From an optimization exercise on the open Yosys and OpenROAD flow, aimed at small area and a short achievable clock period; shortcuts taken in it are not production practice. Only simulation tests tie the RTL to the original design; equivalence was not proved. The series may have gaps, and a smaller design here may also do less where the tests do not look. No activity file was given, so power comes from the tool's default toggle rates.

==> config.mk <==
export PLATFORM = sky130hd
export DESIGN_NAME = LEGv8_Processor
export DESIGN_NICKNAME = LEGv8_Processor
export VERILOG_FILES = /design/flow/design.v
export SDC_FILE = /design/flow/constraint.sdc
export NUM_CORES = 4
export LEC_CHECK = 0
export CAP_MARGIN = 30
export CORE_MARGIN = 2
export CORE_UTILIZATION = 40
export SLEW_MARGIN = 40
==> constraint.sdc <==
create_clock -name core_clock -period 7.3 [get_ports {clk}]
set_input_delay 1.4600 -clock core_clock [delete_from_list [all_inputs] [get_ports {clk}]]
set_output_delay 1.4600 -clock core_clock [all_outputs]
set_load 0.01 [all_outputs]
==> design.v <==
`timescale 1ns / 1ps
module LEGv8_ALC(
    input [10:0] op_code,
    input [1:0]  ALUOp,
    output reg [3:0] ALU_ctrl
    );
    always @(*)
        begin
            case(ALUOp)
            2'b00:
                ALU_ctrl <= 4'b0010;
            2'b01:
                ALU_ctrl <= 4'b0111;
            2'b10:
                if (op_code == 11'b10001011000)
                    ALU_ctrl <= 4'b0010;
                else if (op_code == 11'b11001011000)
                    ALU_ctrl <= 4'b0110;
                else if (op_code == 11'b10001010000)
                    ALU_ctrl <= 4'b0000;
                else if (op_code == 11'b10101010000)
                    ALU_ctrl <= 4'b0001;
                else
                    ALU_ctrl <= 4'b0010;
            default:
                ALU_ctrl <= 4'b0010;
            endcase
        end
endmodule
`timescale 1ns / 1ps
module LEGv8_ALU(
    input [3:0]  ALU_ctrl,
    input [63:0] src_1,
    input [63:0] src_2,
    output reg        zero,
    output reg [63:0] ALU_result
    );
    always @(*)
        case(ALU_ctrl)
            4'b0000: ALU_result <= src_1 & src_2;
            4'b0001:  ALU_result <= src_1 | src_2;
            4'b0010: ALU_result <= src_1 + src_2;
            4'b0110: ALU_result <= src_1 - src_2;
            4'b0111: ALU_result <= src_2;
            4'b1100: ALU_result <= !(src_1 | src_2);
            default: ALU_result <= 64'b0;
        endcase
    always @(ALU_result)
        if (ALU_result == 0)
            zero <= 1'b1;
        else
            zero <= 1'b0;
endmodule
`timescale 1ns / 1ps
module LEGv8_Ctrl(
    input        rst,
    input [10:0] Inst,
    output reg        UBranch,
    output reg        Branch,
    output reg        MemRead,
    output reg        MemtoReg,
    output reg [1:0]  ALUop,
    output reg        MemWrite,
    output reg        ALUSrc,
    output reg        RegWrite
    );
    always @(Inst or rst)
        begin
            if(Inst == 11'd1986)                 
                begin
                    UBranch     <= 1'b0;
                    Branch      <= 1'b0;
                    MemRead     <= 1'b1;
                    MemtoReg    <= 1'b1;
                    ALUop       <= 2'b00;
                    MemWrite    <= 1'b0;
                    ALUSrc      <= 1'b1;
                    RegWrite    <= 1'b1;
                end
            else if (Inst == 11'd1984)           
                begin
                    UBranch     <= 1'b0;
                    Branch      <= 1'b0;
                    MemRead     <= 1'b0;
                    MemtoReg    <= 1'b0;
                    ALUop       <= 2'b00;
                    MemWrite    <= 1'b1;
                    ALUSrc      <= 1'b1;
                    RegWrite    <= 1'b0;
                end
            else if (Inst[10:3] == 8'd180)       
                begin
                    UBranch     <= 1'b0;
                    Branch      <= 1'b1;
                    MemRead     <= 1'b0;
                    MemtoReg    <= 1'b0;
                    ALUop       <= 2'b01;
                    MemWrite    <= 1'b0;
                    ALUSrc      <= 1'b0;
                    RegWrite    <= 1'b0;
                end
            else if (Inst[10:5] == 6'd5)         
                begin
                    UBranch     <= 1'b1;
                    Branch      <= 1'b0;
                    MemRead     <= 1'b0;
                    MemtoReg    <= 1'b0;
                    ALUop       <= 2'b00;
                    MemWrite    <= 1'b0;
                    ALUSrc      <= 1'b0;
                    RegWrite    <= 1'b0;
                end
            else
                begin                            
                    UBranch     <= 1'b0;
                    Branch      <= 1'b0;
                    MemRead     <= 1'b0;
                    MemtoReg    <= 1'b0;
                    ALUop       <= 2'b10;
                    MemWrite    <= 1'b0;
                    ALUSrc      <= 1'b0;
                    RegWrite    <= 1'b1;
                end
        end
endmodule
`timescale 1ns / 1ps
module LEGv8_SE(
    input        rst,
    input [31:0] inst,
    output reg [63:0] extd
    );
    reg [63:0] temp;
    always @(inst or rst)
        case(inst[31:28])
        4'b1111:
            begin
                temp = inst[20:12];
                if (inst[20] == 1)
                    extd <= (64'hFFFFFFFFFFFFFE00) | temp;
                else
                    extd <= (64'h00000000000001FF) & temp;
            end
        4'b1011:
            begin
                temp = inst[23:5];
                if (inst[23] == 1)
                    extd <= (64'hFFFFFFFFFFFC0000) | temp;
                else
                    extd <= (64'h000000000003FFFF) & temp;
            end
        4'b0001:
            begin
                temp = inst[25:0];
                if (inst[25] == 1)
                    extd <= (64'hFFFFFFFFFC000000) | temp;
                else
                    extd <= (64'h0000000003FFFFFF) & temp;
            end
        default:
            begin
                temp = 64'b0;
                extd <= 64'b0;
            end
        endcase
endmodule
`timescale 1ns / 1ps
module LEGv8_RegFile(
    input        clk,
    input        rst,
    input        RegWrite,
    input [4:0]  RR1,
    input [4:0]  RR2,
    input [4:0]  WR,
    input [63:0] WD,
    output reg [63:0] RD1,
    output reg [63:0] RD2
    );
    reg [63:0] RegFile [31:0];
    always @(*)
        begin
            RD1 <= RegFile[RR1];
            RD2 <= RegFile[RR2];
        end
    always @(posedge clk)
        begin
            if(rst)
                RegFile[31] <= 64'h0000000000000000;
            else if(RegWrite == 1'b1)
                begin
                    RegFile[WR] <= WD;
                end
        end
endmodule
`timescale 1ns / 1ps
module LEGv8_MEM(
    input rst,
    input UBranch,
    input Branch,
    input is_zero,
    output reg PCSrc
    );
    reg CBZ;
    always @(Branch or is_zero)
        begin
            CBZ <= Branch & is_zero;
        end
    always @(UBranch or CBZ)
        begin
            PCSrc <= UBranch | CBZ;
        end
endmodule
`timescale 1ns / 1ps
module LEGv8_IF(
    input        clk,
    input        rst,
    input        PCSrc,
    input [63:0] Br_Tar,
    output reg [63:0] PC
    );
    always @(posedge clk)
        if (rst)
            PC <= 64'b0;
        else
        case (PCSrc)
        1'b0:
            begin
                PC <= PC + 4;
            end
        1'b1:
            begin
                PC <= Br_Tar;
            end
        endcase
endmodule
`timescale 1ns / 1ps
module LEGv8_ID(
    input        clk,
    input        rst,
    input [31:0] inst,
    input [4:0]  WR,
    input [63:0] WD,
    input        RegWrite,
    output wire [63:0] RD1,
    output wire [63:0] RD2,
    output wire [63:0] SE,
    output wire        UBranch,
    output wire        Branch,
    output wire        MemRead,
    output wire        MemtoReg,
    output wire [1:0]  ALUop,
    output wire        MemWrite,
    output wire        ALUSrc,
    output wire        RegWrite_c
    );
    reg Reg2Loc;
    reg [10:0] opcode;
    reg [4:0]  RR1;
    reg [4:0]  RR2;
    LEGv8_RegFile RF_mod(clk, rst, RegWrite, RR1, RR2, WR, WD, RD1, RD2);
    LEGv8_SE      SE_mod(rst, inst, SE);
    LEGv8_Ctrl    CT_mod(rst, opcode, UBranch, Branch, MemRead, MemtoReg,
                         ALUop, MemWrite, ALUSrc, RegWrite_c);
    always @(inst or rst)
        begin
            Reg2Loc = inst[28];
            opcode  <= inst[31:21];
            RR1     <= inst[9:5];
            case(Reg2Loc)
            1'b0:
                begin
                    RR2 <= inst[20:16];
                end
            1'b1:
                begin
                    RR2 <= inst[4:0];
                end
            endcase
        end
endmodule
`timescale 1ns / 1ps
module LEGv8_EX(
    input [63:0] RD1,
    input [63:0] RD2,
    input [63:0] PC,
    input [63:0] SE,
    input [10:0] op_code,
    input [1:0]  ALUop,
    input        ALUSrc,
    output reg  [63:0] Br_Tar,
    output wire        is_zero,
    output wire [63:0] ALU_result
    );
    reg  [63:0] src_2;
    reg  [63:0] shift;
    wire [3:0]  ALU_ctrl;
    LEGv8_ALC ALC_mod(op_code, ALUop, ALU_ctrl);
    LEGv8_ALU ALU_mod(ALU_ctrl, RD1, src_2, is_zero, ALU_result);
    always @(*)
        begin
            case(ALUSrc)
                1'b0: src_2 <= RD2;
                1'b1: src_2 <= SE;
            endcase
        end
    always @(SE)
        begin
            shift <= SE << 2;
        end
    always @(*)
        begin
            Br_Tar <= PC + shift;
        end
endmodule
`timescale 1ns / 1ps
module LEGv8_Processor(
    input        clk,
    input        rst,
    input [31:0] inst,
    input [63:0] RD_DM,
    output wire [63:0] PC,
    output reg [63:0] address_DM,
    output reg [63:0] WD_DM,
    output reg        MemRead_DM,
    output reg        MemWrite_DM
    );
    reg [63:0] IF_PC;
    reg [31:0] IF_inst;
    reg        IF_valid;
    reg [63:0] ID_RD1;
    reg [63:0] ID_RD2;
    reg [63:0] ID_PC;
    reg [63:0] ID_SE;
    reg        ID_UBranch;
    reg        ID_Branch;
    reg        ID_MemRead;
    reg        ID_MemtoReg;
    reg [1:0]  ID_ALUop;
    reg        ID_MemWrite;
    reg        ID_ALUSrc;
    reg        ID_RegWrite;
    reg [10:0] ID_op_code;
    reg [4:0]  ID_WR;
    reg [63:0] EX_Br_Tar;
    reg        EX_is_zero;
    reg [63:0] EX_ALU_result;
    reg        EX_UBranch;
    reg        EX_Branch;
    reg        EX_MemRead;
    reg        EX_MemtoReg;
    reg        EX_MemWrite;
    reg        EX_RegWrite;
    reg [63:0] EX_WD;
    reg [4:0]  EX_WR;
    reg [63:0] WB_RD_DM;
    reg [63:0] WB_ALU_result;
    reg [4:0]  WB_WR;
    reg        WB_MemtoReg;
    reg        WB_RegWrite;
    wire        PCSrc;
    wire [63:0] RD1;
    wire [63:0] RD2;
    wire [63:0] SE;
    wire        UBranch;
    wire        Branch;
    wire        MemRead;
    wire        MemtoReg;
    wire [1:0]  ALUop;
    wire        MemWrite;
    wire        ALUSrc;
    wire        RegWrite;
    wire [63:0] Br_Tar;
    wire        is_zero;
    wire [63:0] ALU_result;
    reg [63:0] WriteData;
    LEGv8_IF  M0(clk, rst, PCSrc, EX_Br_Tar, PC);
    LEGv8_ID  M1(clk, rst, IF_inst, WB_WR, WriteData,
                 WB_RegWrite, RD1, RD2, SE, UBranch, Branch,
                 MemRead, MemtoReg, ALUop, MemWrite,
                 ALUSrc, RegWrite);
    LEGv8_EX  M2(ID_RD1, ID_RD2, ID_PC, ID_SE, ID_op_code,
                 ID_ALUop, ID_ALUSrc, Br_Tar, is_zero,
                 ALU_result);
    LEGv8_MEM M3(rst, EX_UBranch, EX_Branch, EX_is_zero, PCSrc);
    always @(posedge clk)
        begin
            IF_PC <= PC;
            IF_inst <= inst;
            ID_RD1 <= RD1;
            ID_RD2 <= RD2;
            ID_PC <= IF_PC;
            ID_SE <= SE;
            ID_MemtoReg <= MemtoReg;
            ID_ALUop <= ALUop;
            ID_ALUSrc <= ALUSrc;
            ID_op_code <= IF_inst[31:21];
            ID_WR <= IF_inst[4:0];
            EX_Br_Tar <= Br_Tar;
            EX_is_zero <= is_zero;
            EX_ALU_result <= ALU_result;
            EX_WD <= ID_RD2;
            EX_WR <= ID_WR;
            EX_MemtoReg <= ID_MemtoReg;
            WB_RD_DM <= RD_DM;
            WB_ALU_result <= EX_ALU_result;
            WB_WR <= EX_WR;
            WB_MemtoReg <= EX_MemtoReg;
        end
    always @(posedge clk)
        begin
            if (rst)
                begin
                    IF_valid <= 1'b0;
                    ID_UBranch <= 1'b0;
                    ID_Branch <= 1'b0;
                    ID_MemRead <= 1'b0;
                    ID_MemWrite <= 1'b0;
                    ID_RegWrite <= 1'b0;
                    EX_UBranch <= 1'b0;
                    EX_Branch <= 1'b0;
                    EX_MemRead <= 1'b0;
                    EX_MemWrite <= 1'b0;
                    EX_RegWrite <= 1'b0;
                    WB_RegWrite <= 1'b0;
                end
            else
                begin
                    IF_valid <= 1'b1;
                    ID_UBranch <= UBranch & IF_valid;
                    ID_Branch <= Branch & IF_valid;
                    ID_MemRead <= MemRead & IF_valid;
                    ID_MemWrite <= MemWrite & IF_valid;
                    ID_RegWrite <= RegWrite & IF_valid;
                    EX_UBranch <= ID_UBranch;
                    EX_Branch <= ID_Branch;
                    EX_MemRead <= ID_MemRead;
                    EX_MemWrite <= ID_MemWrite;
                    EX_RegWrite <= ID_RegWrite;
                    WB_RegWrite <= EX_RegWrite;
                end
        end
    always @(*)
        begin
            address_DM <= EX_ALU_result;
            WD_DM <= EX_WD;
            MemRead_DM <= EX_MemRead;
            MemWrite_DM <= EX_MemWrite;
        end
    always @(*)
        begin
        case(WB_MemtoReg)
            1'b0: WriteData <= WB_ALU_result;
            1'b1: WriteData <= WB_RD_DM;
        endcase
        end
endmodule
==> run.sh <==
#!/bin/bash
# synth_recipe.tcl (not shown) runs the flow's synth.tcl, then flattens the netlist and writes it again
# the make line also repeats each setting of config.mk as NAME=value (left out here)
make -C /OpenROAD-flow-scripts/flow DESIGN_CONFIG=/design/flow/config.mk WORK_HOME=/design/flow/orfs CLKGATE_MAP_FILE= SYNTH_SCRIPT=/design/flow/synth_recipe.tcl finish
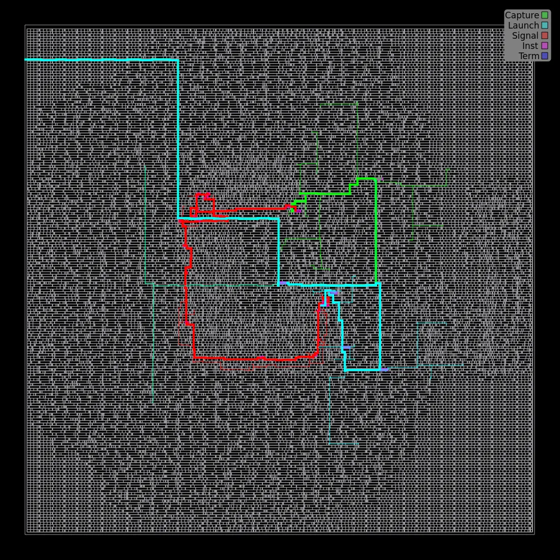
(run_1/worst_path.png)
Total Neg Setup Slack: 0 ps
utilization after layout: 0.468
Period minus WS final: 6910 ps
final setup slack of the worst path: 386 ps
Non-Filler Instances: 12500

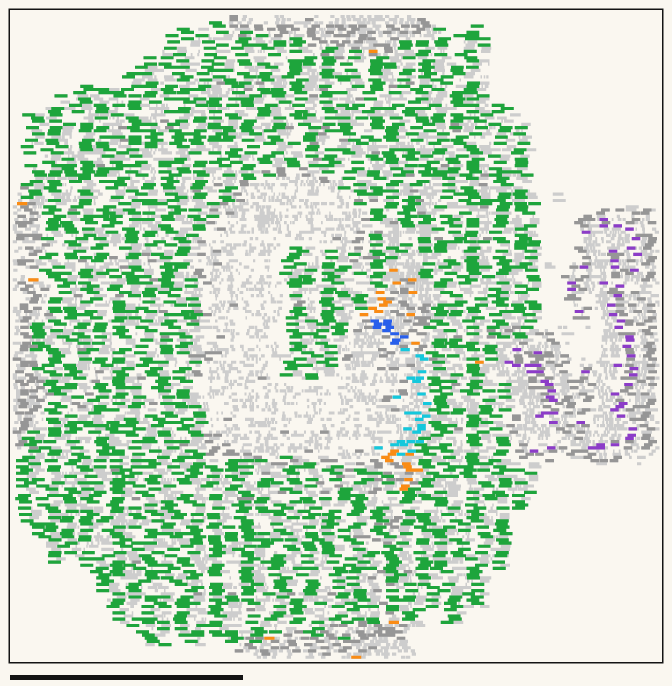
(run_1/flops_by_reg.png)
Scale bar: 200 um.
EX_Br_Tar: marked purple, sequential cells 64, where right middle. ID_op_code: marked blue, sequential cells 11, where middle. M1.RF_mod.RegFile: marked green, sequential cells 2048, where all over the die. ID_SE: marked cyan, sequential cells 26. IF_inst: marked orange, sequential cells 32, where middle.
Another 610 sequential cells are not coloured.

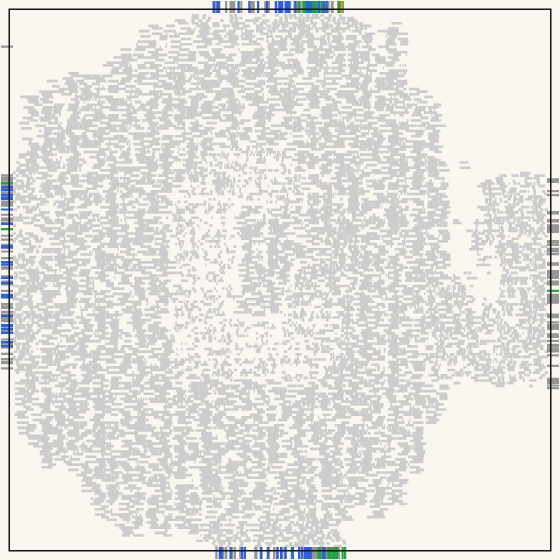
(run_1/io_placement.png)
Pins as bars across the die edge, other pins in grey.
address_DM: marked blue, pins 64, direction output, edge 23 left, 21 top, 20 bottom. MemWrite_DM: marked orange, pins 1, direction output, edge top. inst: marked green, pins 32, direction input, edge 15 bottom, 14 top, 2 left, 1 right.

==> results.py, run 1 <==
metrics = {
    "power": {
        "total_leakage_power_nw": 44.5,
        "share_seq_of_total_power": 0.473,
        "power.share.clock": 0.417,
        "powerDensity_nw_per_um2": 264,
        "ir_worst_vdd_mv": 0.203,
        "net-switching-power_w": 0.00969,
        "share_comb_of_total_power": 0.110,
        "cell_int_power_w": 0.0282,
        "report.power.total_w": 0.0378,
        "switching_share": 0.256,
    },
    "synth": {
        "synth_enable_flop_cells": 2048,
        "post_synth_inst_count": 7697,
        "syn_avg_cell_area_um2": 16.0,
        "post_synthesis_sequential_element_count": 2791,
        "synth-seq-area-share": 0.620,
        "netlist-cell-type-count": 77,
        "synth_ff_type": "sky130_fd_sc_hd__edfxtp_1",
        "async_reset_ff_frac": 0,
        "ys.warnings.count": 10,
        "post-synth-top-area-fraction": 0.499,
        "yosys.area.top_type": "sky130_fd_sc_hd__edfxtp_1",
        "post_synth_instance_area_um2": 123000,
        "top_post_synthesis_cells_by_area": "sky130_fd_sc_hd__edfxtp_1 (50%), sky130_fd_sc_hd__mux4_2 (21%), sky130_fd_sc_hd__dfxtp_1 (12%)",
    },
    "drt": {
        "viasPerCell": 6.24,
        "drc": 0,
        "drt_wl_total_um": 412000,
        "detailroute.via_count": 77800,
        "wl_per_cell_um": 33.1,
        "post_route_antenna_net_violation_count": 0,
        "detail_route.iter0.violations": 9677,
        "drt_first_pass_iters": 6,
    },
    "clock_tree": {
        "clock_path_buffers": 4,
        "cts_tree": "done",
        "cts_num_sinks": 2791,
        "ctsHtreeMaxLevel": 5,
        "clk_latency_ps": 940,
        "cts_hold_repair.buffers": 0,
        "path_clk_slew_ps": 60,
        "cts_made_buffers": 306,
        "cts.root.buffer_cell": "sky130_fd_sc_hd__clkbuf_16",
    },
    "critical_path": {
        "cp_slowest_stage_delay_ps": 680,
        "critical_path_end_type": "flop",
        "worst_path_max_delay_cell": "sky130_fd_sc_hd__or4b_2",
        "worst-path-buf-inv": 3,
        "timing_worst_setup_path_type": "reg -> reg",
        "worst_setup_path_endpoint": "EX_is_zero",
        "r2r_end": "EX_is_zero",
        "critPathLaunchType": "flop",
        "critical_path_cell_count": 26,
        "worst-r2r-setup-slack_ps": 390,
        "timing.critical_path.mode_cell": "sky130_fd_sc_hd__nor2_1",
        "critical_path.reg2reg.startpoint": "ID_ALUSrc",
        "worst_r2r_path_depth": 26,
        "critPathMaxFanout": 53,
        "worst_ep_arrival_time_ps": 7770,
        "worstSetupStartpoint": "ID_ALUSrc",
        "cpLargestDelayFamily": "simple AND/OR/NAND/NOR gates",
        "worst_ep_required_time_ps": 8160,
    },
    "cells_and_area": {
        "syn2layout_area_growth_pct": 16.3,
        "layout_commonest_cell": "sky130_fd_sc_hd__edfxtp_1",
        "multi_input_area_share": 0.316,
        "most_frequent_cells_in_the_layout": "sky130_fd_sc_hd__edfxtp_1 (2048), sky130_fd_sc_hd__mux4_2 (1152), sky130_fd_sc_hd__nand2_1 (804), sky130_fd_sc_hd__dfxtp_1 (734), sky130_fd_sc_hd__nand3_1 (402)",
        "largest_register_ff_count": 2048,
        "nets": 8310,
        "area_of_the_multi_input_gates_um2": 45300,
        "multiInputCombCellCount": 4346,
        "nFillCells": 26100,
        "final_layout_size_suffix_gt1_frac": 0.249,
        "num-clock-buffers": 416,
        "clkCellAreaFrac": 0.0718,
        "num_antenna_cells": 32,
        "signal_buffers": 583,
        "seq_cells": 2791,
        "dominant-cell-class": "flip-flops and latches",
        "seqAreaFraction": 0.533,
        "layout.area.seq_um2": 76400,
        "non_clock_buffering_overhead_in_the_final_layout": 0.0415,
        "largest-register": "M1.RF_mod.RegFile",
        "finish.instance_area_um2": 143000,
        "n_all_inverters": 52,
    },
    "die": {
        "tap_cells": 4100,
        "die-height_um": 559,
        "core.rowCount": 203,
        "die_x_um": 559,
        "top_level_port_count": 292,
        "die-area_um2": 313000,
        "placeableCoreArea_um2": 306000,
        "start_util": 0.402,
    },
    "global_routing": {
        "grt_pass1_vias": 77400,
        "global_route_usage_over_all_layers": 0.258,
        "grt-ovfl-total": 0,
        "wire_length_of_the_first_global_routing_pass_um": 582000,
        "initial_antenna_violation_count": 32,
        "maximum_number_of_pins_on_one_net_before_global_route_repair": 118,
    },
    "min_path": {
        "min_path_cells": 0,
        "worst_hold_path.endpoint": "ID_PC[62]",
        "worst_hold_path_type": "reg -> reg",
        "min-delay-start": "IF_PC[62]",
    },
    "place": {
        "detailed_place.area_um2": 133000,
        "dp_cells": 11900,
        "replace_congestion": 0.937,
        "placement.setup.worst_slack_ps": -109,
        "port-buffer-count": 291,
        "dp_hpwl_um": 252000,
    },
    "timing": {
        "remaining_max_slew_budget_at_the_tightest_pin": 0.345,
        "max_freq_mhz": 145,
        "timing.final.max_slew_violations": 0,
        "finalCritPeriodShare": 0.947,
        "fin_clk_skew_ps": 69.4,
        "minimum_hold_slack_ps": 296,
        "grt_setup_unrepaired": "no",
        "setup_viol": 0,
        "final_hold_viol_count": 0,
        "worst_slew_pin_slew_ps": 955,
    },
    "run_status": {
        "run_status": "finished clean",
    },
    "run": {
        "max_cap_violations": 0,
    },
}
## run 1: timing repair
| action | CTS | global route |
|---|---|---|
| setup buffers | 0 | 1 |
| pin swaps | 0 | 1 |
| setup endpoints to repair | 1 | 4 |
| gates resized for setup | 2 | 5 |
## run 1: cell usage after synthesis, types with 26 or more instances
cell / n
sky130_fd_sc_hd__a211oi_1: 61
sky130_fd_sc_hd__a21o_1: 77
sky130_fd_sc_hd__a21oi_1: 218
sky130_fd_sc_hd__a31oi_1: 32
sky130_fd_sc_hd__and3_1: 27
sky130_fd_sc_hd__buf_1: 128
sky130_fd_sc_hd__clkbuf_1: 372
sky130_fd_sc_hd__dfxtp_1: 743
sky130_fd_sc_hd__edfxtp_1: 2048
sky130_fd_sc_hd__ha_1: 130
sky130_fd_sc_hd__inv_1: 52
sky130_fd_sc_hd__mux2_2: 66
sky130_fd_sc_hd__mux2i_1: 101
sky130_fd_sc_hd__mux4_2: 1152
sky130_fd_sc_hd__nand2_1: 808
sky130_fd_sc_hd__nand3_1: 403
sky130_fd_sc_hd__nand4_1: 52
sky130_fd_sc_hd__nor2_1: 309
sky130_fd_sc_hd__nor2b_1: 38
sky130_fd_sc_hd__nor3_1: 49
sky130_fd_sc_hd__o21a_1: 28
sky130_fd_sc_hd__o21ai_0: 240
sky130_fd_sc_hd__o221ai_1: 28
sky130_fd_sc_hd__or3_1: 26
sky130_fd_sc_hd__xnor2_1: 101
sky130_fd_sc_hd__xor2_1: 120
## run 1: power by group through the flow
stage | combinational (W) | clock, W | sequential (W)
after floorplan | 0.00239 | 0 | 0.0179
after CTS | 0.00414 | 0.0159 | 0.0179
after global placement | 0.00412 | 0 | 0.0182
after global routing | 0.00442 | 0.0166 | 0.0179
after detailed placement | 0.00412 | 0 | 0.0182
final | 0.00417 | 0.0158 | 0.0179
## run 1: layer usage
metal | up-vias | share of wire | GRT usage
met5 | - | 0.00023 | 0
met4 | 16 | 0.051 | 0.119
met3 | 814 | 0.098 | 0.0557
met2 | 4610 | 0.46 | 0.403
met1 | 40800 | 0.39 | 0.347
li1 | 31500 | - | -
## run 1: cell families after synthesis
kind of cell | share of synthesized area
buffers and inverters | 0.0171
AOI/OAI and AO/OA | 0.0431
muxes | 0.225
xor gates and xnor gates | 0.0157
adders and majority gates | 0.0137
DFF | 0.620
and+or+nand+nor | 0.0661
==> run_1/placement_by_type.png <==
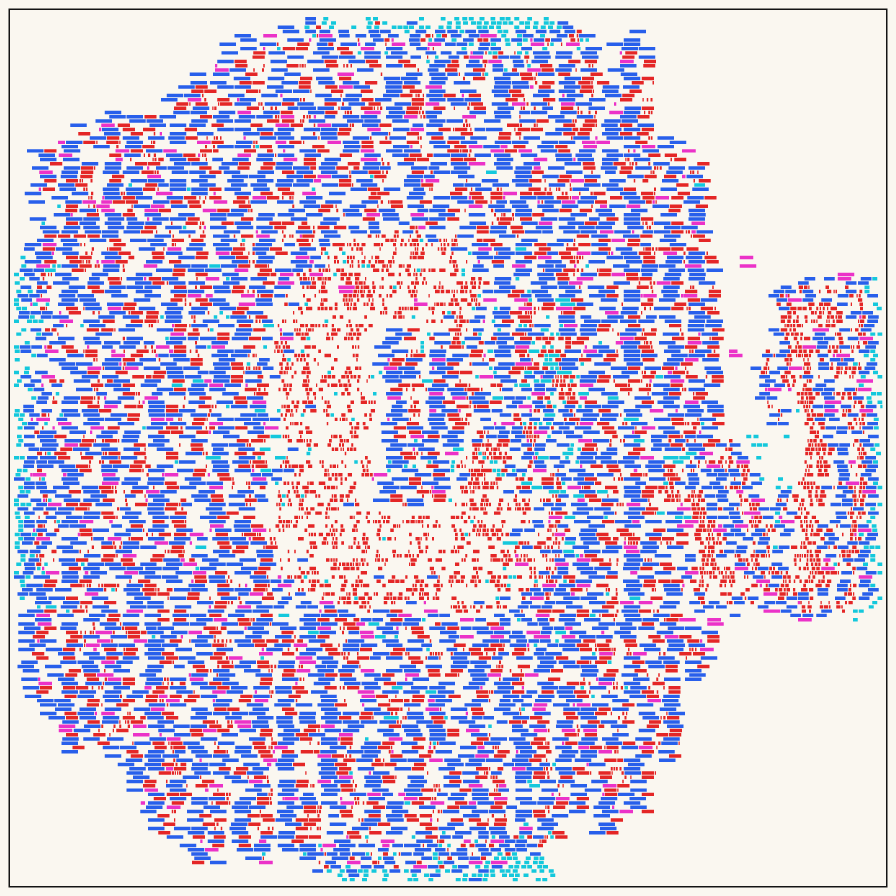

## Run 2: what changed since run 1
==> design.v (replaced) <==
`timescale 1ns / 1ps
module LEGv8_Processor(
    input        clk,
    input        rst,
    input [31:0] inst,
    input [63:0] RD_DM,
    output wire [63:0] PC,
    output wire [63:0] address_DM,
    output wire [63:0] WD_DM,
    output wire        MemRead_DM,
    output wire        MemWrite_DM
    );
    reg  [63:2] pc_q;
    reg         ex_take;
    reg  [63:0] ex_res;
    assign PC = {pc_q, 2'b00};
    always @(posedge clk)
        if (rst)
            pc_q <= 62'd0;
        else if (ex_take)
            pc_q <= ex_res[63:2];
        else
            pc_q <= pc_q + 62'd1;
    wire [10:0] op = inst[31:21];
    wire f_ld  = (op == 11'b11111000010);
    wire f_st  = (op == 11'b11111000000);
    wire f_cbz = (op[10:3] == 8'b10110100);
    wire f_b   = (op[10:5] == 6'b000101);
    wire f_r   = ~(f_ld | f_st | f_cbz | f_b);
    reg [25:0] if_inst;
    reg [4:0]  if_rr2;
    reg [63:2] if_pc;
    reg        if_valid;
    reg        if_ld, if_st, if_cbz, if_b, if_br, if_r, if_sub, if_logic, if_orr;
    always @(posedge clk) begin
        if_inst  <= inst[25:0];
        if_rr2   <= inst[28] ? inst[4:0] : inst[20:16];
        if_pc    <= pc_q;
        if_valid <= ~rst;
        if_ld    <= f_ld;
        if_st    <= f_st;
        if_cbz   <= f_cbz;
        if_b     <= f_b;
        if_br    <= f_cbz | f_b;
        if_r     <= f_r;
        if_sub   <= (op == 11'b11001011000);
        if_logic <= (op == 11'b10001010000) | (op == 11'b10101010000);
        if_orr   <= (op == 11'b10101010000);
    end
    wire d_mem = if_ld | if_st;
    reg [27:0] d_imm;
    always @(*)
        if (d_mem)
            d_imm = {{19{if_inst[20]}}, if_inst[20:12]};
        else if (if_cbz)
            d_imm = {{7{if_inst[23]}}, if_inst[23:5], 2'b00};
        else
            d_imm = {if_inst[25:0], 2'b00};
    reg [63:0] rf [0:31];
    reg [63:0] wb_data;
    reg [4:0]  wb_wr;
    reg        wb_rw;
    wire [63:0] rd1 = rf[if_inst[9:5]];
    wire [63:0] rd2 = rf[if_rr2];
    always @(posedge clk)
        if (rst)
            rf[31] <= 64'd0;
        else if (wb_rw)
            rf[wb_wr] <= wb_data;
    reg [63:0] id_a;
    reg [63:0] id_b;
    reg [27:0] id_imm;
    reg        id_useimm, id_sub, id_logic, id_orr;
    reg [4:0]  id_wr;
    reg        id_ld, id_st, id_cbz, id_b_br, id_rw;
    always @(posedge clk) begin
        id_a      <= if_br ? {if_pc, 2'b00} : rd1;
        id_b      <= rd2;
        id_imm    <= d_imm;
        id_useimm <= ~if_r;
        id_sub    <= if_sub;
        id_logic  <= if_logic;
        id_orr    <= if_orr;
        id_wr     <= if_inst[4:0];
        if (rst) begin
            id_ld   <= 1'b0;
            id_st   <= 1'b0;
            id_cbz  <= 1'b0;
            id_b_br <= 1'b0;
            id_rw   <= 1'b0;
        end else begin
            id_ld   <= if_valid & if_ld;
            id_st   <= if_valid & if_st;
            id_cbz  <= if_valid & if_cbz;
            id_b_br <= if_valid & if_b;
            id_rw   <= if_valid & (if_r | if_ld);
        end
    end
    wire [63:0] op2 = id_useimm ? {{36{id_imm[27]}}, id_imm} : id_b;
    wire [63:0] op2x = id_sub ? ~op2 : op2;
    wire [64:0] sum1 = {id_a, 1'b1} + {op2x, id_sub};
    wire [63:0] sum = sum1[64:1];
    wire [63:0] lgc = id_orr ? (id_a | id_b) : (id_a & id_b);
    wire [63:0] res = id_logic ? lgc : sum;
    wire        take = id_b_br | (id_cbz & ~|id_b);
    reg [63:0] ex_wd;
    reg [4:0]  ex_wr;
    reg        ex_ld, ex_st, ex_rw;
    always @(posedge clk) begin
        ex_res <= res;
        ex_wd  <= id_b;
        ex_wr  <= id_wr;
        if (rst) begin
            ex_ld   <= 1'b0;
            ex_st   <= 1'b0;
            ex_rw   <= 1'b0;
            ex_take <= 1'b0;
        end else begin
            ex_ld   <= id_ld;
            ex_st   <= id_st;
            ex_rw   <= id_rw;
            ex_take <= take;
        end
    end
    assign address_DM  = ex_res;
    assign WD_DM       = ex_wd;
    assign MemRead_DM  = ex_ld;
    assign MemWrite_DM = ex_st;
    always @(posedge clk) begin
        wb_data <= ex_ld ? RD_DM : ex_res;
        wb_wr   <= ex_wr;
        wb_rw   <= ~rst & ex_rw;
    end
endmodule
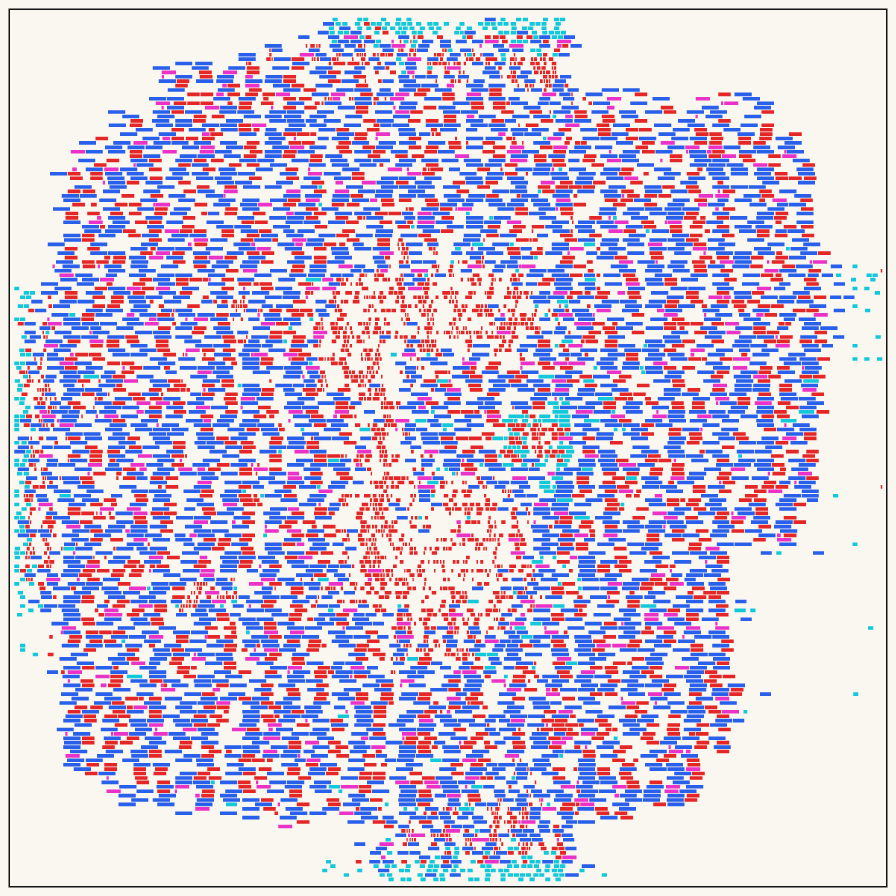
(run_2/placement_by_type.png)
remaining buffers and delay cells: marked cyan, cells 477. combinational and other logic: marked red, cells 3082. clock drivers and dummy loads: marked magenta, cells 523. sequential cells: marked blue, cells 2590.

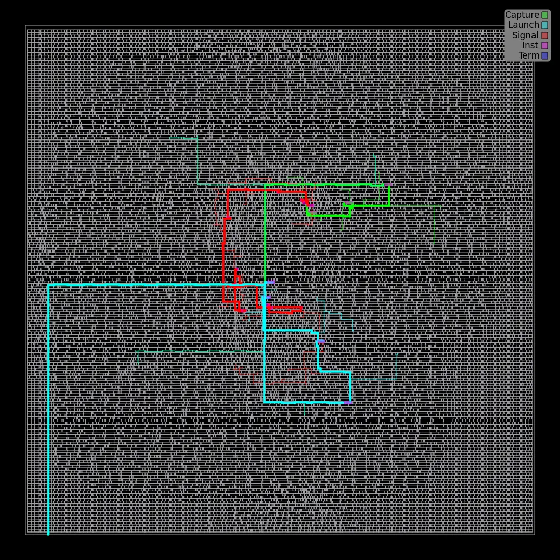
(run_2/worst_path.png)
Non-Filler Instances: 10400
utilization after layout: 0.467

==> results.py, run 2 <==
metrics = {
    "timing": {
        "setup_viol": 0,
        "finalCritPeriodShare": 0.671,
        "worst_slew_pin_slew_ps": 941,
        "fin_setup_tns_ps": 0,
        "final_hold_viol_count": 0,
        "remaining_max_slew_budget_at_the_tightest_pin": 0.366,
        "timing.final.max_slew_violations": 0,
        "timing.final.crit_period_ps": 4900,
        "fin_clk_skew_ps": 51.8,
        "final.setup.worst_slack_ps": 2400,
        "minimum_hold_slack_ps": 320,
        "max_freq_mhz": 204,
        "grt_setup_unrepaired": "no",
    },
    "die": {
        "die-height_um": 540,
        "die-area_um2": 292000,
        "placeableCoreArea_um2": 286000,
        "start_util": 0.403,
        "die_x_um": 540,
        "top_level_port_count": 292,
    },
    "place": {
        "port-buffer-count": 289,
        "dp_hpwl_um": 231000,
        "detailed_place.area_um2": 124000,
        "dp_cells": 9906,
        "placement.setup.worst_slack_ps": 2490,
    },
    "synth": {
        "netlist-cell-type-count": 78,
        "synth_enable_flop_cells": 2048,
        "synth.top_cells.by_count": "sky130_fd_sc_hd__edfxtp_1 (2048), sky130_fd_sc_hd__mux4_2 (1280), sky130_fd_sc_hd__dfxtp_1 (542), sky130_fd_sc_hd__clkbuf_1 (284), sky130_fd_sc_hd__nor2_1 (222)",
        "post_synth_inst_count": 6090,
        "syn_avg_cell_area_um2": 18.9,
        "ys.warnings.count": 1,
        "top_post_synthesis_cells_by_area": "sky130_fd_sc_hd__edfxtp_1 (53%), sky130_fd_sc_hd__mux4_2 (25%), sky130_fd_sc_hd__dfxtp_1 (9.4%)",
        "most_frequent_cell_after_synthesis": "sky130_fd_sc_hd__edfxtp_1",
        "post_synthesis_sequential_element_count": 2590,
        "synth-seq-area-share": 0.629,
        "yosys.area.top_type": "sky130_fd_sc_hd__edfxtp_1",
        "async_reset_ff_frac": 0,
        "post_synth_instance_area_um2": 115000,
        "synth_ff_type": "sky130_fd_sc_hd__edfxtp_1",
    },
    "global_routing": {
        "global_route_track_usage_on_met3": 0.0493,
        "initial_antenna_violation_count": 20,
        "gr-usage-met1": 0.337,
        "grt.busiest_layer": "met2",
        "globalRouteMet2Util": 0.410,
        "global_route_usage_over_all_layers": 0.254,
        "grt-ovfl-total": 0,
        "wire_length_of_the_first_global_routing_pass_um": 521000,
        "grt_pass1_vias": 66400,
    },
    "cells_and_area": {
        "finish.instance_area_um2": 133000,
        "final_layout_size_suffix_gt1_frac": 0.330,
        "largest_register_ff_count": 2048,
        "largest-register": "rf",
        "nets": 6608,
    },
    "run_status": {
        "run_status": "finished clean",
    },
    "power": {
        "total_leakage_power_nw": 43.3,
        "ir_worst_vdd_mv": 0.181,
        "powerDensity_nw_per_um2": 264,
        "report.power.total_w": 0.0353,
    },
    "clock_tree": {
        "cts_hold_repair.buffers": 0,
        "cts_made_buffers": 290,
        "clock_path_buffers": 4,
        "clk_latency_ps": 870,
        "post_cts_resize_count": 0,
        "cts_tree": "done",
        "cts.repair_timing.setup_buffer_count": 0,
        "cts.root.buffer_cell": "sky130_fd_sc_hd__clkbuf_16",
    },
    "drt": {
        "drc": 0,
        "detailroute.via_count": 65800,
        "viasPerCell": 6.30,
        "detail_route.iter0.violations": 8234,
        "drt_wl_total_um": 374000,
        "post_route_antenna_net_violation_count": 0,
        "drt_first_pass_iters": 5,
        "wl_per_cell_um": 35.8,
    },
    "critical_path": {
        "critPathLaunchType": "flop",
        "critical_path_end_type": "flop",
        "timing_worst_setup_path_type": "reg -> reg",
        "worst_ep_arrival_time_ps": 5630,
        "worst_ep_required_time_ps": 8030,
    },
    "min_path": {
        "worst_hold_path_type": "reg -> reg",
    },
}
-- run 2: changes by cell type after synthesis, sizes merged, moves of 72 or more --
cell / delta
mux4: +128
clkbuf: -88
nand2: -607
nand3: -360
o21ai: -103
mux2: +72
nor2: -85
dfxtp: -201
-- run 2: layout make-up --
type,count,area [um^2]
clock buffers,397,8250
fillers,23700,152000
diodes,11,27.5
flip-flops and latches,2590,72400
inverters,28,106
clock inverters,126,1270
well taps,3762,4710
repair buffers,477,5320
multi-input cells,3054,41400
-- run 2: final timing paths --
path / startpoint / to / slack [ps] / depth (start not counted)
worst max-delay path: id_useimm / ex_res[60] / 2400 / 14
worst min-delay path: ex_wr[1] / wb_wr[1] / 320 / 0
worst max register to register: id_useimm / ex_res[60] / 2400 / 14
worst min register to register: ex_wr[1] / wb_wr[1] / 320 / 0
-- run 2: worst max-delay path, cell delays in order, from the launching register on --
cell and delay, ps:
sky130_fd_sc_hd__dfxtp_2 320, sky130_fd_sc_hd__buf_4 440, sky130_fd_sc_hd__clkinv_2 700, sky130_fd_sc_hd__a21oi_1 380, sky130_fd_sc_hd__xnor2_1 90, sky130_fd_sc_hd__ha_1 400, sky130_fd_sc_hd__a21o_1 210, sky130_fd_sc_hd__o21bai_1 190
sky130_fd_sc_hd__a221oi_1 430, sky130_fd_sc_hd__o221ai_1 220, sky130_fd_sc_hd__nor2_2 330, sky130_fd_sc_hd__o21bai_2 220, sky130_fd_sc_hd__a21o_1 250, sky130_fd_sc_hd__a2111o_1 410, sky130_fd_sc_hd__o211a_1 130
-- run 2: kinds of logic (layout without fill, tap and decap cells) --
logic type                 after synthesis  after routing  synth area share
xor gates and xnor gates               174            174            0.0132
DFF                                   2590           2590             0.629
and+or+nand+nor                        718            718            0.0306
other                                    1             13         0.0000326
buffers and inverters                  447           1028            0.0148
muxes                                 1536           1536             0.274
adders and majority gates              129            129            0.0127
AOI/OAI and AO/OA                      495            495            0.0253
-- run 2: where the power goes --
part	total [W]	leakage [nW]	internal [W]	switching [W]
clock network	0.0147	4.69	0.00861	0.00609
logic	0.00353	14.8	0.00169	0.00184
registers	0.0170	23.9	0.0162	0.000793
-- run 2: metal layers --
| layer | vias up | share of wire |
|---|---|---|
| li1 | 26100 | - |
| met1 | 35600 | 0.39 |
| met2 | 3373 | 0.48 |
| met3 | 682 | 0.085 |
| met4 | 6 | 0.049 |
| met5 | - | 0.00011 |
==> run_2/io_placement.png <==
Pins as bars across the die edge, other pins in grey.
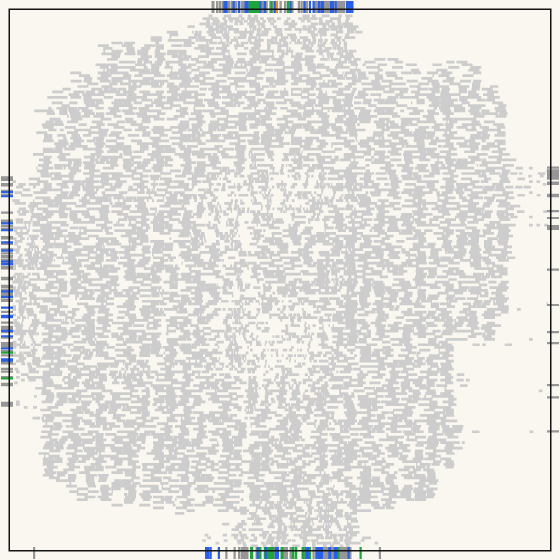

--- run 3 (changed files replaced; the others as in run 2) ---
==> design.v <==
`timescale 1ns / 1ps
module LEGv8_Processor(
    input        clk,
    input        rst,
    input [31:0] inst,
    input [63:0] RD_DM,
    output wire [63:0] PC,
    output wire [63:0] address_DM,
    output wire [63:0] WD_DM,
    output wire        MemRead_DM,
    output wire        MemWrite_DM
    );
    reg  [63:2] pc_q;
    reg         ex_take;
    reg  [63:0] ex_res;
    assign PC = {pc_q, 2'b00};
    always @(posedge clk)
        if (rst)
            pc_q <= 62'd0;
        else if (ex_take)
            pc_q <= ex_res[63:2];
        else
            pc_q <= pc_q + 62'd1;
    wire [10:0] op = inst[31:21];
    wire f_ld  = (op == 11'b11111000010);
    wire f_st  = (op == 11'b11111000000);
    wire f_cbz = (op[10:3] == 8'b10110100);
    wire f_b   = (op[10:5] == 6'b000101);
    wire f_r   = ~(f_ld | f_st | f_cbz | f_b);
    reg [25:0] if_inst;
    reg [7:0]  if_s1, if_s2;
    reg [3:0]  if_h1, if_h2;
    reg [63:2] if_pc;
    reg        if_valid;
    reg        if_ld, if_st, if_cbz, if_b, if_br, if_r, if_sub, if_logic, if_orr;
    always @(posedge clk) begin
        if_inst  <= inst[25:0];
        if_s1    <= (f_cbz | f_b) ? 8'd0 : (8'd1 << inst[7:5]);
        if_h1    <= 4'd1 << inst[9:8];
        if_s2    <= 8'd1 << (inst[28] ? inst[2:0] : inst[18:16]);
        if_h2    <= 4'd1 << (inst[28] ? inst[4:3] : inst[20:19]);
        if_pc    <= pc_q;
        if_valid <= ~rst;
        if_ld    <= f_ld;
        if_st    <= f_st;
        if_cbz   <= f_cbz;
        if_b     <= f_b;
        if_br    <= f_cbz | f_b;
        if_r     <= f_r;
        if_sub   <= (op == 11'b11001011000);
        if_logic <= (op == 11'b10001010000) | (op == 11'b10101010000);
        if_orr   <= (op == 11'b10101010000);
    end
    wire d_mem = if_ld | if_st;
    reg [27:0] d_imm;
    always @(*)
        if (d_mem)
            d_imm = {{19{if_inst[20]}}, if_inst[20:12]};
        else if (if_cbz)
            d_imm = {{7{if_inst[23]}}, if_inst[23:5], 2'b00};
        else
            d_imm = {if_inst[25:0], 2'b00};
    reg [63:0] rf [0:31];
    reg [63:0] wb_data;
    reg [31:0] wb_we;             
    reg [63:0] q1 [0:3];
    reg [63:0] q2 [0:3];
    integer k, h;
    always @(*)
        for (h = 0; h < 4; h = h + 1) begin
            q1[h] = 64'd0;
            q2[h] = 64'd0;
            for (k = 0; k < 8; k = k + 1) begin
                q1[h] = q1[h] | ({64{if_s1[k]}} & rf[8*h + k]);
                q2[h] = q2[h] | ({64{if_s2[k]}} & rf[8*h + k]);
            end
        end
    wire [63:0] rd1 = ({64{if_h1[0]}} & q1[0]) | ({64{if_h1[1]}} & q1[1]) |
                      ({64{if_h1[2]}} & q1[2]) | ({64{if_h1[3]}} & q1[3]) |
                      (if_br ? {if_pc, 2'b00} : 64'd0);
    wire [63:0] rd2 = ({64{if_h2[0]}} & q2[0]) | ({64{if_h2[1]}} & q2[1]) |
                      ({64{if_h2[2]}} & q2[2]) | ({64{if_h2[3]}} & q2[3]);
    integer w;
    always @(posedge clk) begin
        for (w = 0; w < 31; w = w + 1)
            if (wb_we[w] & ~rst)
                rf[w] <= wb_data;
        if (rst)
            rf[31] <= 64'd0;
        else if (wb_we[31])
            rf[31] <= wb_data;
    end
    wire [63:0] opb = if_r ? (rd2 ^ {64{if_sub}}) : {{36{d_imm[27]}}, d_imm};
    wire [63:0] p0  = rd1 ^ opb;
    wire [63:0] g0  = rd1 & (opb & {64{~if_logic}});
    wire [63:0] lg  = if_orr ? (rd1 | rd2) : (rd1 & rd2);
    reg [63:0] id_p;
    reg [63:1] id_g;
    reg        id_g0;
    reg [63:0] id_wd;
    reg [4:0]  id_wr;
    reg        id_ld, id_st, id_cbz, id_b_br, id_rw;
    always @(posedge clk) begin
        id_p  <= if_logic ? lg : {p0[63:1], rd1[0] ^ (if_r ? rd2[0] : d_imm[0])};
        id_g  <= g0[63:1];
        id_g0 <= if_sub ? (rd1[0] | ~rd2[0]) : g0[0];
        id_wd     <= rd2;
        id_wr     <= if_inst[4:0];
        if (rst) begin
            id_ld   <= 1'b0;
            id_st   <= 1'b0;
            id_cbz  <= 1'b0;
            id_b_br <= 1'b0;
            id_rw   <= 1'b0;
        end else begin
            id_ld   <= if_valid & if_ld;
            id_st   <= if_valid & if_st;
            id_cbz  <= if_valid & if_cbz;
            id_b_br <= if_valid & if_b;
            id_rw   <= if_valid & (if_r | if_ld);
        end
    end
    reg [63:0] kg [0:6];
    reg [63:0] kp [0:6];
    integer l, j;
    always @(*) begin
        kg[0] = {id_g, id_g0};
        kp[0] = id_p;
        for (l = 0; l < 6; l = l + 1)
            for (j = 0; j < 64; j = j + 1)
                if (j >= (1 << l)) begin
                    kg[l+1][j] = kg[l][j] | (kp[l][j] & kg[l][j - (1 << l)]);
                    kp[l+1][j] = kp[l][j] & kp[l][j - (1 << l)];
                end else begin
                    kg[l+1][j] = kg[l][j];
                    kp[l+1][j] = kp[l][j];
                end
    end
    wire [63:0] res  = id_p ^ {kg[6][62:0], 1'b0};
    wire        take = id_b_br | (id_cbz & ~|id_wd);
    reg [63:0] ex_wd;
    reg [4:0]  ex_wr;
    reg        ex_ld, ex_st, ex_rw;
    always @(posedge clk) begin
        ex_res <= res;
        ex_wd  <= id_wd;
        ex_wr  <= id_wr;
        if (rst) begin
            ex_ld   <= 1'b0;
            ex_st   <= 1'b0;
            ex_rw   <= 1'b0;
            ex_take <= 1'b0;
        end else begin
            ex_ld   <= id_ld;
            ex_st   <= id_st;
            ex_rw   <= id_rw;
            ex_take <= take;
        end
    end
    assign address_DM  = ex_res;
    assign WD_DM       = ex_wd;
    assign MemRead_DM  = ex_ld;
    assign MemWrite_DM = ex_st;
    always @(posedge clk) begin
        wb_data <= ex_ld ? RD_DM : ex_res;
        wb_we   <= (~rst & ex_rw) ? (32'd1 << ex_wr) : 32'd0;
    end
endmodule
==> config.mk <==
export PLATFORM = sky130hd
export DESIGN_NAME = LEGv8_Processor
export DESIGN_NICKNAME = LEGv8_Processor
export VERILOG_FILES = /design/flow/design.v
export SDC_FILE = /design/flow/constraint.sdc
export NUM_CORES = 4
export LEC_CHECK = 0
export CAP_MARGIN = 30
export CORE_MARGIN = 2
export CORE_UTILIZATION = 40
export SETUP_SLACK_MARGIN = 4.5
export SLEW_MARGIN = 40
export TNS_END_PERCENT = 0
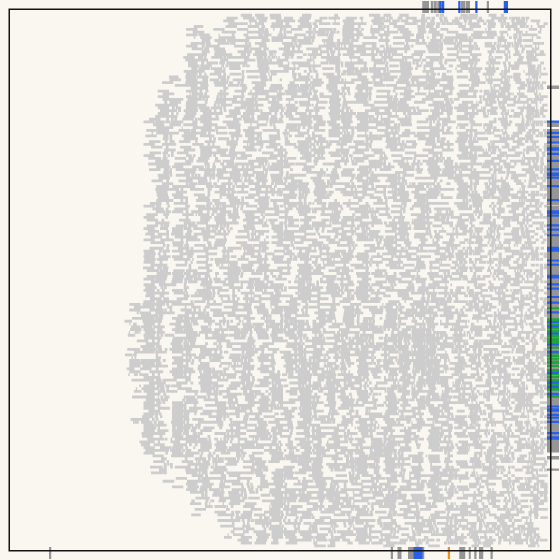
(run_3/io_placement.png)
Pins as bars across the die edge, other pins in grey.
address_DM: marked blue, pins 64, direction output, edge 50 right, 7 bottom, 7 top. inst: marked green, pins 32, direction input, edge right. MemWrite_DM: marked orange, pins 1, direction output, edge bottom.
All pins by edge: 237 right, 30 bottom, 25 top.

==> results.py, run 3 <==
metrics = {
    "power": {
        "total_leakage_power_nw": 42.1,
        "report.power.total_w": 0.0397,
        "sequentialPower_w": 0.0210,
        "net-switching-power_w": 0.0114,
        "switching_share": 0.287,
        "power.largest_group": "sequential cells",
        "share_seq_of_total_power": 0.528,
        "powerDensity_nw_per_um2": 308,
        "p_clk_w": 0.0141,
        "cell_int_power_w": 0.0283,
        "ir_worst_vdd_mv": 0.175,
        "power.share.clock": 0.355,
        "share_comb_of_total_power": 0.118,
        "comb_power_w": 0.00467,
    },
    "clock_tree": {
        "path_clk_slew_ps": 60,
        "clk_latency_ps": 890,
        "cts_num_sinks": 2666,
        "cts_hold_repair.buffers": 0,
        "ctsHtreeMaxLevel": 5,
        "cts_made_buffers": 274,
        "cts.root.buffer_cell": "sky130_fd_sc_hd__clkbuf_16",
        "clock_path_buffers": 4,
        "cts_tree": "done",
    },
    "min_path": {
        "worst_hold_path_type": "reg -> reg",
        "min_path_cells": 0,
    },
    "timing": {
        "worst_slew_pin_slew_ps": 1020,
        "fin_setup_tns_ps": 0,
        "fin_clk_skew_ps": 79.0,
        "max_freq_mhz": 308,
        "remaining_max_slew_budget_at_the_tightest_pin": 0.318,
        "final_hold_viol_count": 0,
        "timing.final.max_slew_violations": 0,
        "finalCritPeriodShare": 0.445,
        "grt_setup_unrepaired": "yes",
        "setup_viol": 0,
    },
    "die": {
        "core.rowCount": 190,
        "top_level_port_count": 292,
        "placeableCoreArea_um2": 268000,
        "die-height_um": 523,
        "die_x_um": 523,
        "die-area_um2": 274000,
        "start_util": 0.402,
    },
    "drt": {
        "post_route_antenna_net_violation_count": 0,
        "wl_per_cell_um": 39.0,
        "detailroute.via_count": 86200,
        "detail_route.iter0.violations": 19600,
        "drt_wl_total_um": 472000,
        "drt_first_pass_iters": 13,
        "drc": 0,
        "viasPerCell": 7.12,
    },
    "synth": {
        "synth_enable_flop_cells": 1984,
        "syn_avg_cell_area_um2": 13.5,
        "post-synth-top-area-fraction": 0.552,
        "post_synth_instance_area_um2": 108000,
        "yosys.area.top_type": "sky130_fd_sc_hd__edfxtp_1",
        "post_synth_inst_count": 7984,
        "post_synthesis_sequential_element_count": 2666,
        "top_post_synthesis_cells_by_area": "sky130_fd_sc_hd__edfxtp_1 (55%), sky130_fd_sc_hd__a22oi_1 (15%), sky130_fd_sc_hd__dfxtp_1 (13%)",
        "most_frequent_cell_after_synthesis": "sky130_fd_sc_hd__a22oi_1",
        "async_reset_ff_frac": 0,
        "ys.warnings.count": 6,
        "synth.top_cells.by_count": "sky130_fd_sc_hd__a22oi_1 (2183), sky130_fd_sc_hd__edfxtp_1 (1984), sky130_fd_sc_hd__dfxtp_1 (682), sky130_fd_sc_hd__clkbuf_1 (538), sky130_fd_sc_hd__nand4_1 (535)",
        "synth_ff_type": "sky130_fd_sc_hd__edfxtp_1",
        "netlist-cell-type-count": 79,
        "synth-seq-area-share": 0.679,
    },
    "global_routing": {
        "global_route_usage_over_all_layers": 0.316,
        "initial_antenna_violation_count": 30,
        "wire_length_of_the_first_global_routing_pass_um": 616000,
        "grt-ovfl-total": 0,
        "grt_pass1_vias": 79100,
        "maximum_number_of_pins_on_one_net_before_global_route_repair": 100,
    },
    "critical_path": {
        "critPathLaunchType": "flop",
        "crit_chain": "buf_12 -> buf_16 -> a22oi_1 -> nand4_1 -> a222oi_1 -> inv_1 -> a221oi_2 -> inv_1 -> maj3_1 -> nand2_1 -> o21ai_0",
        "worst_path_max_delay_cell": "sky130_fd_sc_hd__a222oi_1",
        "worst_ep_required_time_ps": 7990,
        "worst_r2r_path_depth": 11,
        "timing.critical_path.mode_cell": "sky130_fd_sc_hd__inv_1",
        "critical_path_end_type": "flop",
        "cp_slowest_stage_delay_ps": 920,
        "timing_worst_setup_path_type": "reg -> reg",
        "critical_path_cell_count": 11,
        "worst-path-buf-inv": 4,
        "worst_ep_arrival_time_ps": 3940,
        "cpLargestDelayFamily": "compound AO/OA/AOI/OAI gates",
        "critPathMaxFanout": 7,
    },
    "run_status": {
        "run_status": "finished clean",
    },
    "run": {
        "max_cap_violations": 0,
    },
    "cells_and_area": {
        "largest_register_ff_count": 2048,
        "syn2layout_area_growth_pct": 19.6,
        "final_layout_size_suffix_gt1_frac": 0.147,
        "layout_commonest_cell": "sky130_fd_sc_hd__a22oi_1",
        "most_frequent_cells_in_the_layout": "sky130_fd_sc_hd__a22oi_1 (2128), sky130_fd_sc_hd__edfxtp_1 (1984), sky130_fd_sc_hd__nand4_1 (535), sky130_fd_sc_hd__dfxtp_1 (513), sky130_fd_sc_hd__clkbuf_16 (324)",
        "nets": 8417,
        "largest-register": "rf",
    },
    "place": {
        "dp_cells": 11400,
        "replace_congestion": 0.918,
        "port-buffer-count": 289,
        "dp_hpwl_um": 252000,
    },
}
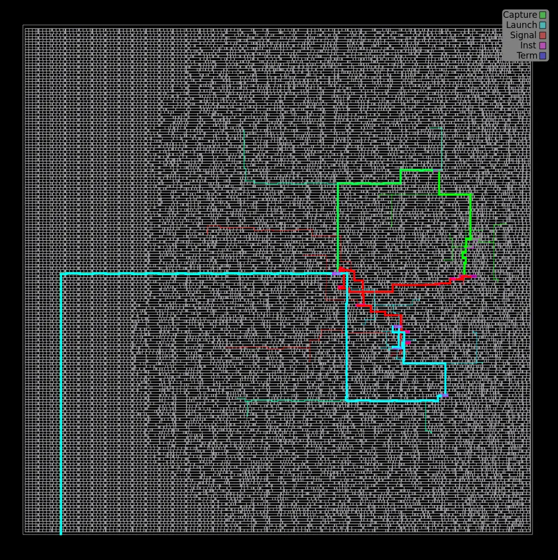
(run_3/worst_path.png)
Period minus WS final: 3250 ps
Non-Filler Instances: 12100
utilization after layout: 0.481

-- run 3: cell count changes in the layout (fill, tap and decap cells not counted), sizes merged, moves of 116 or more --
cell	change
buf	+178
a22oi	+2184
dlygate4sd2	+181
dfxtp	+140
nand4	+507
mux4	-1280
clkdlybuf4s50	-192
inv	+116
-- run 3: cells by family (layout without fill, tap and decap cells) --
logic type,Yosys count,in the layout,share of synthesized area
XOR/XNOR,232,232,0.0188
buffers and inverters,785,1331,0.0277
AND/OR/NAND/NOR,1306,1306,0.0645
multiplexers,155,155,0.0151
flip-flops,2666,2666,0.679
other,1,19,0.0000348
adder cells (fa/ha/maj),66,66,0.00617
AO/OA/AOI/OAI,2773,2773,0.189
-- run 3: per-stage QoR --
stage | hold slack (ps) | setup slack (ps) | utilization | cell area, um^2
finish | 330 | 4050 | 0.481 | 129000
global placement | 318 | 2030 | 0.429 | 115000
CTS | 331 | 4200 | 0.470 | 126000
detailed placement | 313 | 3150 | 0.432 | 116000
floorplan | 310 | 4120 | - | 108000
global route | 336 | 4080 | 0.481 | 129000
-- run 3: path summary, 6_finish.rpt --
kind	startpoint	to	slack [ps]
max reg2reg	if_s1[1]	id_p[31]	4050
min reg2reg	id_wr[4]	ex_wr[4]	330
min	id_wr[4]	ex_wr[4]	330
max	if_s1[1]	id_p[31]	4050
-- run 3: final cells by class --
cell class / instances / area (um^2)
repair buffers: 691 / 8560
inverters: 150 / 563
multi-input cells: 4534 / 33000
clock inverters: 123 / 1150
well taps: 3552 / 4440
clock buffers: 367 / 7660
fillers: 22700 / 139000
diodes: 17 / 42.5
flip-flops and latches: 2666 / 73600
-- run 3: what timing repair did --
action                                  4_1_cts  5_1_grt
gates cloned                                 13       40
resized for setup                           434      236
pin swaps                                    29       95
endpoints found under the setup margin      809      737
setup buffers                                42       91
hold endpoints to repair                      0        0
-- run 3: layer usage --
layer	vias to the layer above	part of all wire	GRT usage	wire length, um
met5	-	0.0011	0	540
li1	33200	-	-	-
met4	38	0.054	0.140	25400
met3	1644	0.19	0.142	87200
met1	42300	0.35	0.414	165000
met2	9011	0.41	0.448	194000
==> run_3/wires.png <==
Scale bar: 200 um.
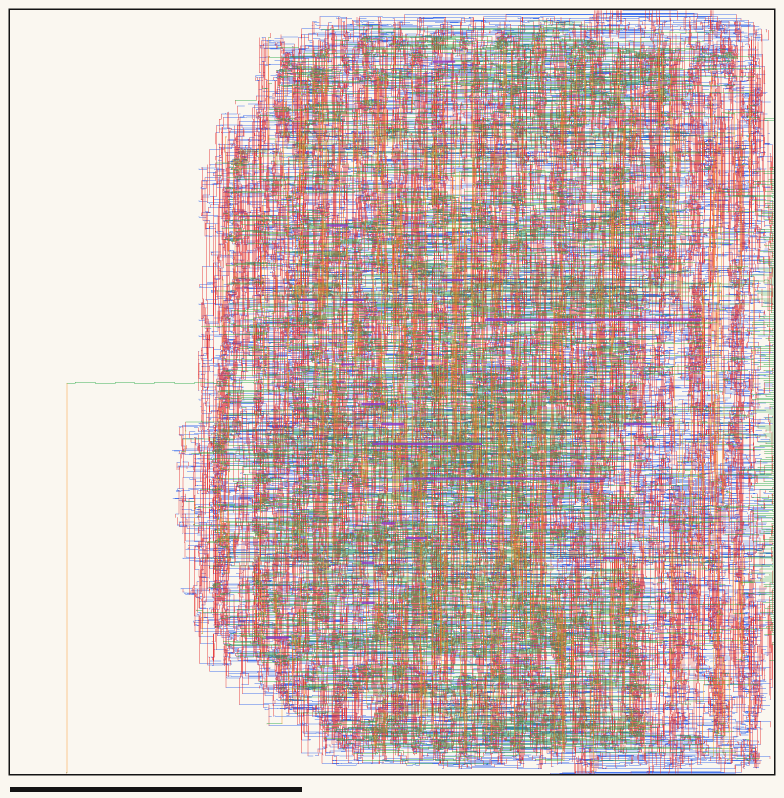

## Run 4: what changed since run 3
--- a/config.mk
+++ b/config.mk
@@ -8,6 +8,8 @@
 export CAP_MARGIN = 30
 export CORE_MARGIN = 2
 export CORE_UTILIZATION = 40
+export CTS_CLUSTER_DIAMETER = 100
+export CTS_CLUSTER_SIZE = 24
 export SETUP_SLACK_MARGIN = 4.5
 export SLEW_MARGIN = 40
 export TNS_END_PERCENT = 0
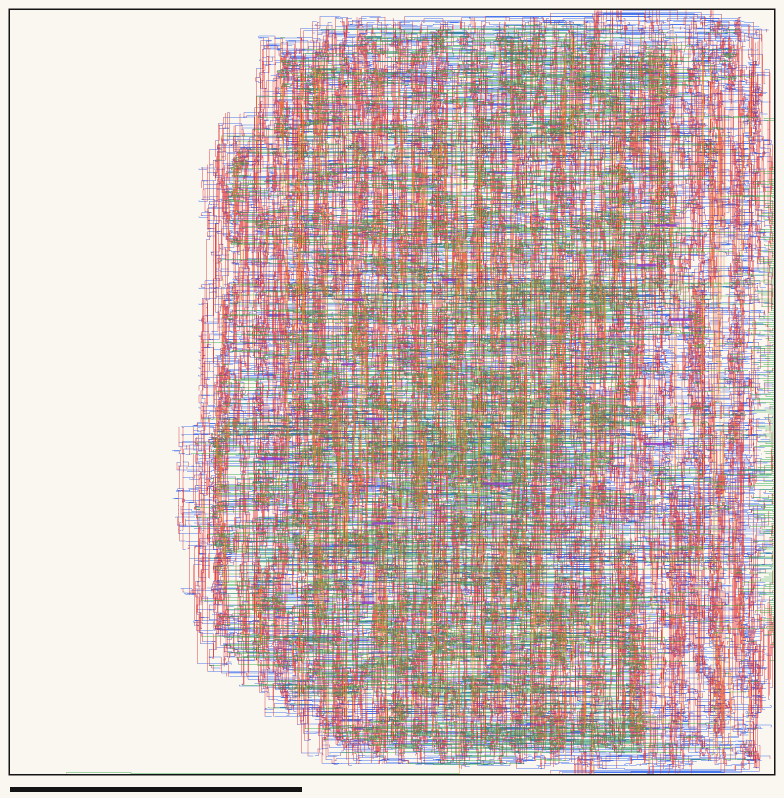
(run_4/wires.png)
Scale bar: 200 um.
metal 4: marked orange, wire length 24.6 mm. metal 5: marked purple, wire length 156 um. metal 2: marked red, wire length 194 mm. metal 3: marked green, wire length 85.8 mm. metal 1: marked blue, wire length 165 mm.

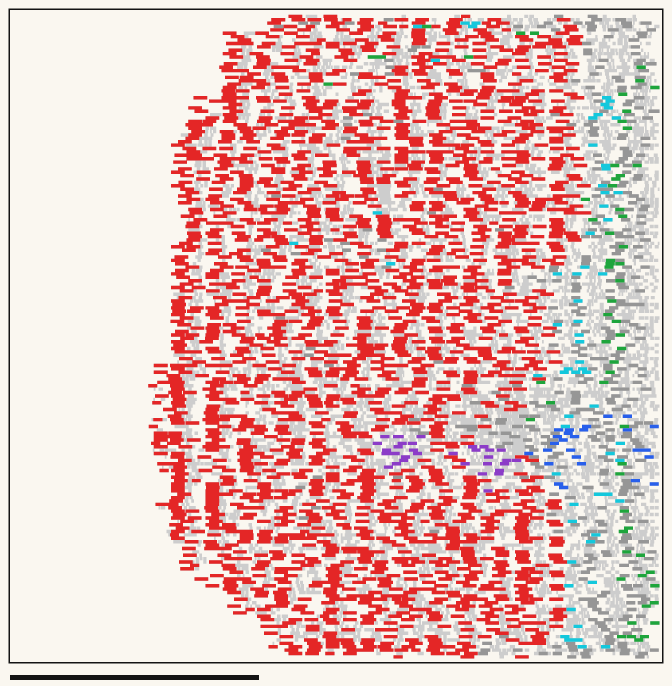
(run_4/flops_by_reg.png)
Scale bar: 200 um.
rf: marked red, sequential cells 2048. id_wd: marked cyan, sequential cells 64, where a column on the right. wb_we: marked purple, sequential cells 32. if_pc: marked green, sequential cells 62, where a column on the right. if_inst: marked blue, sequential cells 26.
Another 434 sequential cells are not coloured.

==> results.py, run 4 <==
metrics = {
    "critical_path": {
        "worst_ep_arrival_time_ps": 4030,
        "critPathLaunchType": "flop",
        "critPathMaxFanout": 94,
        "timing_worst_setup_path_type": "reg -> reg",
        "worst_ep_required_time_ps": 8070,
        "critical_path_end_type": "flop",
    },
    "global_routing": {
        "globalRouteMet2Util": 0.446,
        "wire_length_of_the_first_global_routing_pass_um": 610000,
        "global_route_track_usage_on_met3": 0.133,
        "grt_pass1_vias": 78000,
        "gr-usage-met1": 0.412,
        "maximum_number_of_pins_on_one_net_before_global_route_repair": 100,
        "grt-ovfl-total": 0,
        "grt.busiest_layer": "met2",
        "global_route_usage_over_all_layers": 0.313,
        "initial_antenna_violation_count": 24,
    },
    "synth": {
        "top_post_synthesis_cells_by_area": "sky130_fd_sc_hd__edfxtp_1 (55%), sky130_fd_sc_hd__a22oi_1 (15%), sky130_fd_sc_hd__dfxtp_1 (13%)",
        "most_frequent_cell_after_synthesis": "sky130_fd_sc_hd__a22oi_1",
        "post_synthesis_sequential_element_count": 2666,
        "async_reset_ff_frac": 0,
        "synth_enable_flop_cells": 1984,
        "syn_avg_cell_area_um2": 13.5,
        "synth_ff_type": "sky130_fd_sc_hd__edfxtp_1",
        "yosys.area.top_type": "sky130_fd_sc_hd__edfxtp_1",
        "synth.top_cells.by_count": "sky130_fd_sc_hd__a22oi_1 (2183), sky130_fd_sc_hd__edfxtp_1 (1984), sky130_fd_sc_hd__dfxtp_1 (682), sky130_fd_sc_hd__clkbuf_1 (538), sky130_fd_sc_hd__nand4_1 (535)",
        "synth-seq-area-share": 0.679,
        "post-synth-top-area-fraction": 0.552,
        "post_synth_inst_count": 7984,
        "post_synth_instance_area_um2": 108000,
        "netlist-cell-type-count": 79,
        "ys.warnings.count": 6,
    },
    "power": {
        "total_leakage_power_nw": 39.7,
        "share_comb_of_total_power": 0.139,
        "cell_int_power_w": 0.0235,
        "powerDensity_nw_per_um2": 272,
        "p_clk_w": 0.00814,
        "switching_share": 0.303,
        "power.largest_group": "sequential cells",
        "comb_power_w": 0.00468,
        "sequentialPower_w": 0.0210,
        "share_seq_of_total_power": 0.620,
        "net-switching-power_w": 0.0102,
        "power.share.clock": 0.241,
        "ir_worst_vdd_mv": 0.241,
    },
    "clock_tree": {
        "cts_made_buffers": 121,
        "cts_hold_repair.buffers": 0,
        "path_clk_slew_ps": 100,
        "cts_tree": "done",
        "clock_path_buffers": 3,
        "clk_latency_ps": 860,
        "cts.root.buffer_cell": "sky130_fd_sc_hd__clkbuf_16",
        "cts_num_sinks": 2666,
        "ctsHtreeMaxLevel": 3,
    },
    "cells_and_area": {
        "layout_commonest_cell": "sky130_fd_sc_hd__a22oi_1",
        "syn2layout_area_growth_pct": 15.2,
        "largest-register": "rf",
        "most_frequent_cells_in_the_layout": "sky130_fd_sc_hd__a22oi_1 (2114), sky130_fd_sc_hd__edfxtp_1 (1984), sky130_fd_sc_hd__nand4_1 (535), sky130_fd_sc_hd__dfxtp_1 (502), sky130_fd_sc_hd__nor2_1 (267)",
        "layoutNonFillerInstCount": 11900,
        "largest_register_ff_count": 2048,
        "nets": 8283,
        "final_layout_size_suffix_gt1_frac": 0.127,
        "nFillCells": 23200,
    },
    "timing": {
        "minimum_hold_slack_ps": 336,
        "finalCritPeriodShare": 0.447,
        "setup_viol": 0,
        "grt_setup_unrepaired": "yes",
        "worst_slew_pin_slew_ps": 1030,
        "timing.final.max_slew_violations": 0,
        "timing.final.crit_period_ps": 3260,
        "max_freq_mhz": 306,
        "remaining_max_slew_budget_at_the_tightest_pin": 0.312,
        "final_hold_viol_count": 0,
        "fin_setup_tns_ps": 0,
        "fin_clk_skew_ps": 49.3,
    },
    "die": {
        "die_x_um": 523,
        "start_util": 0.402,
        "die-area_um2": 274000,
        "die-height_um": 523,
        "placeableCoreArea_um2": 268000,
        "top_level_port_count": 292,
        "core.rowCount": 190,
    },
    "place": {
        "dp_hpwl_um": 252000,
        "dp_cells": 11400,
        "port-buffer-count": 289,
        "replace_congestion": 0.918,
    },
    "drt": {
        "detailroute.via_count": 84600,
        "met3_length_um": 85800,
        "post_route_antenna_net_violation_count": 0,
        "wl_per_cell_um": 39.6,
        "detail_route.iter0.violations": 18500,
        "top_layer": "met5",
        "drt_wl_total_um": 470000,
        "drc": 0,
        "viasPerCell": 7.13,
        "route.met2.wl_um": 194000,
        "m1WireLength_um": 165000,
        "drt_first_pass_iters": 13,
    },
    "run_status": {
        "run_status": "finished clean",
    },
    "run": {
        "max_cap_violations": 0,
    },
    "min_path": {
        "worst_hold_path_type": "reg -> reg",
    },
}
-- run 4: cell type report --
class / instances / area, um^2 / area share
inverters: 150 / 563 / 0.00453
clock buffers: 223 / 3540 / 0.0285
repair buffers: 710 / 8900 / 0.0717
multi-input cells: 4534 / 33100 / 0.266
clock inverters: 3 / 36.3 / 0.000292
diodes: 23 / 57.6 / 0.000463
flip-flops and latches: 2666 / 73600 / 0.593
well taps: 3552 / 4440 / 0.0358
-- run 4: path summary, 6_finish.rpt --
path         startpoint       end  slack [ps]  cells after the start
max            if_s2[6]  id_g[49]        4040                      9
min            id_wr[1]  ex_wr[1]         340                      0
max reg2reg    if_s2[6]  id_g[49]        4040                      9
min reg2reg    id_wr[1]  ex_wr[1]         340                      0
-- run 4: cells by family (layout without fill, tap and decap cells) --
logic type / count (synthesis) / count (layout) / synth area share
xor+xnor: 232 / 232 / 0.0188
compound gates: 2773 / 2773 / 0.189
mux: 155 / 155 / 0.0151
simple gates: 1306 / 1306 / 0.0645
buf+inv: 785 / 1086 / 0.0277
fa+ha+maj: 66 / 66 / 0.00617
other cells: 1 / 25 / 0.0000348
flops: 2666 / 2666 / 0.679
-- run 4: worst max-delay path, stage by stage (launching register included) --
cell and delay (ps):
sky130_fd_sc_hd__dfxtp_4 420, sky130_fd_sc_hd__buf_16 200, sky130_fd_sc_hd__a22oi_1 440, sky130_fd_sc_hd__nand4_1 160, sky130_fd_sc_hd__a22oi_1 200, sky130_fd_sc_hd__nand2_1 430
sky130_fd_sc_hd__xnor2_1 260, sky130_fd_sc_hd__a21oi_1 240, sky130_fd_sc_hd__nor3b_1 260, sky130_fd_sc_hd__buf_4 220
-- run 4: what timing repair did --
action,CTS,global route
setup buffers,54,85
hold endpoints to repair,0,0
setup endpoints to repair,814,740
pin swaps,30,83
gates resized for setup,472,264
gates cloned,13,51
-- run 4: metrics by stage --
step | utilization | total power [W] | setup WS [ps] | area (um^2)
2_1_floorplan | - | 0.0221 | 4120 | 108000
3_3_place_gp | 0.429 | 0.0252 | 2030 | 115000
6_report | 0.463 | 0.0338 | 4040 | 124000
5_1_grt | 0.463 | 0.0344 | 4180 | 124000
3_5_place_dp | 0.432 | 0.0253 | 3150 | 116000
4_1_cts | 0.451 | 0.0330 | 4200 | 121000
==> run_4/io_placement.png <==
Pins as bars across the die edge, other pins in grey.
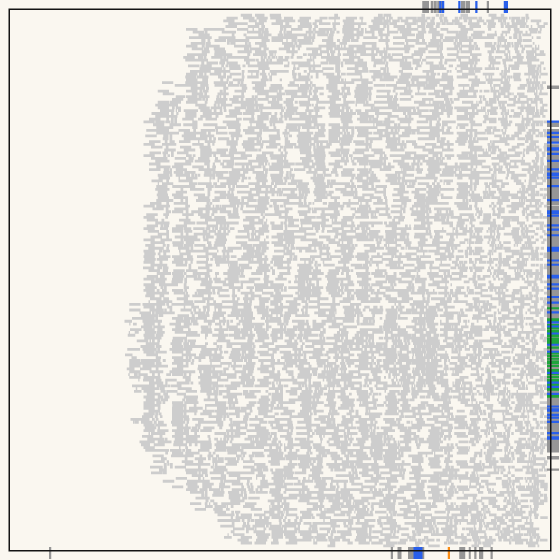

## Run 5: what changed since run 4
--- a/config.mk
+++ b/config.mk
@@ -5,11 +5,11 @@
 export SDC_FILE = /design/flow/constraint.sdc
 export NUM_CORES = 4
 export LEC_CHECK = 0
-export CAP_MARGIN = 30
+export CAP_MARGIN = 20
 export CORE_MARGIN = 2
-export CORE_UTILIZATION = 40
+export CORE_UTILIZATION = 35
 export CTS_CLUSTER_DIAMETER = 100
 export CTS_CLUSTER_SIZE = 24
 export SETUP_SLACK_MARGIN = 4.5
-export SLEW_MARGIN = 40
+export SLEW_MARGIN = 20
 export TNS_END_PERCENT = 0
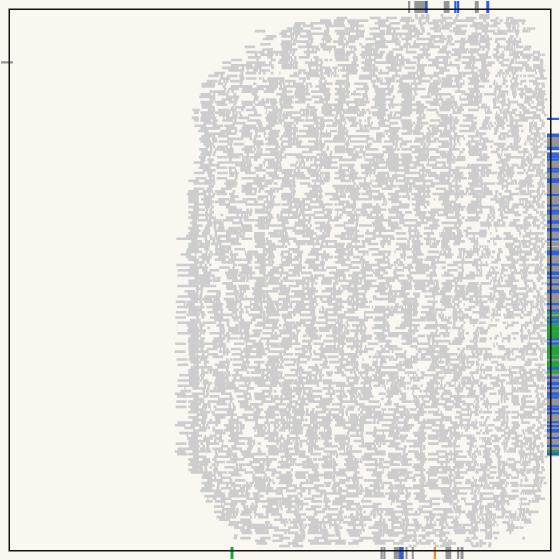
(run_5/io_placement.png)
Pins as bars across the die edge, other pins in grey.
address_DM: marked blue, pins 64, direction output, edge 56 right, 5 top, 3 bottom. MemWrite_DM: marked orange, pins 1, direction output, edge bottom. inst: marked green, pins 32, direction input, edge 30 right, 2 bottom.
All pins by edge: 242 right, 25 top, 24 bottom, 1 left.

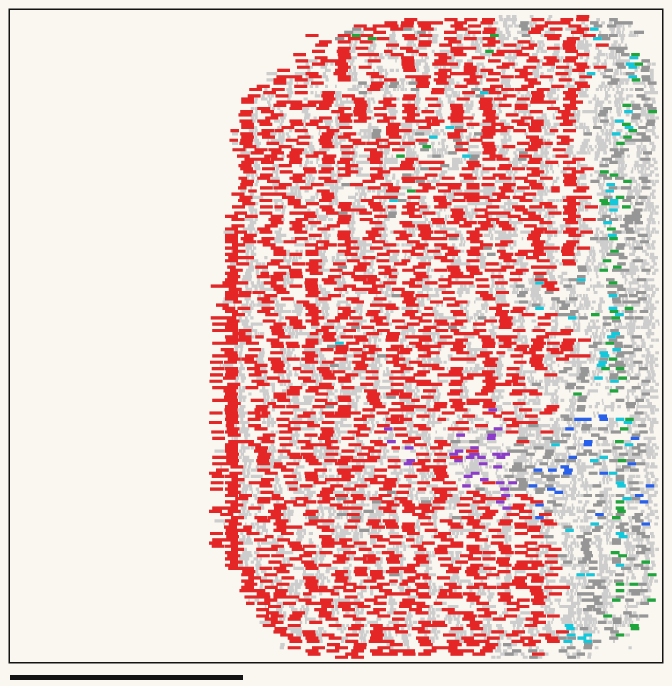
(run_5/flops_by_reg.png)
Scale bar: 200 um.
id_wd: marked cyan, sequential cells 64, where a column on the right. rf: marked red, sequential cells 2048. wb_we: marked purple, sequential cells 32. if_pc: marked green, sequential cells 62, where a column on the right. if_inst: marked blue, sequential cells 26.

==> results.py, run 5 <==
metrics = {
    "run_status": {
        "run_status": "finished clean",
    },
    "global_routing": {
        "grt_pass1_vias": 79800,
        "initial_antenna_violation_count": 38,
        "global_route_usage_over_all_layers": 0.282,
        "wire_length_of_the_first_global_routing_pass_um": 634000,
    },
    "place": {
        "replace_congestion": 0.921,
    },
    "die": {
        "placeableCoreArea_um2": 306000,
        "start_util": 0.352,
        "top_level_port_count": 292,
        "core.rowCount": 203,
        "die-height_um": 559,
        "die-area_um2": 313000,
    },
    "drt": {
        "detailroute.via_count": 84800,
        "wl_per_cell_um": 37.8,
        "top_layer": "met5",
        "drt_first_pass_iters": 10,
        "m1WireLength_um": 164000,
        "route.met2.wl_um": 196000,
        "drt_wl_total_um": 467000,
    },
    "synth": {
        "xor_and_xnor_area_share_after_synthesis": 0.0188,
        "synth_top_family_by_area": "compound AO/OA/AOI/OAI gates",
        "netlist-cell-type-count": 79,
        "post_synthesis_sequential_element_count": 2666,
        "synth_simple_gate_area_share": 0.0645,
        "most_frequent_cell_after_synthesis": "sky130_fd_sc_hd__a22oi_1",
        "post_synth_inst_count": 7984,
        "synth_enable_flop_cells": 1984,
        "synth_ff_type": "sky130_fd_sc_hd__edfxtp_1",
        "synth.mux.area_fraction": 0.0151,
        "async_reset_ff_frac": 0,
        "syn_avg_cell_area_um2": 13.5,
    },
    "clock_tree": {
        "cts_made_buffers": 121,
        "cts_num_sinks": 2666,
        "clk_latency_ps": 850,
        "clock_path_buffers": 3,
        "ctsHtreeMaxLevel": 3,
    },
    "timing": {
        "timing.final.crit_period_ps": 3410,
        "fin_clk_skew_ps": 54.4,
        "fin_setup_tns_ps": 0,
        "max_freq_mhz": 293,
        "timing.final.max_slew_violations": 0,
        "remaining_max_slew_budget_at_the_tightest_pin": 0.114,
        "setup_viol": 0,
    },
    "critical_path": {
        "critical_path_end_type": "flop",
        "worst_ep_arrival_time_ps": 4100,
        "worst_path_max_delay_cell": "sky130_fd_sc_hd__a222oi_1",
        "cp_slowest_stage_delay_ps": 840,
        "critPathLaunchType": "flop",
        "timing_worst_setup_path_type": "reg -> reg",
        "timing.critical_path.mode_cell": "sky130_fd_sc_hd__buf_16",
        "critPathMaxFanout": 23,
        "crit_chain": "buf_4 -> buf_16 -> buf_16 -> a22oi_1 -> nand4_1 -> a222oi_1 -> inv_1 -> a221oi_4 -> inv_2 -> maj3_1 -> nand2_1 -> o21ai_0",
        "cpLargestDelayFamily": "compound AO/OA/AOI/OAI gates",
        "worst-path-buf-inv": 5,
        "worst_ep_required_time_ps": 7990,
    },
    "cells_and_area": {
        "most_frequent_cells_in_the_layout": "sky130_fd_sc_hd__a22oi_1 (2152), sky130_fd_sc_hd__edfxtp_1 (1984), sky130_fd_sc_hd__nand4_1 (535), sky130_fd_sc_hd__dfxtp_1 (530), sky130_fd_sc_hd__nor2_1 (269)",
        "finish.instance_area_um2": 123000,
        "final_layout_size_suffix_gt1_frac": 0.109,
        "layout_commonest_cell": "sky130_fd_sc_hd__a22oi_1",
        "syn2layout_area_growth_pct": 14.4,
    },
    "min_path": {
        "worst_hold_path_type": "reg -> reg",
    },
    "power": {
        "ir_worst_vdd_mv": 0.243,
        "total_leakage_power_nw": 39.2,
    },
}
[run 5: cell counts after synthesis]
No cell type changed its count.
[run 5: logic make-up after synthesis]
group                    after synthesis
AO/OA/AOI/OAI                       2773
flip-flops                          2666
AND/OR/NAND/NOR                     1306
buffers and inverters                785
XOR/XNOR                             232
multiplexers                         155
adder cells (fa/ha/maj)               66
other                                  1
[run 5: area by class of cell]
cell class	count	area [um^2]
Clock inverter	8	98.8
Antenna cell	12	30.0
Timing Repair Buffer	662	7790
Tap cell	4100	5130
Sequential cell	2666	73600
Multi-Input combinational cell	4535	32800
Fill cell	28000	183000
Clock buffer	217	3410
Inverter	150	563
[run 5: what timing repair did]
action | 4_1_cts | 5_1_grt
resized for setup | 505 | 82
setup endpoints to repair | 949 | 1063
pin swaps | 39 | 38
cloned | 35 | 6
setup buffers | 105 | 37
[run 5: path summary, 6_finish.rpt]
| kind | slack [ps] | startpoint | to | cells after the start |
|---|---|---|---|---|
| worst max-delay path | 3890 | if_s1[5] | id_p[53] | 12 |
| worst max register to register | 3890 | if_s1[5] | id_p[53] | 12 |
| worst min register to register | 340 | id_p[0] | ex_res[0] | 0 |
| worst min-delay path | 340 | id_p[0] | ex_res[0] | 0 |
[run 5: worst reg2reg max path, delay by kind of cell, from the launching register on]
kind | cells | cell delay, ps
AOI/OAI and AO/OA | 4 | 1400
adders and majority gates | 1 | 350
buffers and inverters | 5 | 970
DFF | 1 | 390
and+or+nand+nor | 2 | 180
[run 5: report_power, final]
part	switching, W	leakage [nW]	total [W]	internal [W]
logic	0.00297	14.0	0.00452	0.00155
clock network	0.00480	1.66	0.00800	0.00320
registers	0.00237	23.6	0.0210	0.0187
total	0.0101	39.2	0.0336	0.0234
[run 5: routing by layer]
metal | up-vias | global-route usage
li1 | 32700 | -
met1 | 41700 | 0.362
met4 | 40 | 0.144
met5 | - | 0
met2 | 8644 | 0.412
met3 | 1710 | 0.107
[run 5: per-stage QoR]
step	setup WS [ps]	std cells	util	hold slack [ps]
2_1_floorplan	4120	7985	-	310
3_3_place_gp	3280	11900	0.378	321
3_5_place_dp	3240	11900	0.378	313
4_1_cts	4190	12300	0.400	341
5_1_grt	3950	12300	0.403	346
6_report	3890	12400	0.403	339
==> run_5/worst_path.png <==
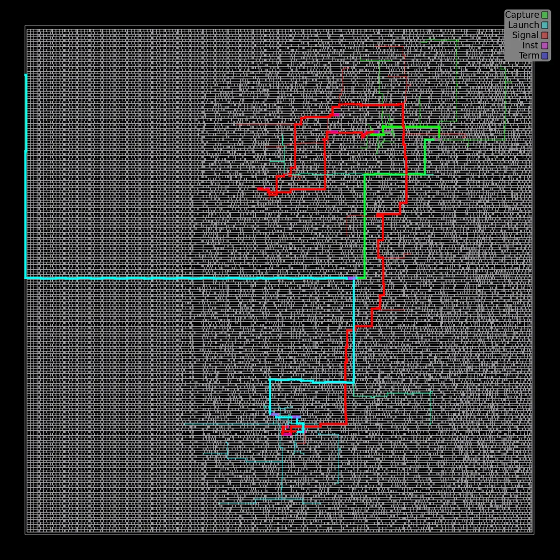

## Run 6: what changed since run 5
--- a/config.mk
+++ b/config.mk
@@ -7,7 +7,7 @@
 export LEC_CHECK = 0
 export CAP_MARGIN = 20
 export CORE_MARGIN = 2
-export CORE_UTILIZATION = 35
+export CORE_UTILIZATION = 45
 export CTS_CLUSTER_DIAMETER = 100
 export CTS_CLUSTER_SIZE = 24
 export SETUP_SLACK_MARGIN = 4.5
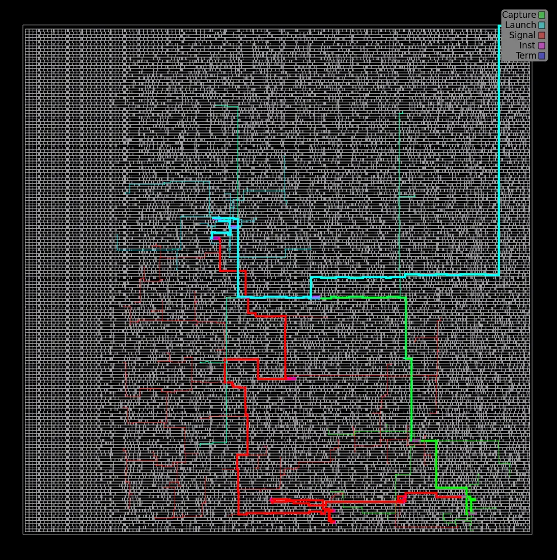
(run_6/worst_path.png)
utilization after layout: 0.515
Period minus WS final: 3530 ps
final setup slack of the worst path: 3770 ps
Non-Filler Instances: 11500

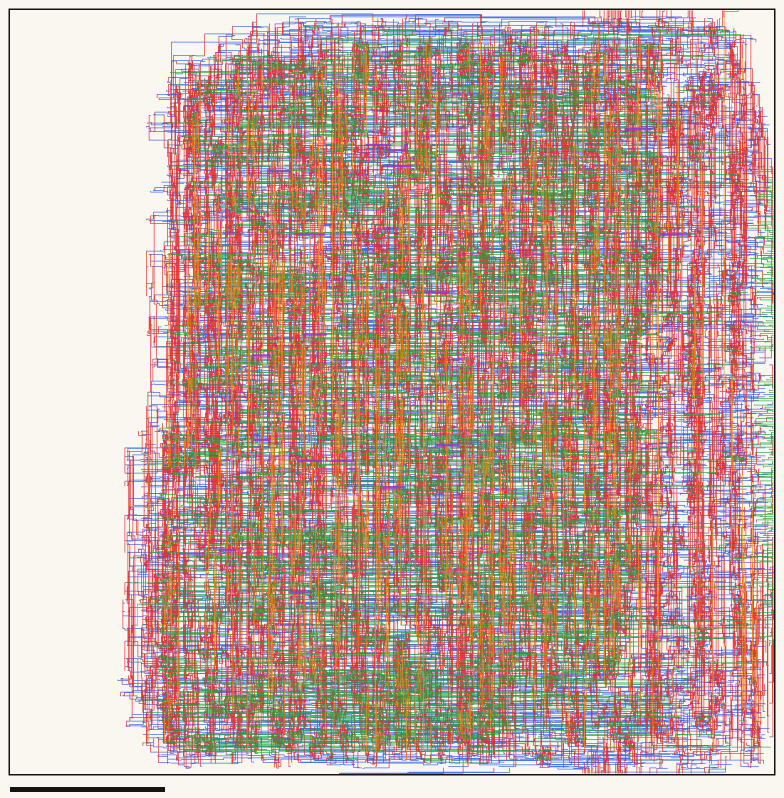
(run_6/wires.png)
Scale bar: 100 um.
metal 1: marked blue, wire length 163 mm. metal 4: marked orange, wire length 32.5 mm. metal 5: marked purple, wire length 233 um. metal 3: marked green, wire length 86.4 mm. metal 2: marked red, wire length 196 mm.

==> results.py, run 6 <==
metrics = {
    "run_status": {
        "run_status": "finished clean",
    },
    "synth": {
        "async_reset_ff_frac": 0,
        "synth_enable_flop_cells": 1984,
        "yosys.area.top_type": "sky130_fd_sc_hd__edfxtp_1",
        "post-synth-top-area-fraction": 0.552,
        "post_synth_instance_area_um2": 108000,
        "most_frequent_cell_after_synthesis": "sky130_fd_sc_hd__a22oi_1",
        "syn_avg_cell_area_um2": 13.5,
        "synth.top_cells.by_count": "sky130_fd_sc_hd__a22oi_1 (2183), sky130_fd_sc_hd__edfxtp_1 (1984), sky130_fd_sc_hd__dfxtp_1 (682), sky130_fd_sc_hd__clkbuf_1 (538), sky130_fd_sc_hd__nand4_1 (535)",
        "post_synth_inst_count": 7984,
        "post_synthesis_sequential_element_count": 2666,
        "ys.warnings.count": 6,
        "top_post_synthesis_cells_by_area": "sky130_fd_sc_hd__edfxtp_1 (55%), sky130_fd_sc_hd__a22oi_1 (15%), sky130_fd_sc_hd__dfxtp_1 (13%)",
        "synth_ff_type": "sky130_fd_sc_hd__edfxtp_1",
        "synth-seq-area-share": 0.679,
        "netlist-cell-type-count": 79,
    },
    "drt": {
        "drt_wl_total_um": 478000,
        "post_route_antenna_net_violation_count": 0,
        "viasPerCell": 7.45,
        "wl_per_cell_um": 41.7,
        "drc": 0,
        "drt_first_pass_iters": 19,
        "detail_route.iter0.violations": 18800,
        "detailroute.via_count": 85400,
    },
    "global_routing": {
        "grt_pass1_vias": 78600,
        "global_route_usage_over_all_layers": 0.374,
        "wire_length_of_the_first_global_routing_pass_um": 640000,
        "initial_antenna_violation_count": 33,
        "grt-ovfl-total": 0,
        "maximum_number_of_pins_on_one_net_before_global_route_repair": 153,
    },
    "timing": {
        "final_hold_viol_count": 0,
        "fin_setup_tns_ps": 0,
        "grt_setup_unrepaired": "yes",
        "max_freq_mhz": 283,
        "worst_slew_pin_slew_ps": 1230,
        "timing.final.max_slew_violations": 0,
        "finalCritPeriodShare": 0.484,
        "fin_clk_skew_ps": 47.4,
        "setup_viol": 0,
        "remaining_max_slew_budget_at_the_tightest_pin": 0.168,
    },
    "power": {
        "sequentialPower_w": 0.0210,
        "power.largest_group": "sequential cells",
        "total_leakage_power_nw": 39.1,
        "share_comb_of_total_power": 0.139,
        "report.power.total_w": 0.0337,
        "power.share.clock": 0.238,
        "comb_power_w": 0.00468,
        "switching_share": 0.305,
        "share_seq_of_total_power": 0.624,
        "cell_int_power_w": 0.0235,
        "ir_worst_vdd_mv": 0.231,
        "powerDensity_nw_per_um2": 275,
        "p_clk_w": 0.00802,
        "net-switching-power_w": 0.0103,
    },
    "clock_tree": {
        "clk_latency_ps": 880,
        "clock_path_buffers": 3,
        "cts_num_sinks": 2666,
        "cts_made_buffers": 121,
        "cts_hold_repair.buffers": 0,
        "cts_tree": "done",
        "ctsHtreeMaxLevel": 3,
        "cts.root.buffer_cell": "sky130_fd_sc_hd__clkbuf_16",
        "path_clk_slew_ps": 100,
    },
    "die": {
        "die-area_um2": 244000,
        "placeableCoreArea_um2": 238000,
        "start_util": 0.453,
        "top_level_port_count": 292,
        "die-height_um": 494,
        "die_x_um": 494,
        "core.rowCount": 179,
    },
    "critical_path": {
        "critical_path_end_type": "flop",
        "worstSetupStartpoint": "if_s2[2]",
        "critical_path.reg2reg.startpoint": "if_s2[2]",
        "critPathLaunchType": "flop",
        "timing_worst_setup_path_type": "reg -> reg",
        "crit_chain": "buf_4 -> buf_16 -> a22oi_1 -> nand4_1 -> a22oi_1 -> nand2_1 -> xor2_1 -> a21oi_1 -> nor3_1",
        "cp_slowest_stage_delay_ps": 520,
        "worst_ep_arrival_time_ps": 4220,
        "worst_r2r_path_depth": 9,
        "worst-r2r-setup-slack_ps": 3770,
        "timing.critical_path.mode_cell": "sky130_fd_sc_hd__a22oi_1",
        "worst_path_max_delay_cell": "sky130_fd_sc_hd__buf_4",
        "r2r_end": "id_g[5]",
        "worst_setup_path_endpoint": "id_g[5]",
        "critPathMaxFanout": 72,
        "worst_ep_required_time_ps": 7990,
    },
    "cells_and_area": {
        "finish.instance_area_um2": 123000,
        "nets": 8254,
        "largest-register": "rf",
        "final_layout_size_suffix_gt1_frac": 0.113,
        "largest_register_ff_count": 2048,
        "syn2layout_area_growth_pct": 13.7,
        "layout_commonest_cell": "sky130_fd_sc_hd__a22oi_1",
        "most_frequent_cells_in_the_layout": "sky130_fd_sc_hd__a22oi_1 (2148), sky130_fd_sc_hd__edfxtp_1 (1984), sky130_fd_sc_hd__nand4_1 (535), sky130_fd_sc_hd__dfxtp_1 (530), sky130_fd_sc_hd__nor2_1 (264)",
    },
    "run": {
        "max_cap_violations": 0,
    },
    "place": {
        "dp_cells": 11000,
        "port-buffer-count": 289,
        "replace_congestion": 0.942,
        "detailed_place.area_um2": 115000,
        "dp_hpwl_um": 261000,
    },
    "min_path": {
        "worst_hold_path_type": "reg -> reg",
    },
}
-- run 6: cell counts after synthesis --
Identical to the previous run, type by type.
-- run 6: worst min-delay path by stage --
stage / start / slack, ps / end / cells past startpoint
2_1_floorplan: id_p[0] / 310 / ex_res[0] / 0
3_5_place_dp: id_p[0] / 320 / ex_res[0] / 0
4_1_cts: id_p[0] / 330 / ex_res[0] / 0
3_3_place_gp: id_wr[4] / 320 / ex_wr[4] / 0
5_1_grt: id_wr[0] / 340 / ex_wr[0] / 0
6_report: id_p[0] / 330 / ex_res[0] / 0
-- run 6: kinds of logic (layout without fill, tap and decap cells) --
kind of cell / Yosys count / count (layout) / share of synthesized area
compound gates: 2773 / 2773 / 0.189
xor+xnor: 232 / 232 / 0.0188
fa+ha+maj: 66 / 66 / 0.00617
buf+inv: 785 / 1055 / 0.0277
flops: 2666 / 2666 / 0.679
mux: 155 / 155 / 0.0151
other cells: 1 / 44 / 0.0000348
simple gates: 1306 / 1307 / 0.0645
-- run 6: per-layer routing --
layer / part of all wire / vias to the layer above / GRT usage
li1: - / 32800 / -
met1: 0.34 / 41700 / 0.477
met2: 0.41 / 9100 / 0.528
met3: 0.18 / 1818 / 0.166
met4: 0.068 / 34 / 0.212
met5: 0.00049 / - / 0
-- run 6: what timing repair did --
| action | in CTS | in global routing |
|---|---|---|
| endpoints found under the setup margin | 732 | 746 |
| gates cloned | 31 | 7 |
| hold endpoints to repair | 0 | 0 |
| pin swaps | 38 | 48 |
| setup buffers | 94 | 57 |
| gates resized for setup | 410 | 132 |
-- run 6: final cells by class --
class,instances,area (um^2)
Antenna cell,42,105
Clock buffer,217,3400
Clock inverter,8,96.3
Fill cell,19700,116000
Inverter,150,567
Multi-Input combinational cell,4535,32700
Sequential cell,2666,73600
Tap cell,3167,3960
Timing Repair Buffer,680,8140
-- run 6: critical path, delay by kind of cell, from the launching register on --
kind	cells	cell delay [ps]
AO/OA/AOI/OAI	3	430
XOR/XNOR	1	190
buffers and inverters	2	980
flip-flops	1	490
AND/OR/NAND/NOR	3	1160
-- run 6: through the flow --
stage,hold slack (ps),util,setup WS [ps]
detailed placement,318,0.482,2880
floorplan,310,-,4120
global route,345,0.514,3920
CTS,334,0.509,4060
finish,332,0.515,3770
global placement,318,0.482,2760
==> run_6/placement_by_type.png <==
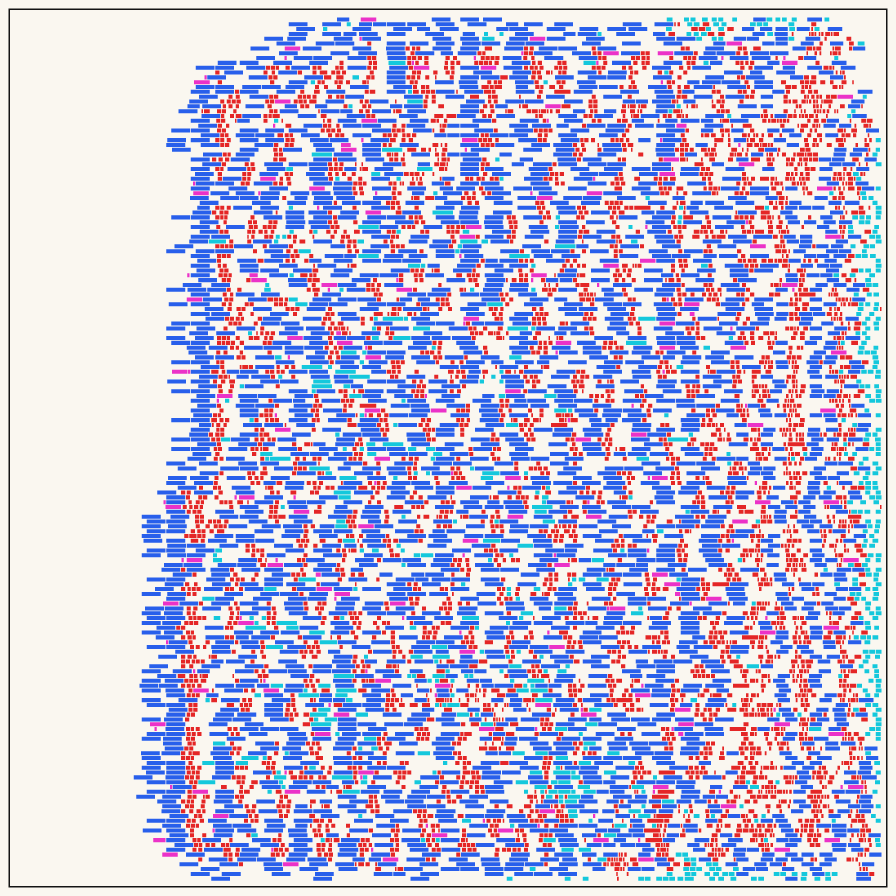

## Run 7: what changed since run 6
--- a/config.mk
+++ b/config.mk
@@ -7,7 +7,7 @@
 export LEC_CHECK = 0
 export CAP_MARGIN = 20
 export CORE_MARGIN = 2
-export CORE_UTILIZATION = 45
+export CORE_UTILIZATION = 40
 export CTS_CLUSTER_DIAMETER = 100
 export CTS_CLUSTER_SIZE = 24
 export SETUP_SLACK_MARGIN = 4.5
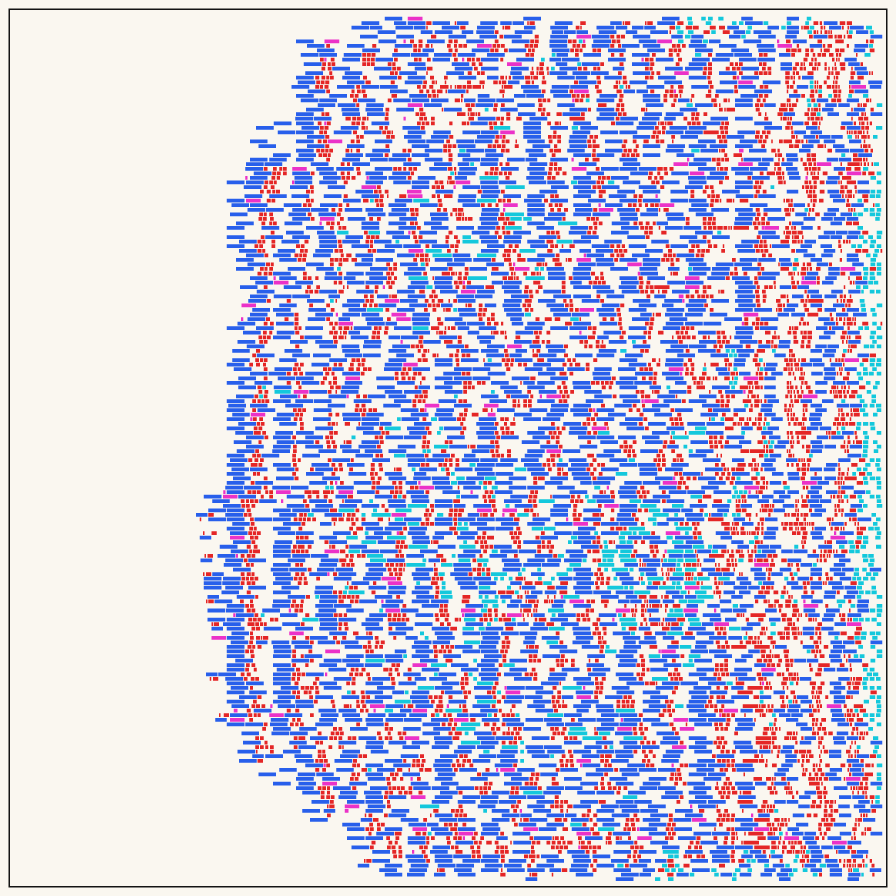
(run_7/placement_by_type.png)
sequential cells: marked blue, cells 2666. remaining buffers and delay cells: marked cyan, cells 721. combinational and other logic: marked red, cells 4684. clock drivers and dummy loads: marked magenta, cells 226.

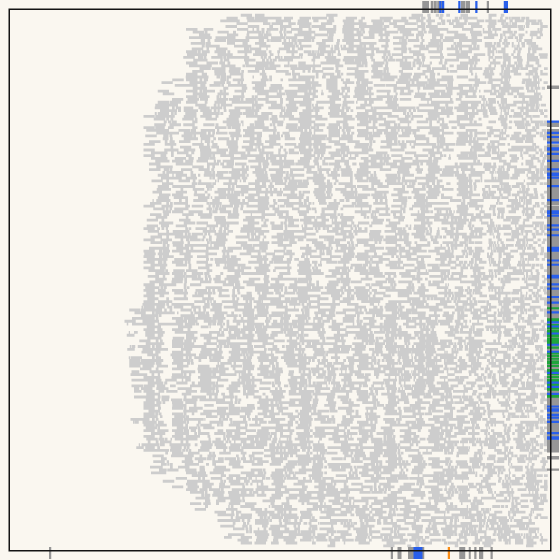
(run_7/io_placement.png)
Pins as bars across the die edge, other pins in grey.
inst: marked green, pins 32, direction input, edge right. MemWrite_DM: marked orange, pins 1, direction output, edge bottom. address_DM: marked blue, pins 64, direction output, edge 50 right, 7 bottom, 7 top.
All pins by edge: 237 right, 30 bottom, 25 top.

==> results.py, run 7 <==
metrics = {
    "place": {
        "port-buffer-count": 289,
        "replace_congestion": 0.918,
        "dp_cells": 11400,
        "placement.setup.worst_slack_ps": 2970,
        "detailed_place.area_um2": 115000,
    },
    "cells_and_area": {
        "layout_commonest_cell": "sky130_fd_sc_hd__a22oi_1",
        "final_layout_size_suffix_gt1_frac": 0.122,
        "final_core_util": 0.462,
        "nFillCells": 23200,
        "largest-register": "rf",
        "finish.instance_area_um2": 124000,
        "layoutNonFillerInstCount": 11900,
        "largest_register_ff_count": 2048,
        "most_frequent_cells_in_the_layout": "sky130_fd_sc_hd__a22oi_1 (2121), sky130_fd_sc_hd__edfxtp_1 (1984), sky130_fd_sc_hd__nand4_1 (535), sky130_fd_sc_hd__dfxtp_1 (535), sky130_fd_sc_hd__nor2_1 (267)",
    },
    "clock_tree": {
        "clk_latency_ps": 860,
        "ctsHtreeMaxLevel": 3,
        "cts.root.buffer_cell": "sky130_fd_sc_hd__clkbuf_16",
        "cts_tree": "done",
        "cts_num_sinks": 2666,
        "path_clk_slew_ps": 110,
        "cts_made_buffers": 121,
        "clock_path_buffers": 3,
        "cts_hold_repair.buffers": 0,
    },
    "timing": {
        "remaining_max_slew_budget_at_the_tightest_pin": 0.124,
        "timing.final.max_slew_violations": 0,
        "final.setup.worst_slack_ps": 3860,
        "final_hold_viol_count": 0,
        "timing.final.crit_period_ps": 3440,
        "minimum_hold_slack_ps": 338,
        "setup_viol": 0,
        "fin_clk_skew_ps": 51.1,
        "worst_slew_pin_slew_ps": 1300,
    },
    "power": {
        "powerDensity_nw_per_um2": 272,
        "report.power.total_w": 0.0338,
    },
    "die": {
        "start_util": 0.402,
        "die-area_um2": 274000,
        "core.rowCount": 190,
        "die-height_um": 523,
        "placeableCoreArea_um2": 268000,
        "die_x_um": 523,
        "top_level_port_count": 292,
    },
    "drt": {
        "wl_per_cell_um": 39.3,
        "detailroute.via_count": 85000,
        "post_route_antenna_net_violation_count": 0,
        "drc": 0,
        "detail_route.iter0.violations": 18500,
        "viasPerCell": 7.17,
        "drt_first_pass_iters": 17,
    },
    "min_path": {
        "min_path_cells": 0,
        "worst_hold_path_type": "reg -> reg",
        "min-delay-start": "id_wr[1]",
    },
    "run": {
        "max_cap_violations": 0,
    },
    "synth": {
        "synth_enable_flop_cells": 1984,
        "ys.warnings.count": 6,
        "most_frequent_cell_after_synthesis": "sky130_fd_sc_hd__a22oi_1",
        "synth-seq-area-share": 0.679,
        "post_synthesis_sequential_element_count": 2666,
        "synth.top_cells.by_count": "sky130_fd_sc_hd__a22oi_1 (2183), sky130_fd_sc_hd__edfxtp_1 (1984), sky130_fd_sc_hd__dfxtp_1 (682), sky130_fd_sc_hd__clkbuf_1 (538), sky130_fd_sc_hd__nand4_1 (535)",
        "synth_ff_type": "sky130_fd_sc_hd__edfxtp_1",
        "syn_avg_cell_area_um2": 13.5,
        "yosys.area.top_type": "sky130_fd_sc_hd__edfxtp_1",
        "netlist-cell-type-count": 79,
        "async_reset_ff_frac": 0,
    },
    "global_routing": {
        "grt-ovfl-total": 0,
        "grt_pass1_vias": 78800,
        "initial_antenna_violation_count": 37,
        "maximum_number_of_pins_on_one_net_before_global_route_repair": 100,
        "global_route_usage_over_all_layers": 0.326,
    },
    "critical_path": {
        "worst_ep_required_time_ps": 7990,
        "critPathLaunchType": "flop",
        "critical_path.reg2reg.startpoint": "if_s1[6]",
        "r2r_end": "id_p[39]",
        "critical_path_end_type": "flop",
        "timing.critical_path.mode_cell": "sky130_fd_sc_hd__inv_1",
        "worst_path_max_delay_cell": "sky130_fd_sc_hd__a222oi_1",
        "timing_worst_setup_path_type": "reg -> reg",
        "worst-r2r-setup-slack_ps": 3860,
        "worst_ep_arrival_time_ps": 4140,
        "critPathMaxFanout": 13,
    },
    "run_status": {
        "run_status": "finished clean",
    },
}
-- run 7: critical path: cells and delay by family, from the launching register on --
| kind | cells | cell delay, ps |
|---|---|---|
| flops | 1 | 420 |
| compound gates | 4 | 1670 |
| fa+ha+maj | 1 | 300 |
| simple gates | 2 | 360 |
| buf+inv | 3 | 500 |
-- run 7: cells by family (layout without fill, tap and decap cells) --
| logic type | after synthesis | in the layout | share of synthesized area |
|---|---|---|---|
| flip-flops | 2666 | 2666 | 0.679 |
| XOR/XNOR | 232 | 232 | 0.0188 |
| other | 1 | 18 | 0.0000348 |
| AND/OR/NAND/NOR | 1306 | 1306 | 0.0645 |
| AO/OA/AOI/OAI | 2773 | 2773 | 0.189 |
| adder cells (fa/ha/maj) | 66 | 66 | 0.00617 |
| buffers and inverters | 785 | 1097 | 0.0277 |
| multiplexers | 155 | 155 | 0.0151 |
-- run 7: cell type report --
type                            count  area (um^2)  area share
Antenna cell                       16         40.0    0.000323
Clock buffer                      221         3540      0.0286
Clock inverter                      5         37.5    0.000303
Inverter                          150          563     0.00454
Multi-Input combinational cell   4534        33000       0.266
Sequential cell                  2666        73600       0.593
Tap cell                         3552         4440      0.0359
Timing Repair Buffer              721         8750      0.0706
-- run 7: metal layers --
| layer | GRT usage | vias to the layer above | share of wire |
|---|---|---|---|
| met2 | 0.464 | 8636 | 0.41 |
| met5 | 0 | - | 0.00051 |
| met1 | 0.422 | 41900 | 0.35 |
| met3 | 0.147 | 1590 | 0.18 |
| met4 | 0.151 | 40 | 0.055 |
| li1 | - | 32800 | - |
-- run 7: worst max-delay path by stage --
stage / startpoint / to / slack (ps) / cells after the start
floorplan: rst / rf[10][0] / 4120 / 3
global placement: pc_q[2] / pc_q[54] / 2030 / 10
detailed placement: pc_q[2] / pc_q[54] / 2970 / 10
CTS: if_s1[5] / id_p[39] / 4220 / 10
global route: if_s1[6] / id_p[42] / 3950 / 10
finish: if_s1[6] / id_p[39] / 3860 / 10
-- run 7: power breakdown --
group	switching [W]	internal, W
Sequential	0.00227	0.0187
Combinational	0.00311	0.00161
Clock	0.00483	0.00330
Total	0.0102	0.0236
-- run 7: what timing repair did --
action / CTS / global route
resized for setup: 635 / 56
gates cloned: 48 / 3
endpoints found under the hold margin: 0 / 0
setup endpoints to repair: 1008 / 939
buffers inserted: 165 / 17
pin swaps: 71 / 40
==> run_7/worst_path.png <==
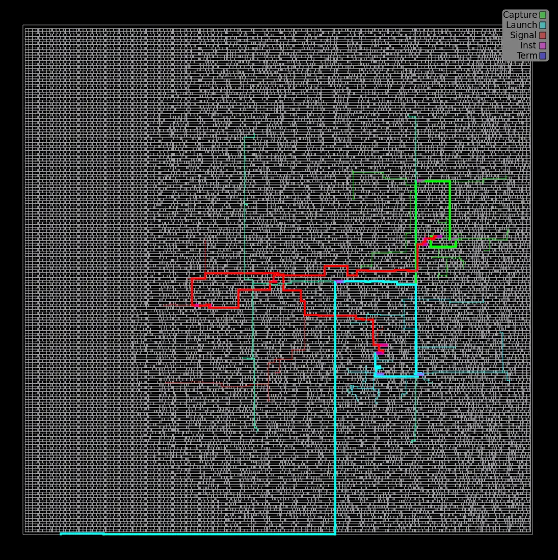

## Run 8: what changed since run 7
--- a/config.mk
+++ b/config.mk
@@ -10,6 +10,7 @@
 export CORE_UTILIZATION = 40
 export CTS_CLUSTER_DIAMETER = 100
 export CTS_CLUSTER_SIZE = 24
+export PLACE_DENSITY = 0.7
 export SETUP_SLACK_MARGIN = 4.5
 export SLEW_MARGIN = 20
 export TNS_END_PERCENT = 0
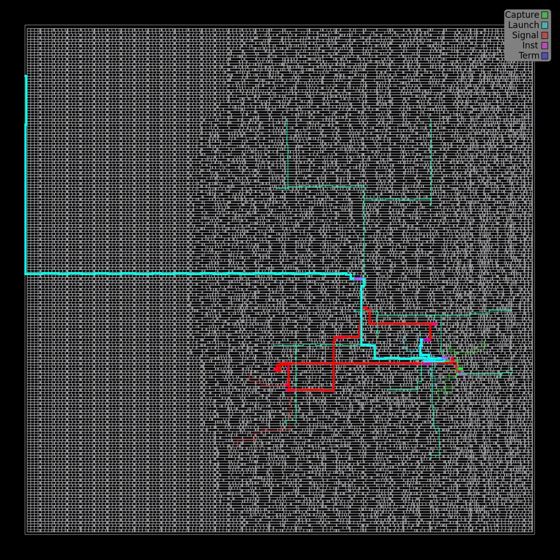
(run_8/worst_path.png)
final setup slack of the worst path: 3790 ps
Period minus WS final: 3510 ps
Non-Filler Instances: 11700
utilization after layout: 0.455

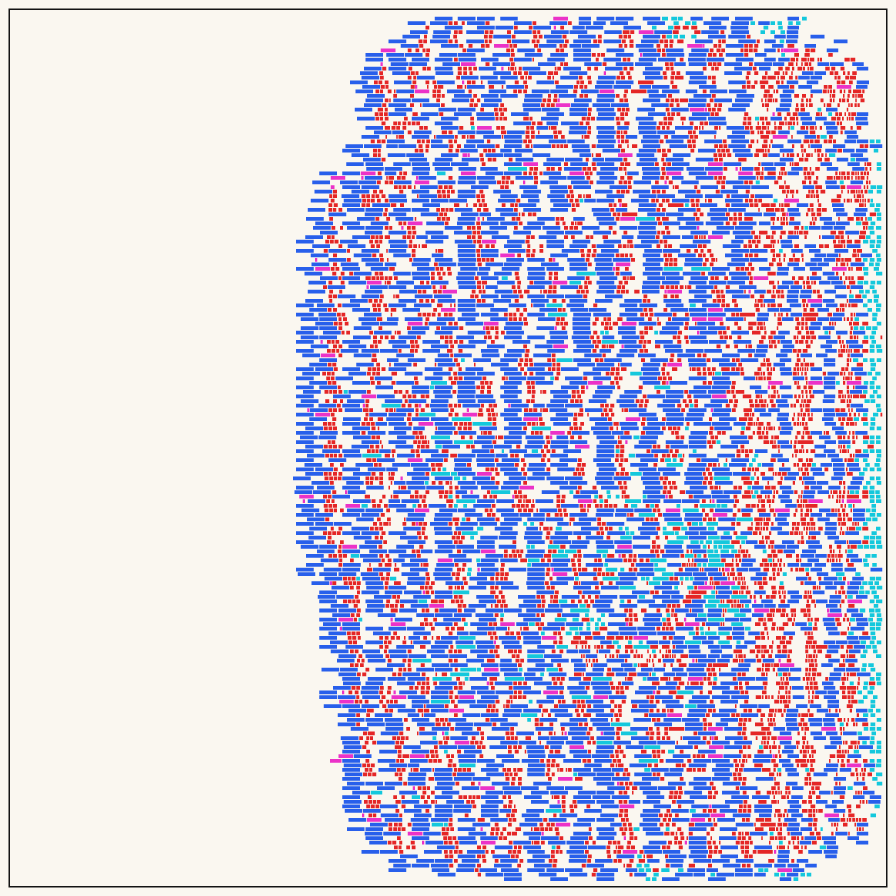
(run_8/placement_by_type.png)
remaining buffers and delay cells: marked cyan, cells 601. combinational and other logic: marked red, cells 4685. clock drivers and dummy loads: marked magenta, cells 223. sequential cells: marked blue, cells 2666.

==> results.py, run 8 <==
metrics = {
    "timing": {
        "max_freq_mhz": 285,
        "remaining_max_slew_budget_at_the_tightest_pin": 0.0697,
        "worst_slew_pin_slew_ps": 1400,
        "fin_clk_skew_ps": 53.9,
        "grt_setup_unrepaired": "yes",
        "finalCritPeriodShare": 0.480,
        "final_hold_viol_count": 0,
        "fin_setup_tns_ps": 0,
        "timing.final.max_slew_violations": 0,
    },
    "critical_path": {
        "worst_path_max_delay_cell": "sky130_fd_sc_hd__a222oi_1",
        "timing_worst_setup_path_type": "reg -> reg",
        "critPathLaunchType": "flop",
        "worst_ep_arrival_time_ps": 4190,
        "critPathMaxFanout": 5,
        "critical_path.reg2reg.startpoint": "if_s1[0]",
        "worst_ep_required_time_ps": 7990,
        "worstSetupStartpoint": "if_s1[0]",
        "crit_chain": "buf_12 -> buf_12 -> buf_16 -> a22oi_2 -> nand4_1 -> a222oi_1 -> inv_1 -> a221oi_4 -> inv_1 -> maj3_1 -> nand2_1 -> o21ai_1",
        "cp_slowest_stage_delay_ps": 1190,
        "critical_path_end_type": "flop",
    },
    "synth": {
        "yosys.area.top_type": "sky130_fd_sc_hd__edfxtp_1",
        "synth-seq-area-share": 0.679,
        "post_synthesis_sequential_element_count": 2666,
        "synth_ff_type": "sky130_fd_sc_hd__edfxtp_1",
        "post_synth_instance_area_um2": 108000,
        "top_post_synthesis_cells_by_area": "sky130_fd_sc_hd__edfxtp_1 (55%), sky130_fd_sc_hd__a22oi_1 (15%), sky130_fd_sc_hd__dfxtp_1 (13%)",
        "most_frequent_cell_after_synthesis": "sky130_fd_sc_hd__a22oi_1",
        "post-synth-top-area-fraction": 0.552,
        "synth.top_cells.by_count": "sky130_fd_sc_hd__a22oi_1 (2183), sky130_fd_sc_hd__edfxtp_1 (1984), sky130_fd_sc_hd__dfxtp_1 (682), sky130_fd_sc_hd__clkbuf_1 (538), sky130_fd_sc_hd__nand4_1 (535)",
        "synth_enable_flop_cells": 1984,
        "post_synth_inst_count": 7984,
        "netlist-cell-type-count": 79,
        "ys.warnings.count": 6,
        "async_reset_ff_frac": 0,
        "syn_avg_cell_area_um2": 13.5,
    },
    "drt": {
        "m1WireLength_um": 140000,
        "met3_length_um": 83100,
        "detailroute.via_count": 84500,
        "drt_first_pass_iters": 22,
        "detail_route.iter0.violations": 20000,
        "drt_wl_total_um": 432000,
        "top_layer": "met5",
        "route.met2.wl_um": 179000,
        "drc": 0,
        "wl_per_cell_um": 36.8,
        "viasPerCell": 7.20,
    },
    "cells_and_area": {
        "largest_register_ff_count": 2048,
        "most_frequent_cells_in_the_layout": "sky130_fd_sc_hd__a22oi_1 (2162), sky130_fd_sc_hd__edfxtp_1 (1984), sky130_fd_sc_hd__dfxtp_1 (537), sky130_fd_sc_hd__nand4_1 (535), sky130_fd_sc_hd__nor2_1 (267)",
        "layout_commonest_cell": "sky130_fd_sc_hd__a22oi_1",
        "nFillCells": 23000,
        "final_layout_size_suffix_gt1_frac": 0.102,
        "nets": 8175,
    },
    "clock_tree": {
        "cts_made_buffers": 121,
        "cts.root.buffer_cell": "sky130_fd_sc_hd__clkbuf_16",
        "ctsHtreeMaxLevel": 3,
        "cts_hold_repair.buffers": 0,
        "path_clk_slew_ps": 100,
        "cts_tree": "done",
        "clock_path_buffers": 3,
        "clk_latency_ps": 860,
    },
    "die": {
        "placeableCoreArea_um2": 268000,
        "core.rowCount": 190,
        "start_util": 0.402,
        "top_level_port_count": 292,
        "die_x_um": 523,
        "die-area_um2": 274000,
        "die-height_um": 523,
    },
    "global_routing": {
        "wire_length_of_the_first_global_routing_pass_um": 593000,
        "grt.busiest_layer": "met2",
        "grt-ovfl-total": 0,
        "global_route_usage_over_all_layers": 0.300,
        "gr-usage-met1": 0.366,
        "globalRouteMet2Util": 0.434,
        "grt_pass1_vias": 79800,
        "maximum_number_of_pins_on_one_net_before_global_route_repair": 104,
    },
    "min_path": {
        "worst_hold_path_type": "reg -> reg",
        "min-delay-start": "id_wr[1]",
    },
    "place": {
        "dp_hpwl_um": 229000,
        "port-buffer-count": 289,
        "placement.setup.worst_slack_ps": 3060,
    },
    "power": {
        "total_leakage_power_nw": 38.8,
        "ir_worst_vdd_mv": 0.257,
        "report.power.total_w": 0.0333,
        "powerDensity_nw_per_um2": 273,
    },
    "run_status": {
        "run_status": "finished clean",
    },
}
==> run 8: cell count changes in the layout (fill, tap and decap cells not counted), moves of 7 or more <==
cell                       change
sky130_fd_sc_hd__buf_16       -19
sky130_fd_sc_hd__o21ai_0       +7
sky130_fd_sc_hd__a221oi_4      -9
sky130_fd_sc_hd__a22oi_2      -41
sky130_fd_sc_hd__a221oi_1      +9
sky130_fd_sc_hd__buf_4        -72
sky130_fd_sc_hd__a22oi_1      +41
sky130_fd_sc_hd__nand2_1       +8
sky130_fd_sc_hd__nand2_2       -7
sky130_fd_sc_hd__buf_12       -21
sky130_fd_sc_hd__dfxtp_4       +9
sky130_fd_sc_hd__dfxtp_2      -11
==> run 8: power by group <==
group | switching (W) | internal [W]
clock network | 0.00472 | 0.00325
registers | 0.00232 | 0.0187
logic | 0.00279 | 0.00150
total | 0.00983 | 0.0234
==> run 8: timing repair <==
action                      CTS  global route
gates resized for setup     584             6
setup endpoints to repair  1037           987
pin swaps                    53             8
gates cloned                 36             0
buffers inserted            112             6
==> run 8: cells by family (layout without fill, tap and decap cells) <==
group,count (synthesis),after routing,synth area share
xor+xnor,232,232,0.0188
compound gates,2773,2773,0.189
fa+ha+maj,66,66,0.00617
other cells,1,18,0.0000348
simple gates,1306,1307,0.0645
flops,2666,2666,0.679
mux,155,155,0.0151
buf+inv,785,974,0.0277
==> run 8: path summary, 6_finish.rpt <==
kind         slack (ps)        to  cells after the start
max reg2reg        3790  id_p[19]                     12
min                 350  ex_wr[1]                      0
max                3790  id_p[19]                     12
min reg2reg         350  ex_wr[1]                      0
==> run 8: worst max-delay path, delay by kind of cell (launching register included) <==
family	cells	cell delay, ps
and+or+nand+nor	2	210
adders and majority gates	1	350
buffers and inverters	5	700
AOI/OAI and AO/OA	4	1730
DFF	1	370
==> run 8: cell type report <==
class                      instances  area [um^2]  area share
sequential                      2666        73600       0.604
multi-input combinational       4535        32600       0.268
timing repair buffer             601         7130      0.0585
tap                             3552         4440      0.0365
clock buffer                     219         3480      0.0286
inverter                         150          563     0.00462
clock inverter                     4         45.0    0.000370
antenna                           16         40.0    0.000328
==> run 8: stage by stage <==
stage	utilization	instance area, um^2	hold slack (ps)	instances
floorplan	-	108000	310	7985
global placement	0.428	115000	319	11300
detailed placement	0.428	115000	318	11300
CTS	0.454	122000	336	11700
global route	0.454	122000	357	11700
finish	0.455	122000	349	11700
==> run_8/wires.png <==
Scale bar: 200 um.
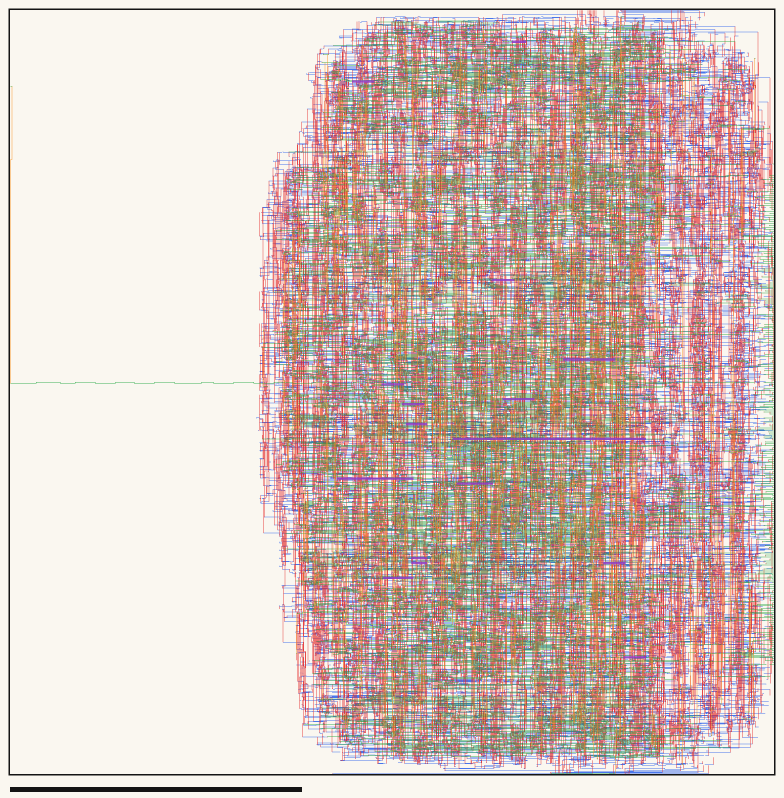

## Run 9: what changed since run 8
==> config.mk (replaced) <==
export PLATFORM = sky130hd
export DESIGN_NAME = LEGv8_Processor
export DESIGN_NICKNAME = LEGv8_Processor
export VERILOG_FILES = /design/flow/design.v
export SDC_FILE = /design/flow/constraint.sdc
export NUM_CORES = 4
export LEC_CHECK = 0
export CAP_MARGIN = 30
export CORE_MARGIN = 2
export CORE_UTILIZATION = 40
export CTS_CLUSTER_DIAMETER = 100
export CTS_CLUSTER_SIZE = 24
export SETUP_SLACK_MARGIN = 4.8
export SLEW_MARGIN = 40
export TNS_END_PERCENT = 0
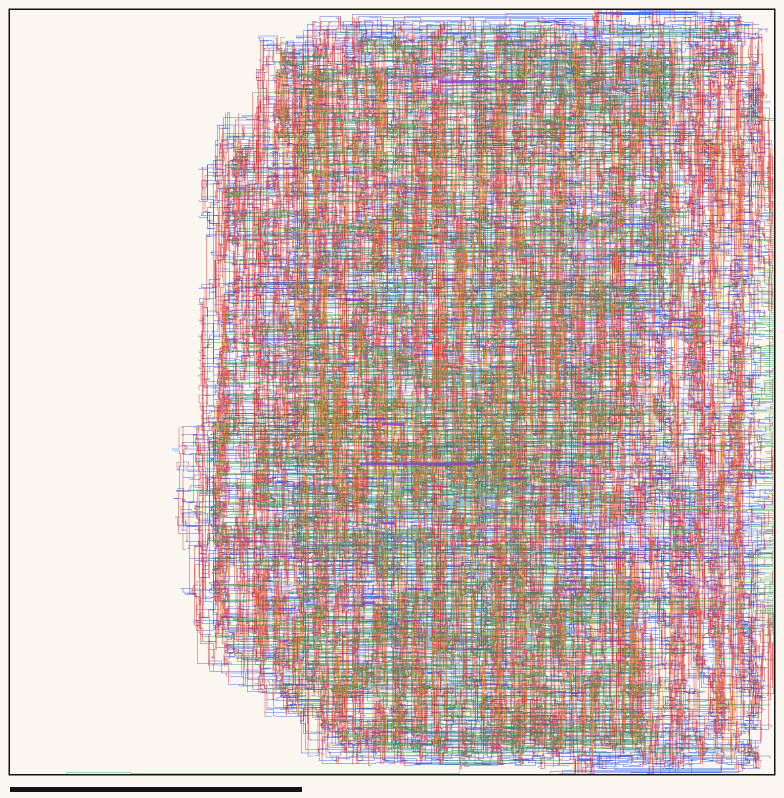
(run_9/wires.png)
Scale bar: 200 um.
metal 1: marked blue, wire length 167 mm. metal 2: marked red, wire length 196 mm. metal 5: marked purple, wire length 299 um. metal 4: marked orange, wire length 27.1 mm. metal 3: marked green, wire length 87.1 mm.

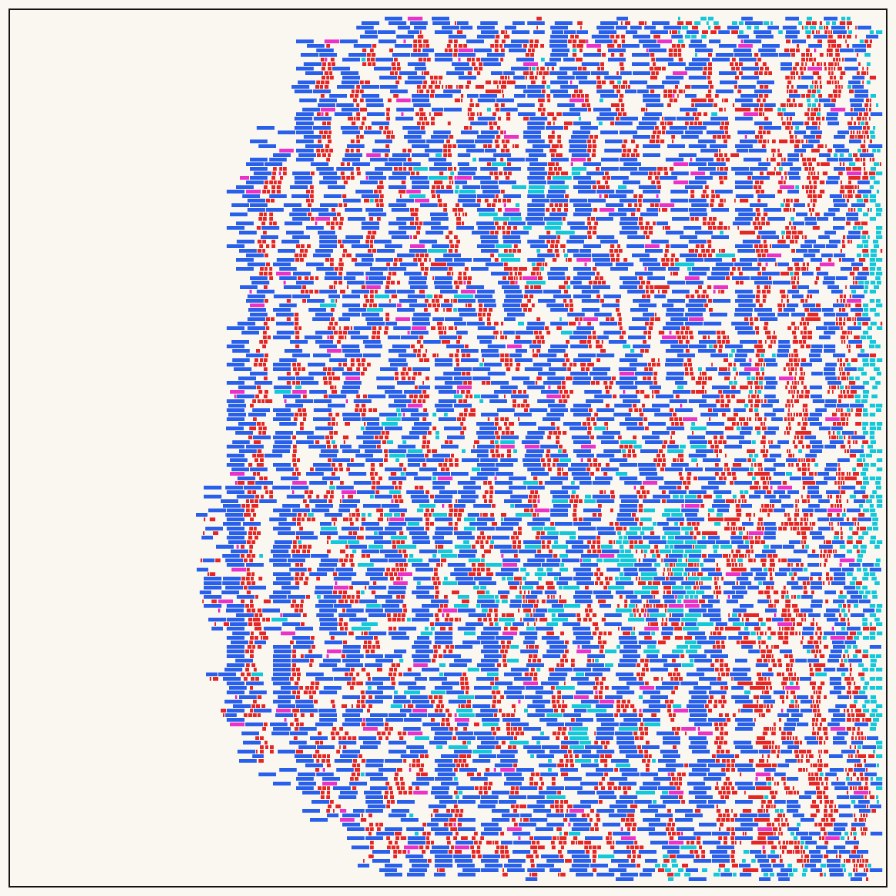
(run_9/placement_by_type.png)
clock drivers and dummy loads: marked magenta, cells 226. remaining buffers and delay cells: marked cyan, cells 807. sequential cells: marked blue, cells 2666. combinational and other logic: marked red, cells 4684.

==> results.py, run 9 <==
metrics = {
    "drt": {
        "wl_per_cell_um": 39.9,
        "top_layer": "met5",
        "detailroute.via_count": 85700,
        "route.met2.wl_um": 196000,
        "viasPerCell": 7.16,
        "post_route_antenna_net_violation_count": 0,
        "detail_route.iter0.violations": 19000,
        "met3_length_um": 87100,
    },
    "synth": {
        "synth_ff_type": "sky130_fd_sc_hd__edfxtp_1",
        "post_synthesis_sequential_element_count": 2666,
        "synth_enable_flop_cells": 1984,
        "post_synth_inst_count": 7984,
        "async_reset_ff_frac": 0,
    },
    "die": {
        "top_level_port_count": 292,
        "die_x_um": 523,
        "core.rowCount": 190,
        "die-height_um": 523,
        "die-area_um2": 274000,
    },
    "min_path": {
        "worst_hold_path_type": "reg -> reg",
    },
    "power": {
        "ir_worst_vdd_mv": 0.239,
        "net-switching-power_w": 0.0103,
        "share_comb_of_total_power": 0.145,
    },
    "critical_path": {
        "worst_ep_required_time_ps": 8020,
        "worst-path-buf-inv": 3,
        "cp_slowest_stage_delay_ps": 620,
    },
    "clock_tree": {
        "clock_path_buffers": 3,
        "post_cts_resize_count": 968,
    },
    "run_status": {
        "run_status": "finished clean",
    },
    "cells_and_area": {
        "layout_commonest_cell": "sky130_fd_sc_hd__a22oi_1",
        "final_core_util": 0.469,
    },
    "timing": {
        "grt_setup_unrepaired": "yes",
        "remaining_max_slew_budget_at_the_tightest_pin": 0.344,
        "fin_clk_skew_ps": 44.9,
    },
    "place": {
        "dp_cells": 11400,
        "replace_congestion": 0.918,
    },
    "run": {
        "max_cap_violations": 0,
    },
    "global_routing": {
        "initial_antenna_violation_count": 27,
    },
}
## run 9: kinds of logic (layout without fill, tap and decap cells)
kind of cell,count (synthesis),after routing,share of synthesized area
mux,155,155,0.0151
compound gates,2773,2773,0.189
xor+xnor,232,232,0.0188
other cells,1,29,0.0000348
buf+inv,785,1183,0.0277
flops,2666,2666,0.679
fa+ha+maj,66,66,0.00617
simple gates,1306,1306,0.0645
## run 9: path summary, 6_finish.rpt
| path | endpoint | slack (ps) | depth (start not counted) |
|---|---|---|---|
| worst max-delay path | id_p[2] | 4020 | 10 |
| worst min-delay path | ex_wr[1] | 340 | 0 |
| worst max register to register | id_p[2] | 4020 | 10 |
| worst min register to register | ex_wr[1] | 340 | 0 |
## run 9: final cells by class
type / count / area (um^2) / share of cell area
flip-flops and latches: 2666 / 73700 / 0.586
multi-input cells: 4534 / 33200 / 0.264
repair buffers: 807 / 10200 / 0.0809
well taps: 3552 / 4440 / 0.0353
clock buffers: 223 / 3540 / 0.0281
inverters: 150 / 563 / 0.00448
diodes: 27 / 67.6 / 0.000537
clock inverters: 3 / 36.3 / 0.000288
## run 9: per-stage QoR
stage	total power (W)	setup slack (ps)	cell area [um^2]	hold WS, ps
2_1_floorplan	0.0221	4120	108000	310
3_3_place_gp	0.0252	2030	115000	318
3_5_place_dp	0.0253	3150	116000	313
4_1_cts	0.0334	4340	124000	337
5_1_grt	0.0347	4190	126000	352
6_report	0.0340	4020	126000	337
## run 9: metal layers
metal	vias up	GRT usage
li1	33000	-
met1	42200	0.428
met2	8804	0.466
met3	1627	0.140
met4	32	0.162
met5	-	0

==> gallery <==
Metal layers overlaid.
Scale bar: 200 um.
(a)
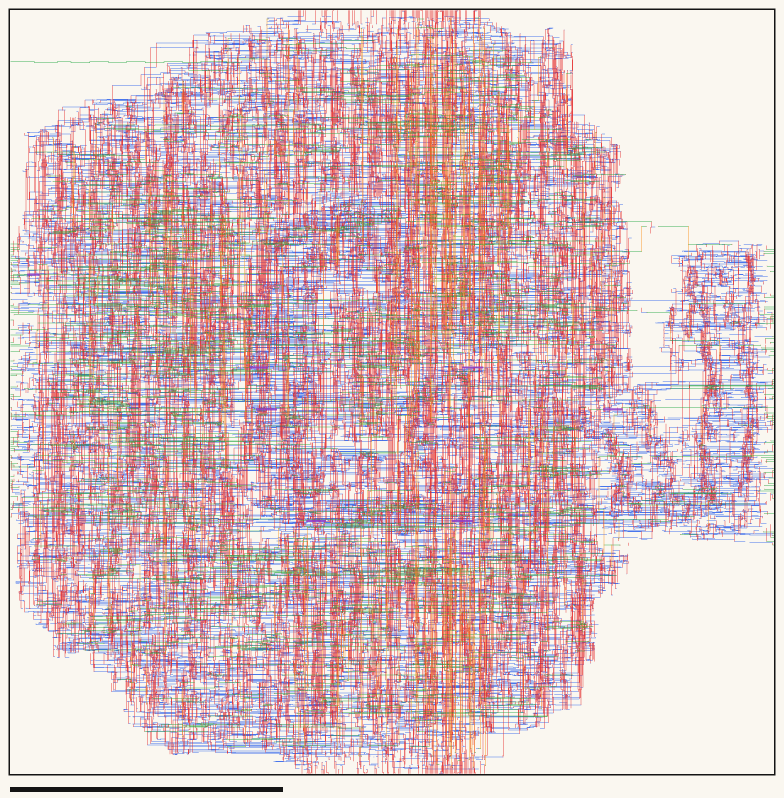
(b)
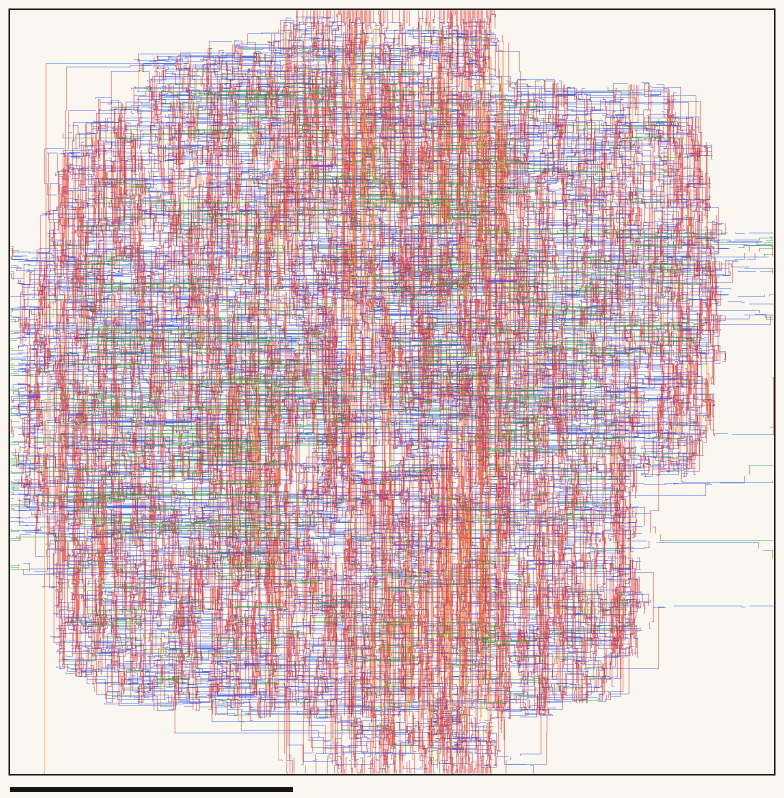
(c)
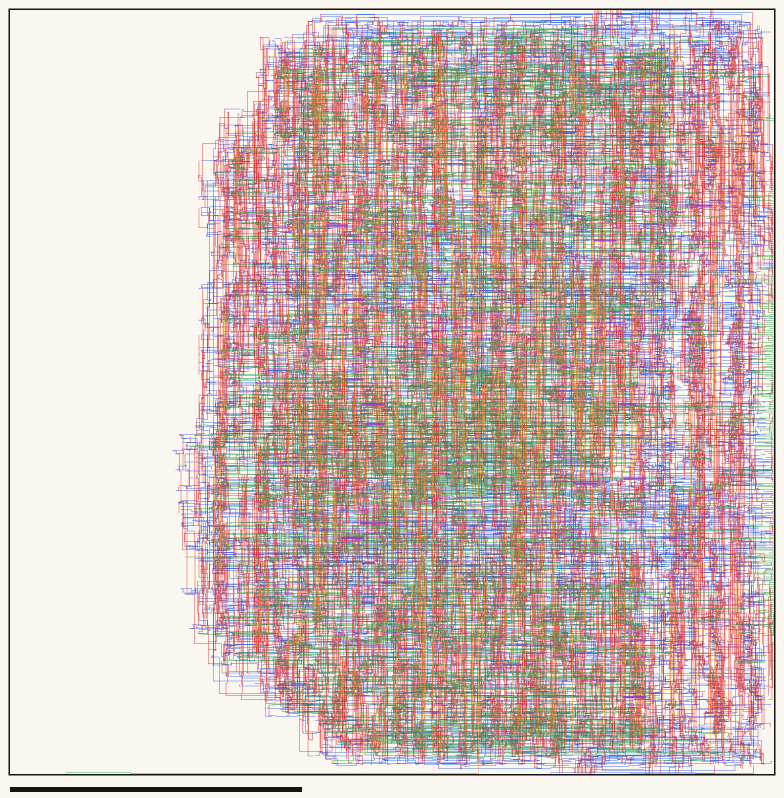
(d)
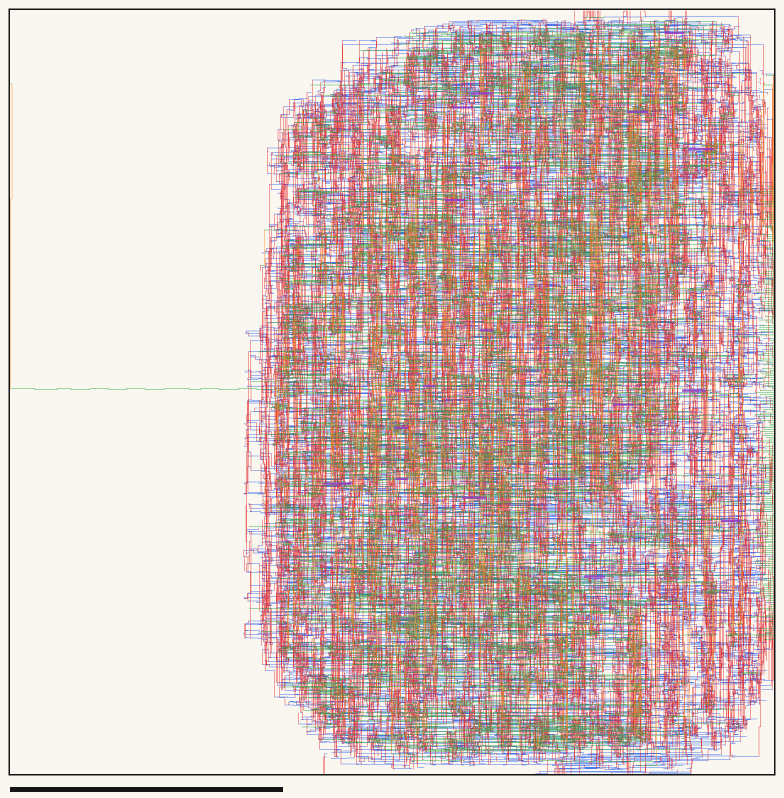
(d) -> run 5
(a) -> run 1
(b) -> run 2
(c) -> run 7

Key to (a):
metal 4: marked orange, wire length 21.1 mm. metal 2: marked red, wire length 191 mm. metal 3: marked green, wire length 40.6 mm. metal 5: marked purple, wire length 94.8 um. metal 1: marked blue, wire length 160 mm.

-- afterwards: timing with drivers on the ports --
The results above use ideal ports. As a check the final layouts listed here were re-extracted and re-timed, cells and wires unchanged.
Step 1 (the two cells are an assumption about what drives the block):
set clk [get_ports {clk}]
set_driving_cell -lib_cell sky130_fd_sc_hd__clkbuf_16 $clk
set_driving_cell -lib_cell sky130_fd_sc_hd__buf_2 [delete_from_list [all_inputs] $clk]
Step 2 also shifts input and output timing later by t, the mid clock arrival at the registers, as if the neighbouring blocks saw the same clock.
Three values: no drivers, after step 1, after step 2; two values: the first two.
run	t (ns)	setup slack, ns	worst hold slack (ns)
run 1	1.011	0.386 / 0.386 / 0.386	0.296 / 0.296 / 0.296
run 2	0.946	2.400 / 2.400 / 2.400	0.320 / 0.320 / 0.320
run 3	0.960	4.051 / 4.051 / 3.178	0.329 / 0.329 / 0.329
run 4	0.925	4.037 / 4.037 / 3.190	0.336 / 0.336 / 0.336
run 5	0.921	3.888 / 3.888 / 3.178	0.339 / 0.339 / 0.339
run 6	0.964	3.768 / 3.768 / 3.088	0.332 / 0.332 / 0.332
run 7	0.930	3.856 / 3.856 / 3.205	0.338 / 0.338 / 0.338
run 8	0.935	3.794 / 3.794 / 3.225	0.349 / 0.349 / 0.349
run 9	0.924	4.015 / 4.015 / 3.213	0.337 / 0.337 / 0.337
After both steps every run listed still meets setup and hold. The setup slack of run 3, which loses most, moves by 0.000 ns with the drivers and by -0.873 ns with both steps.
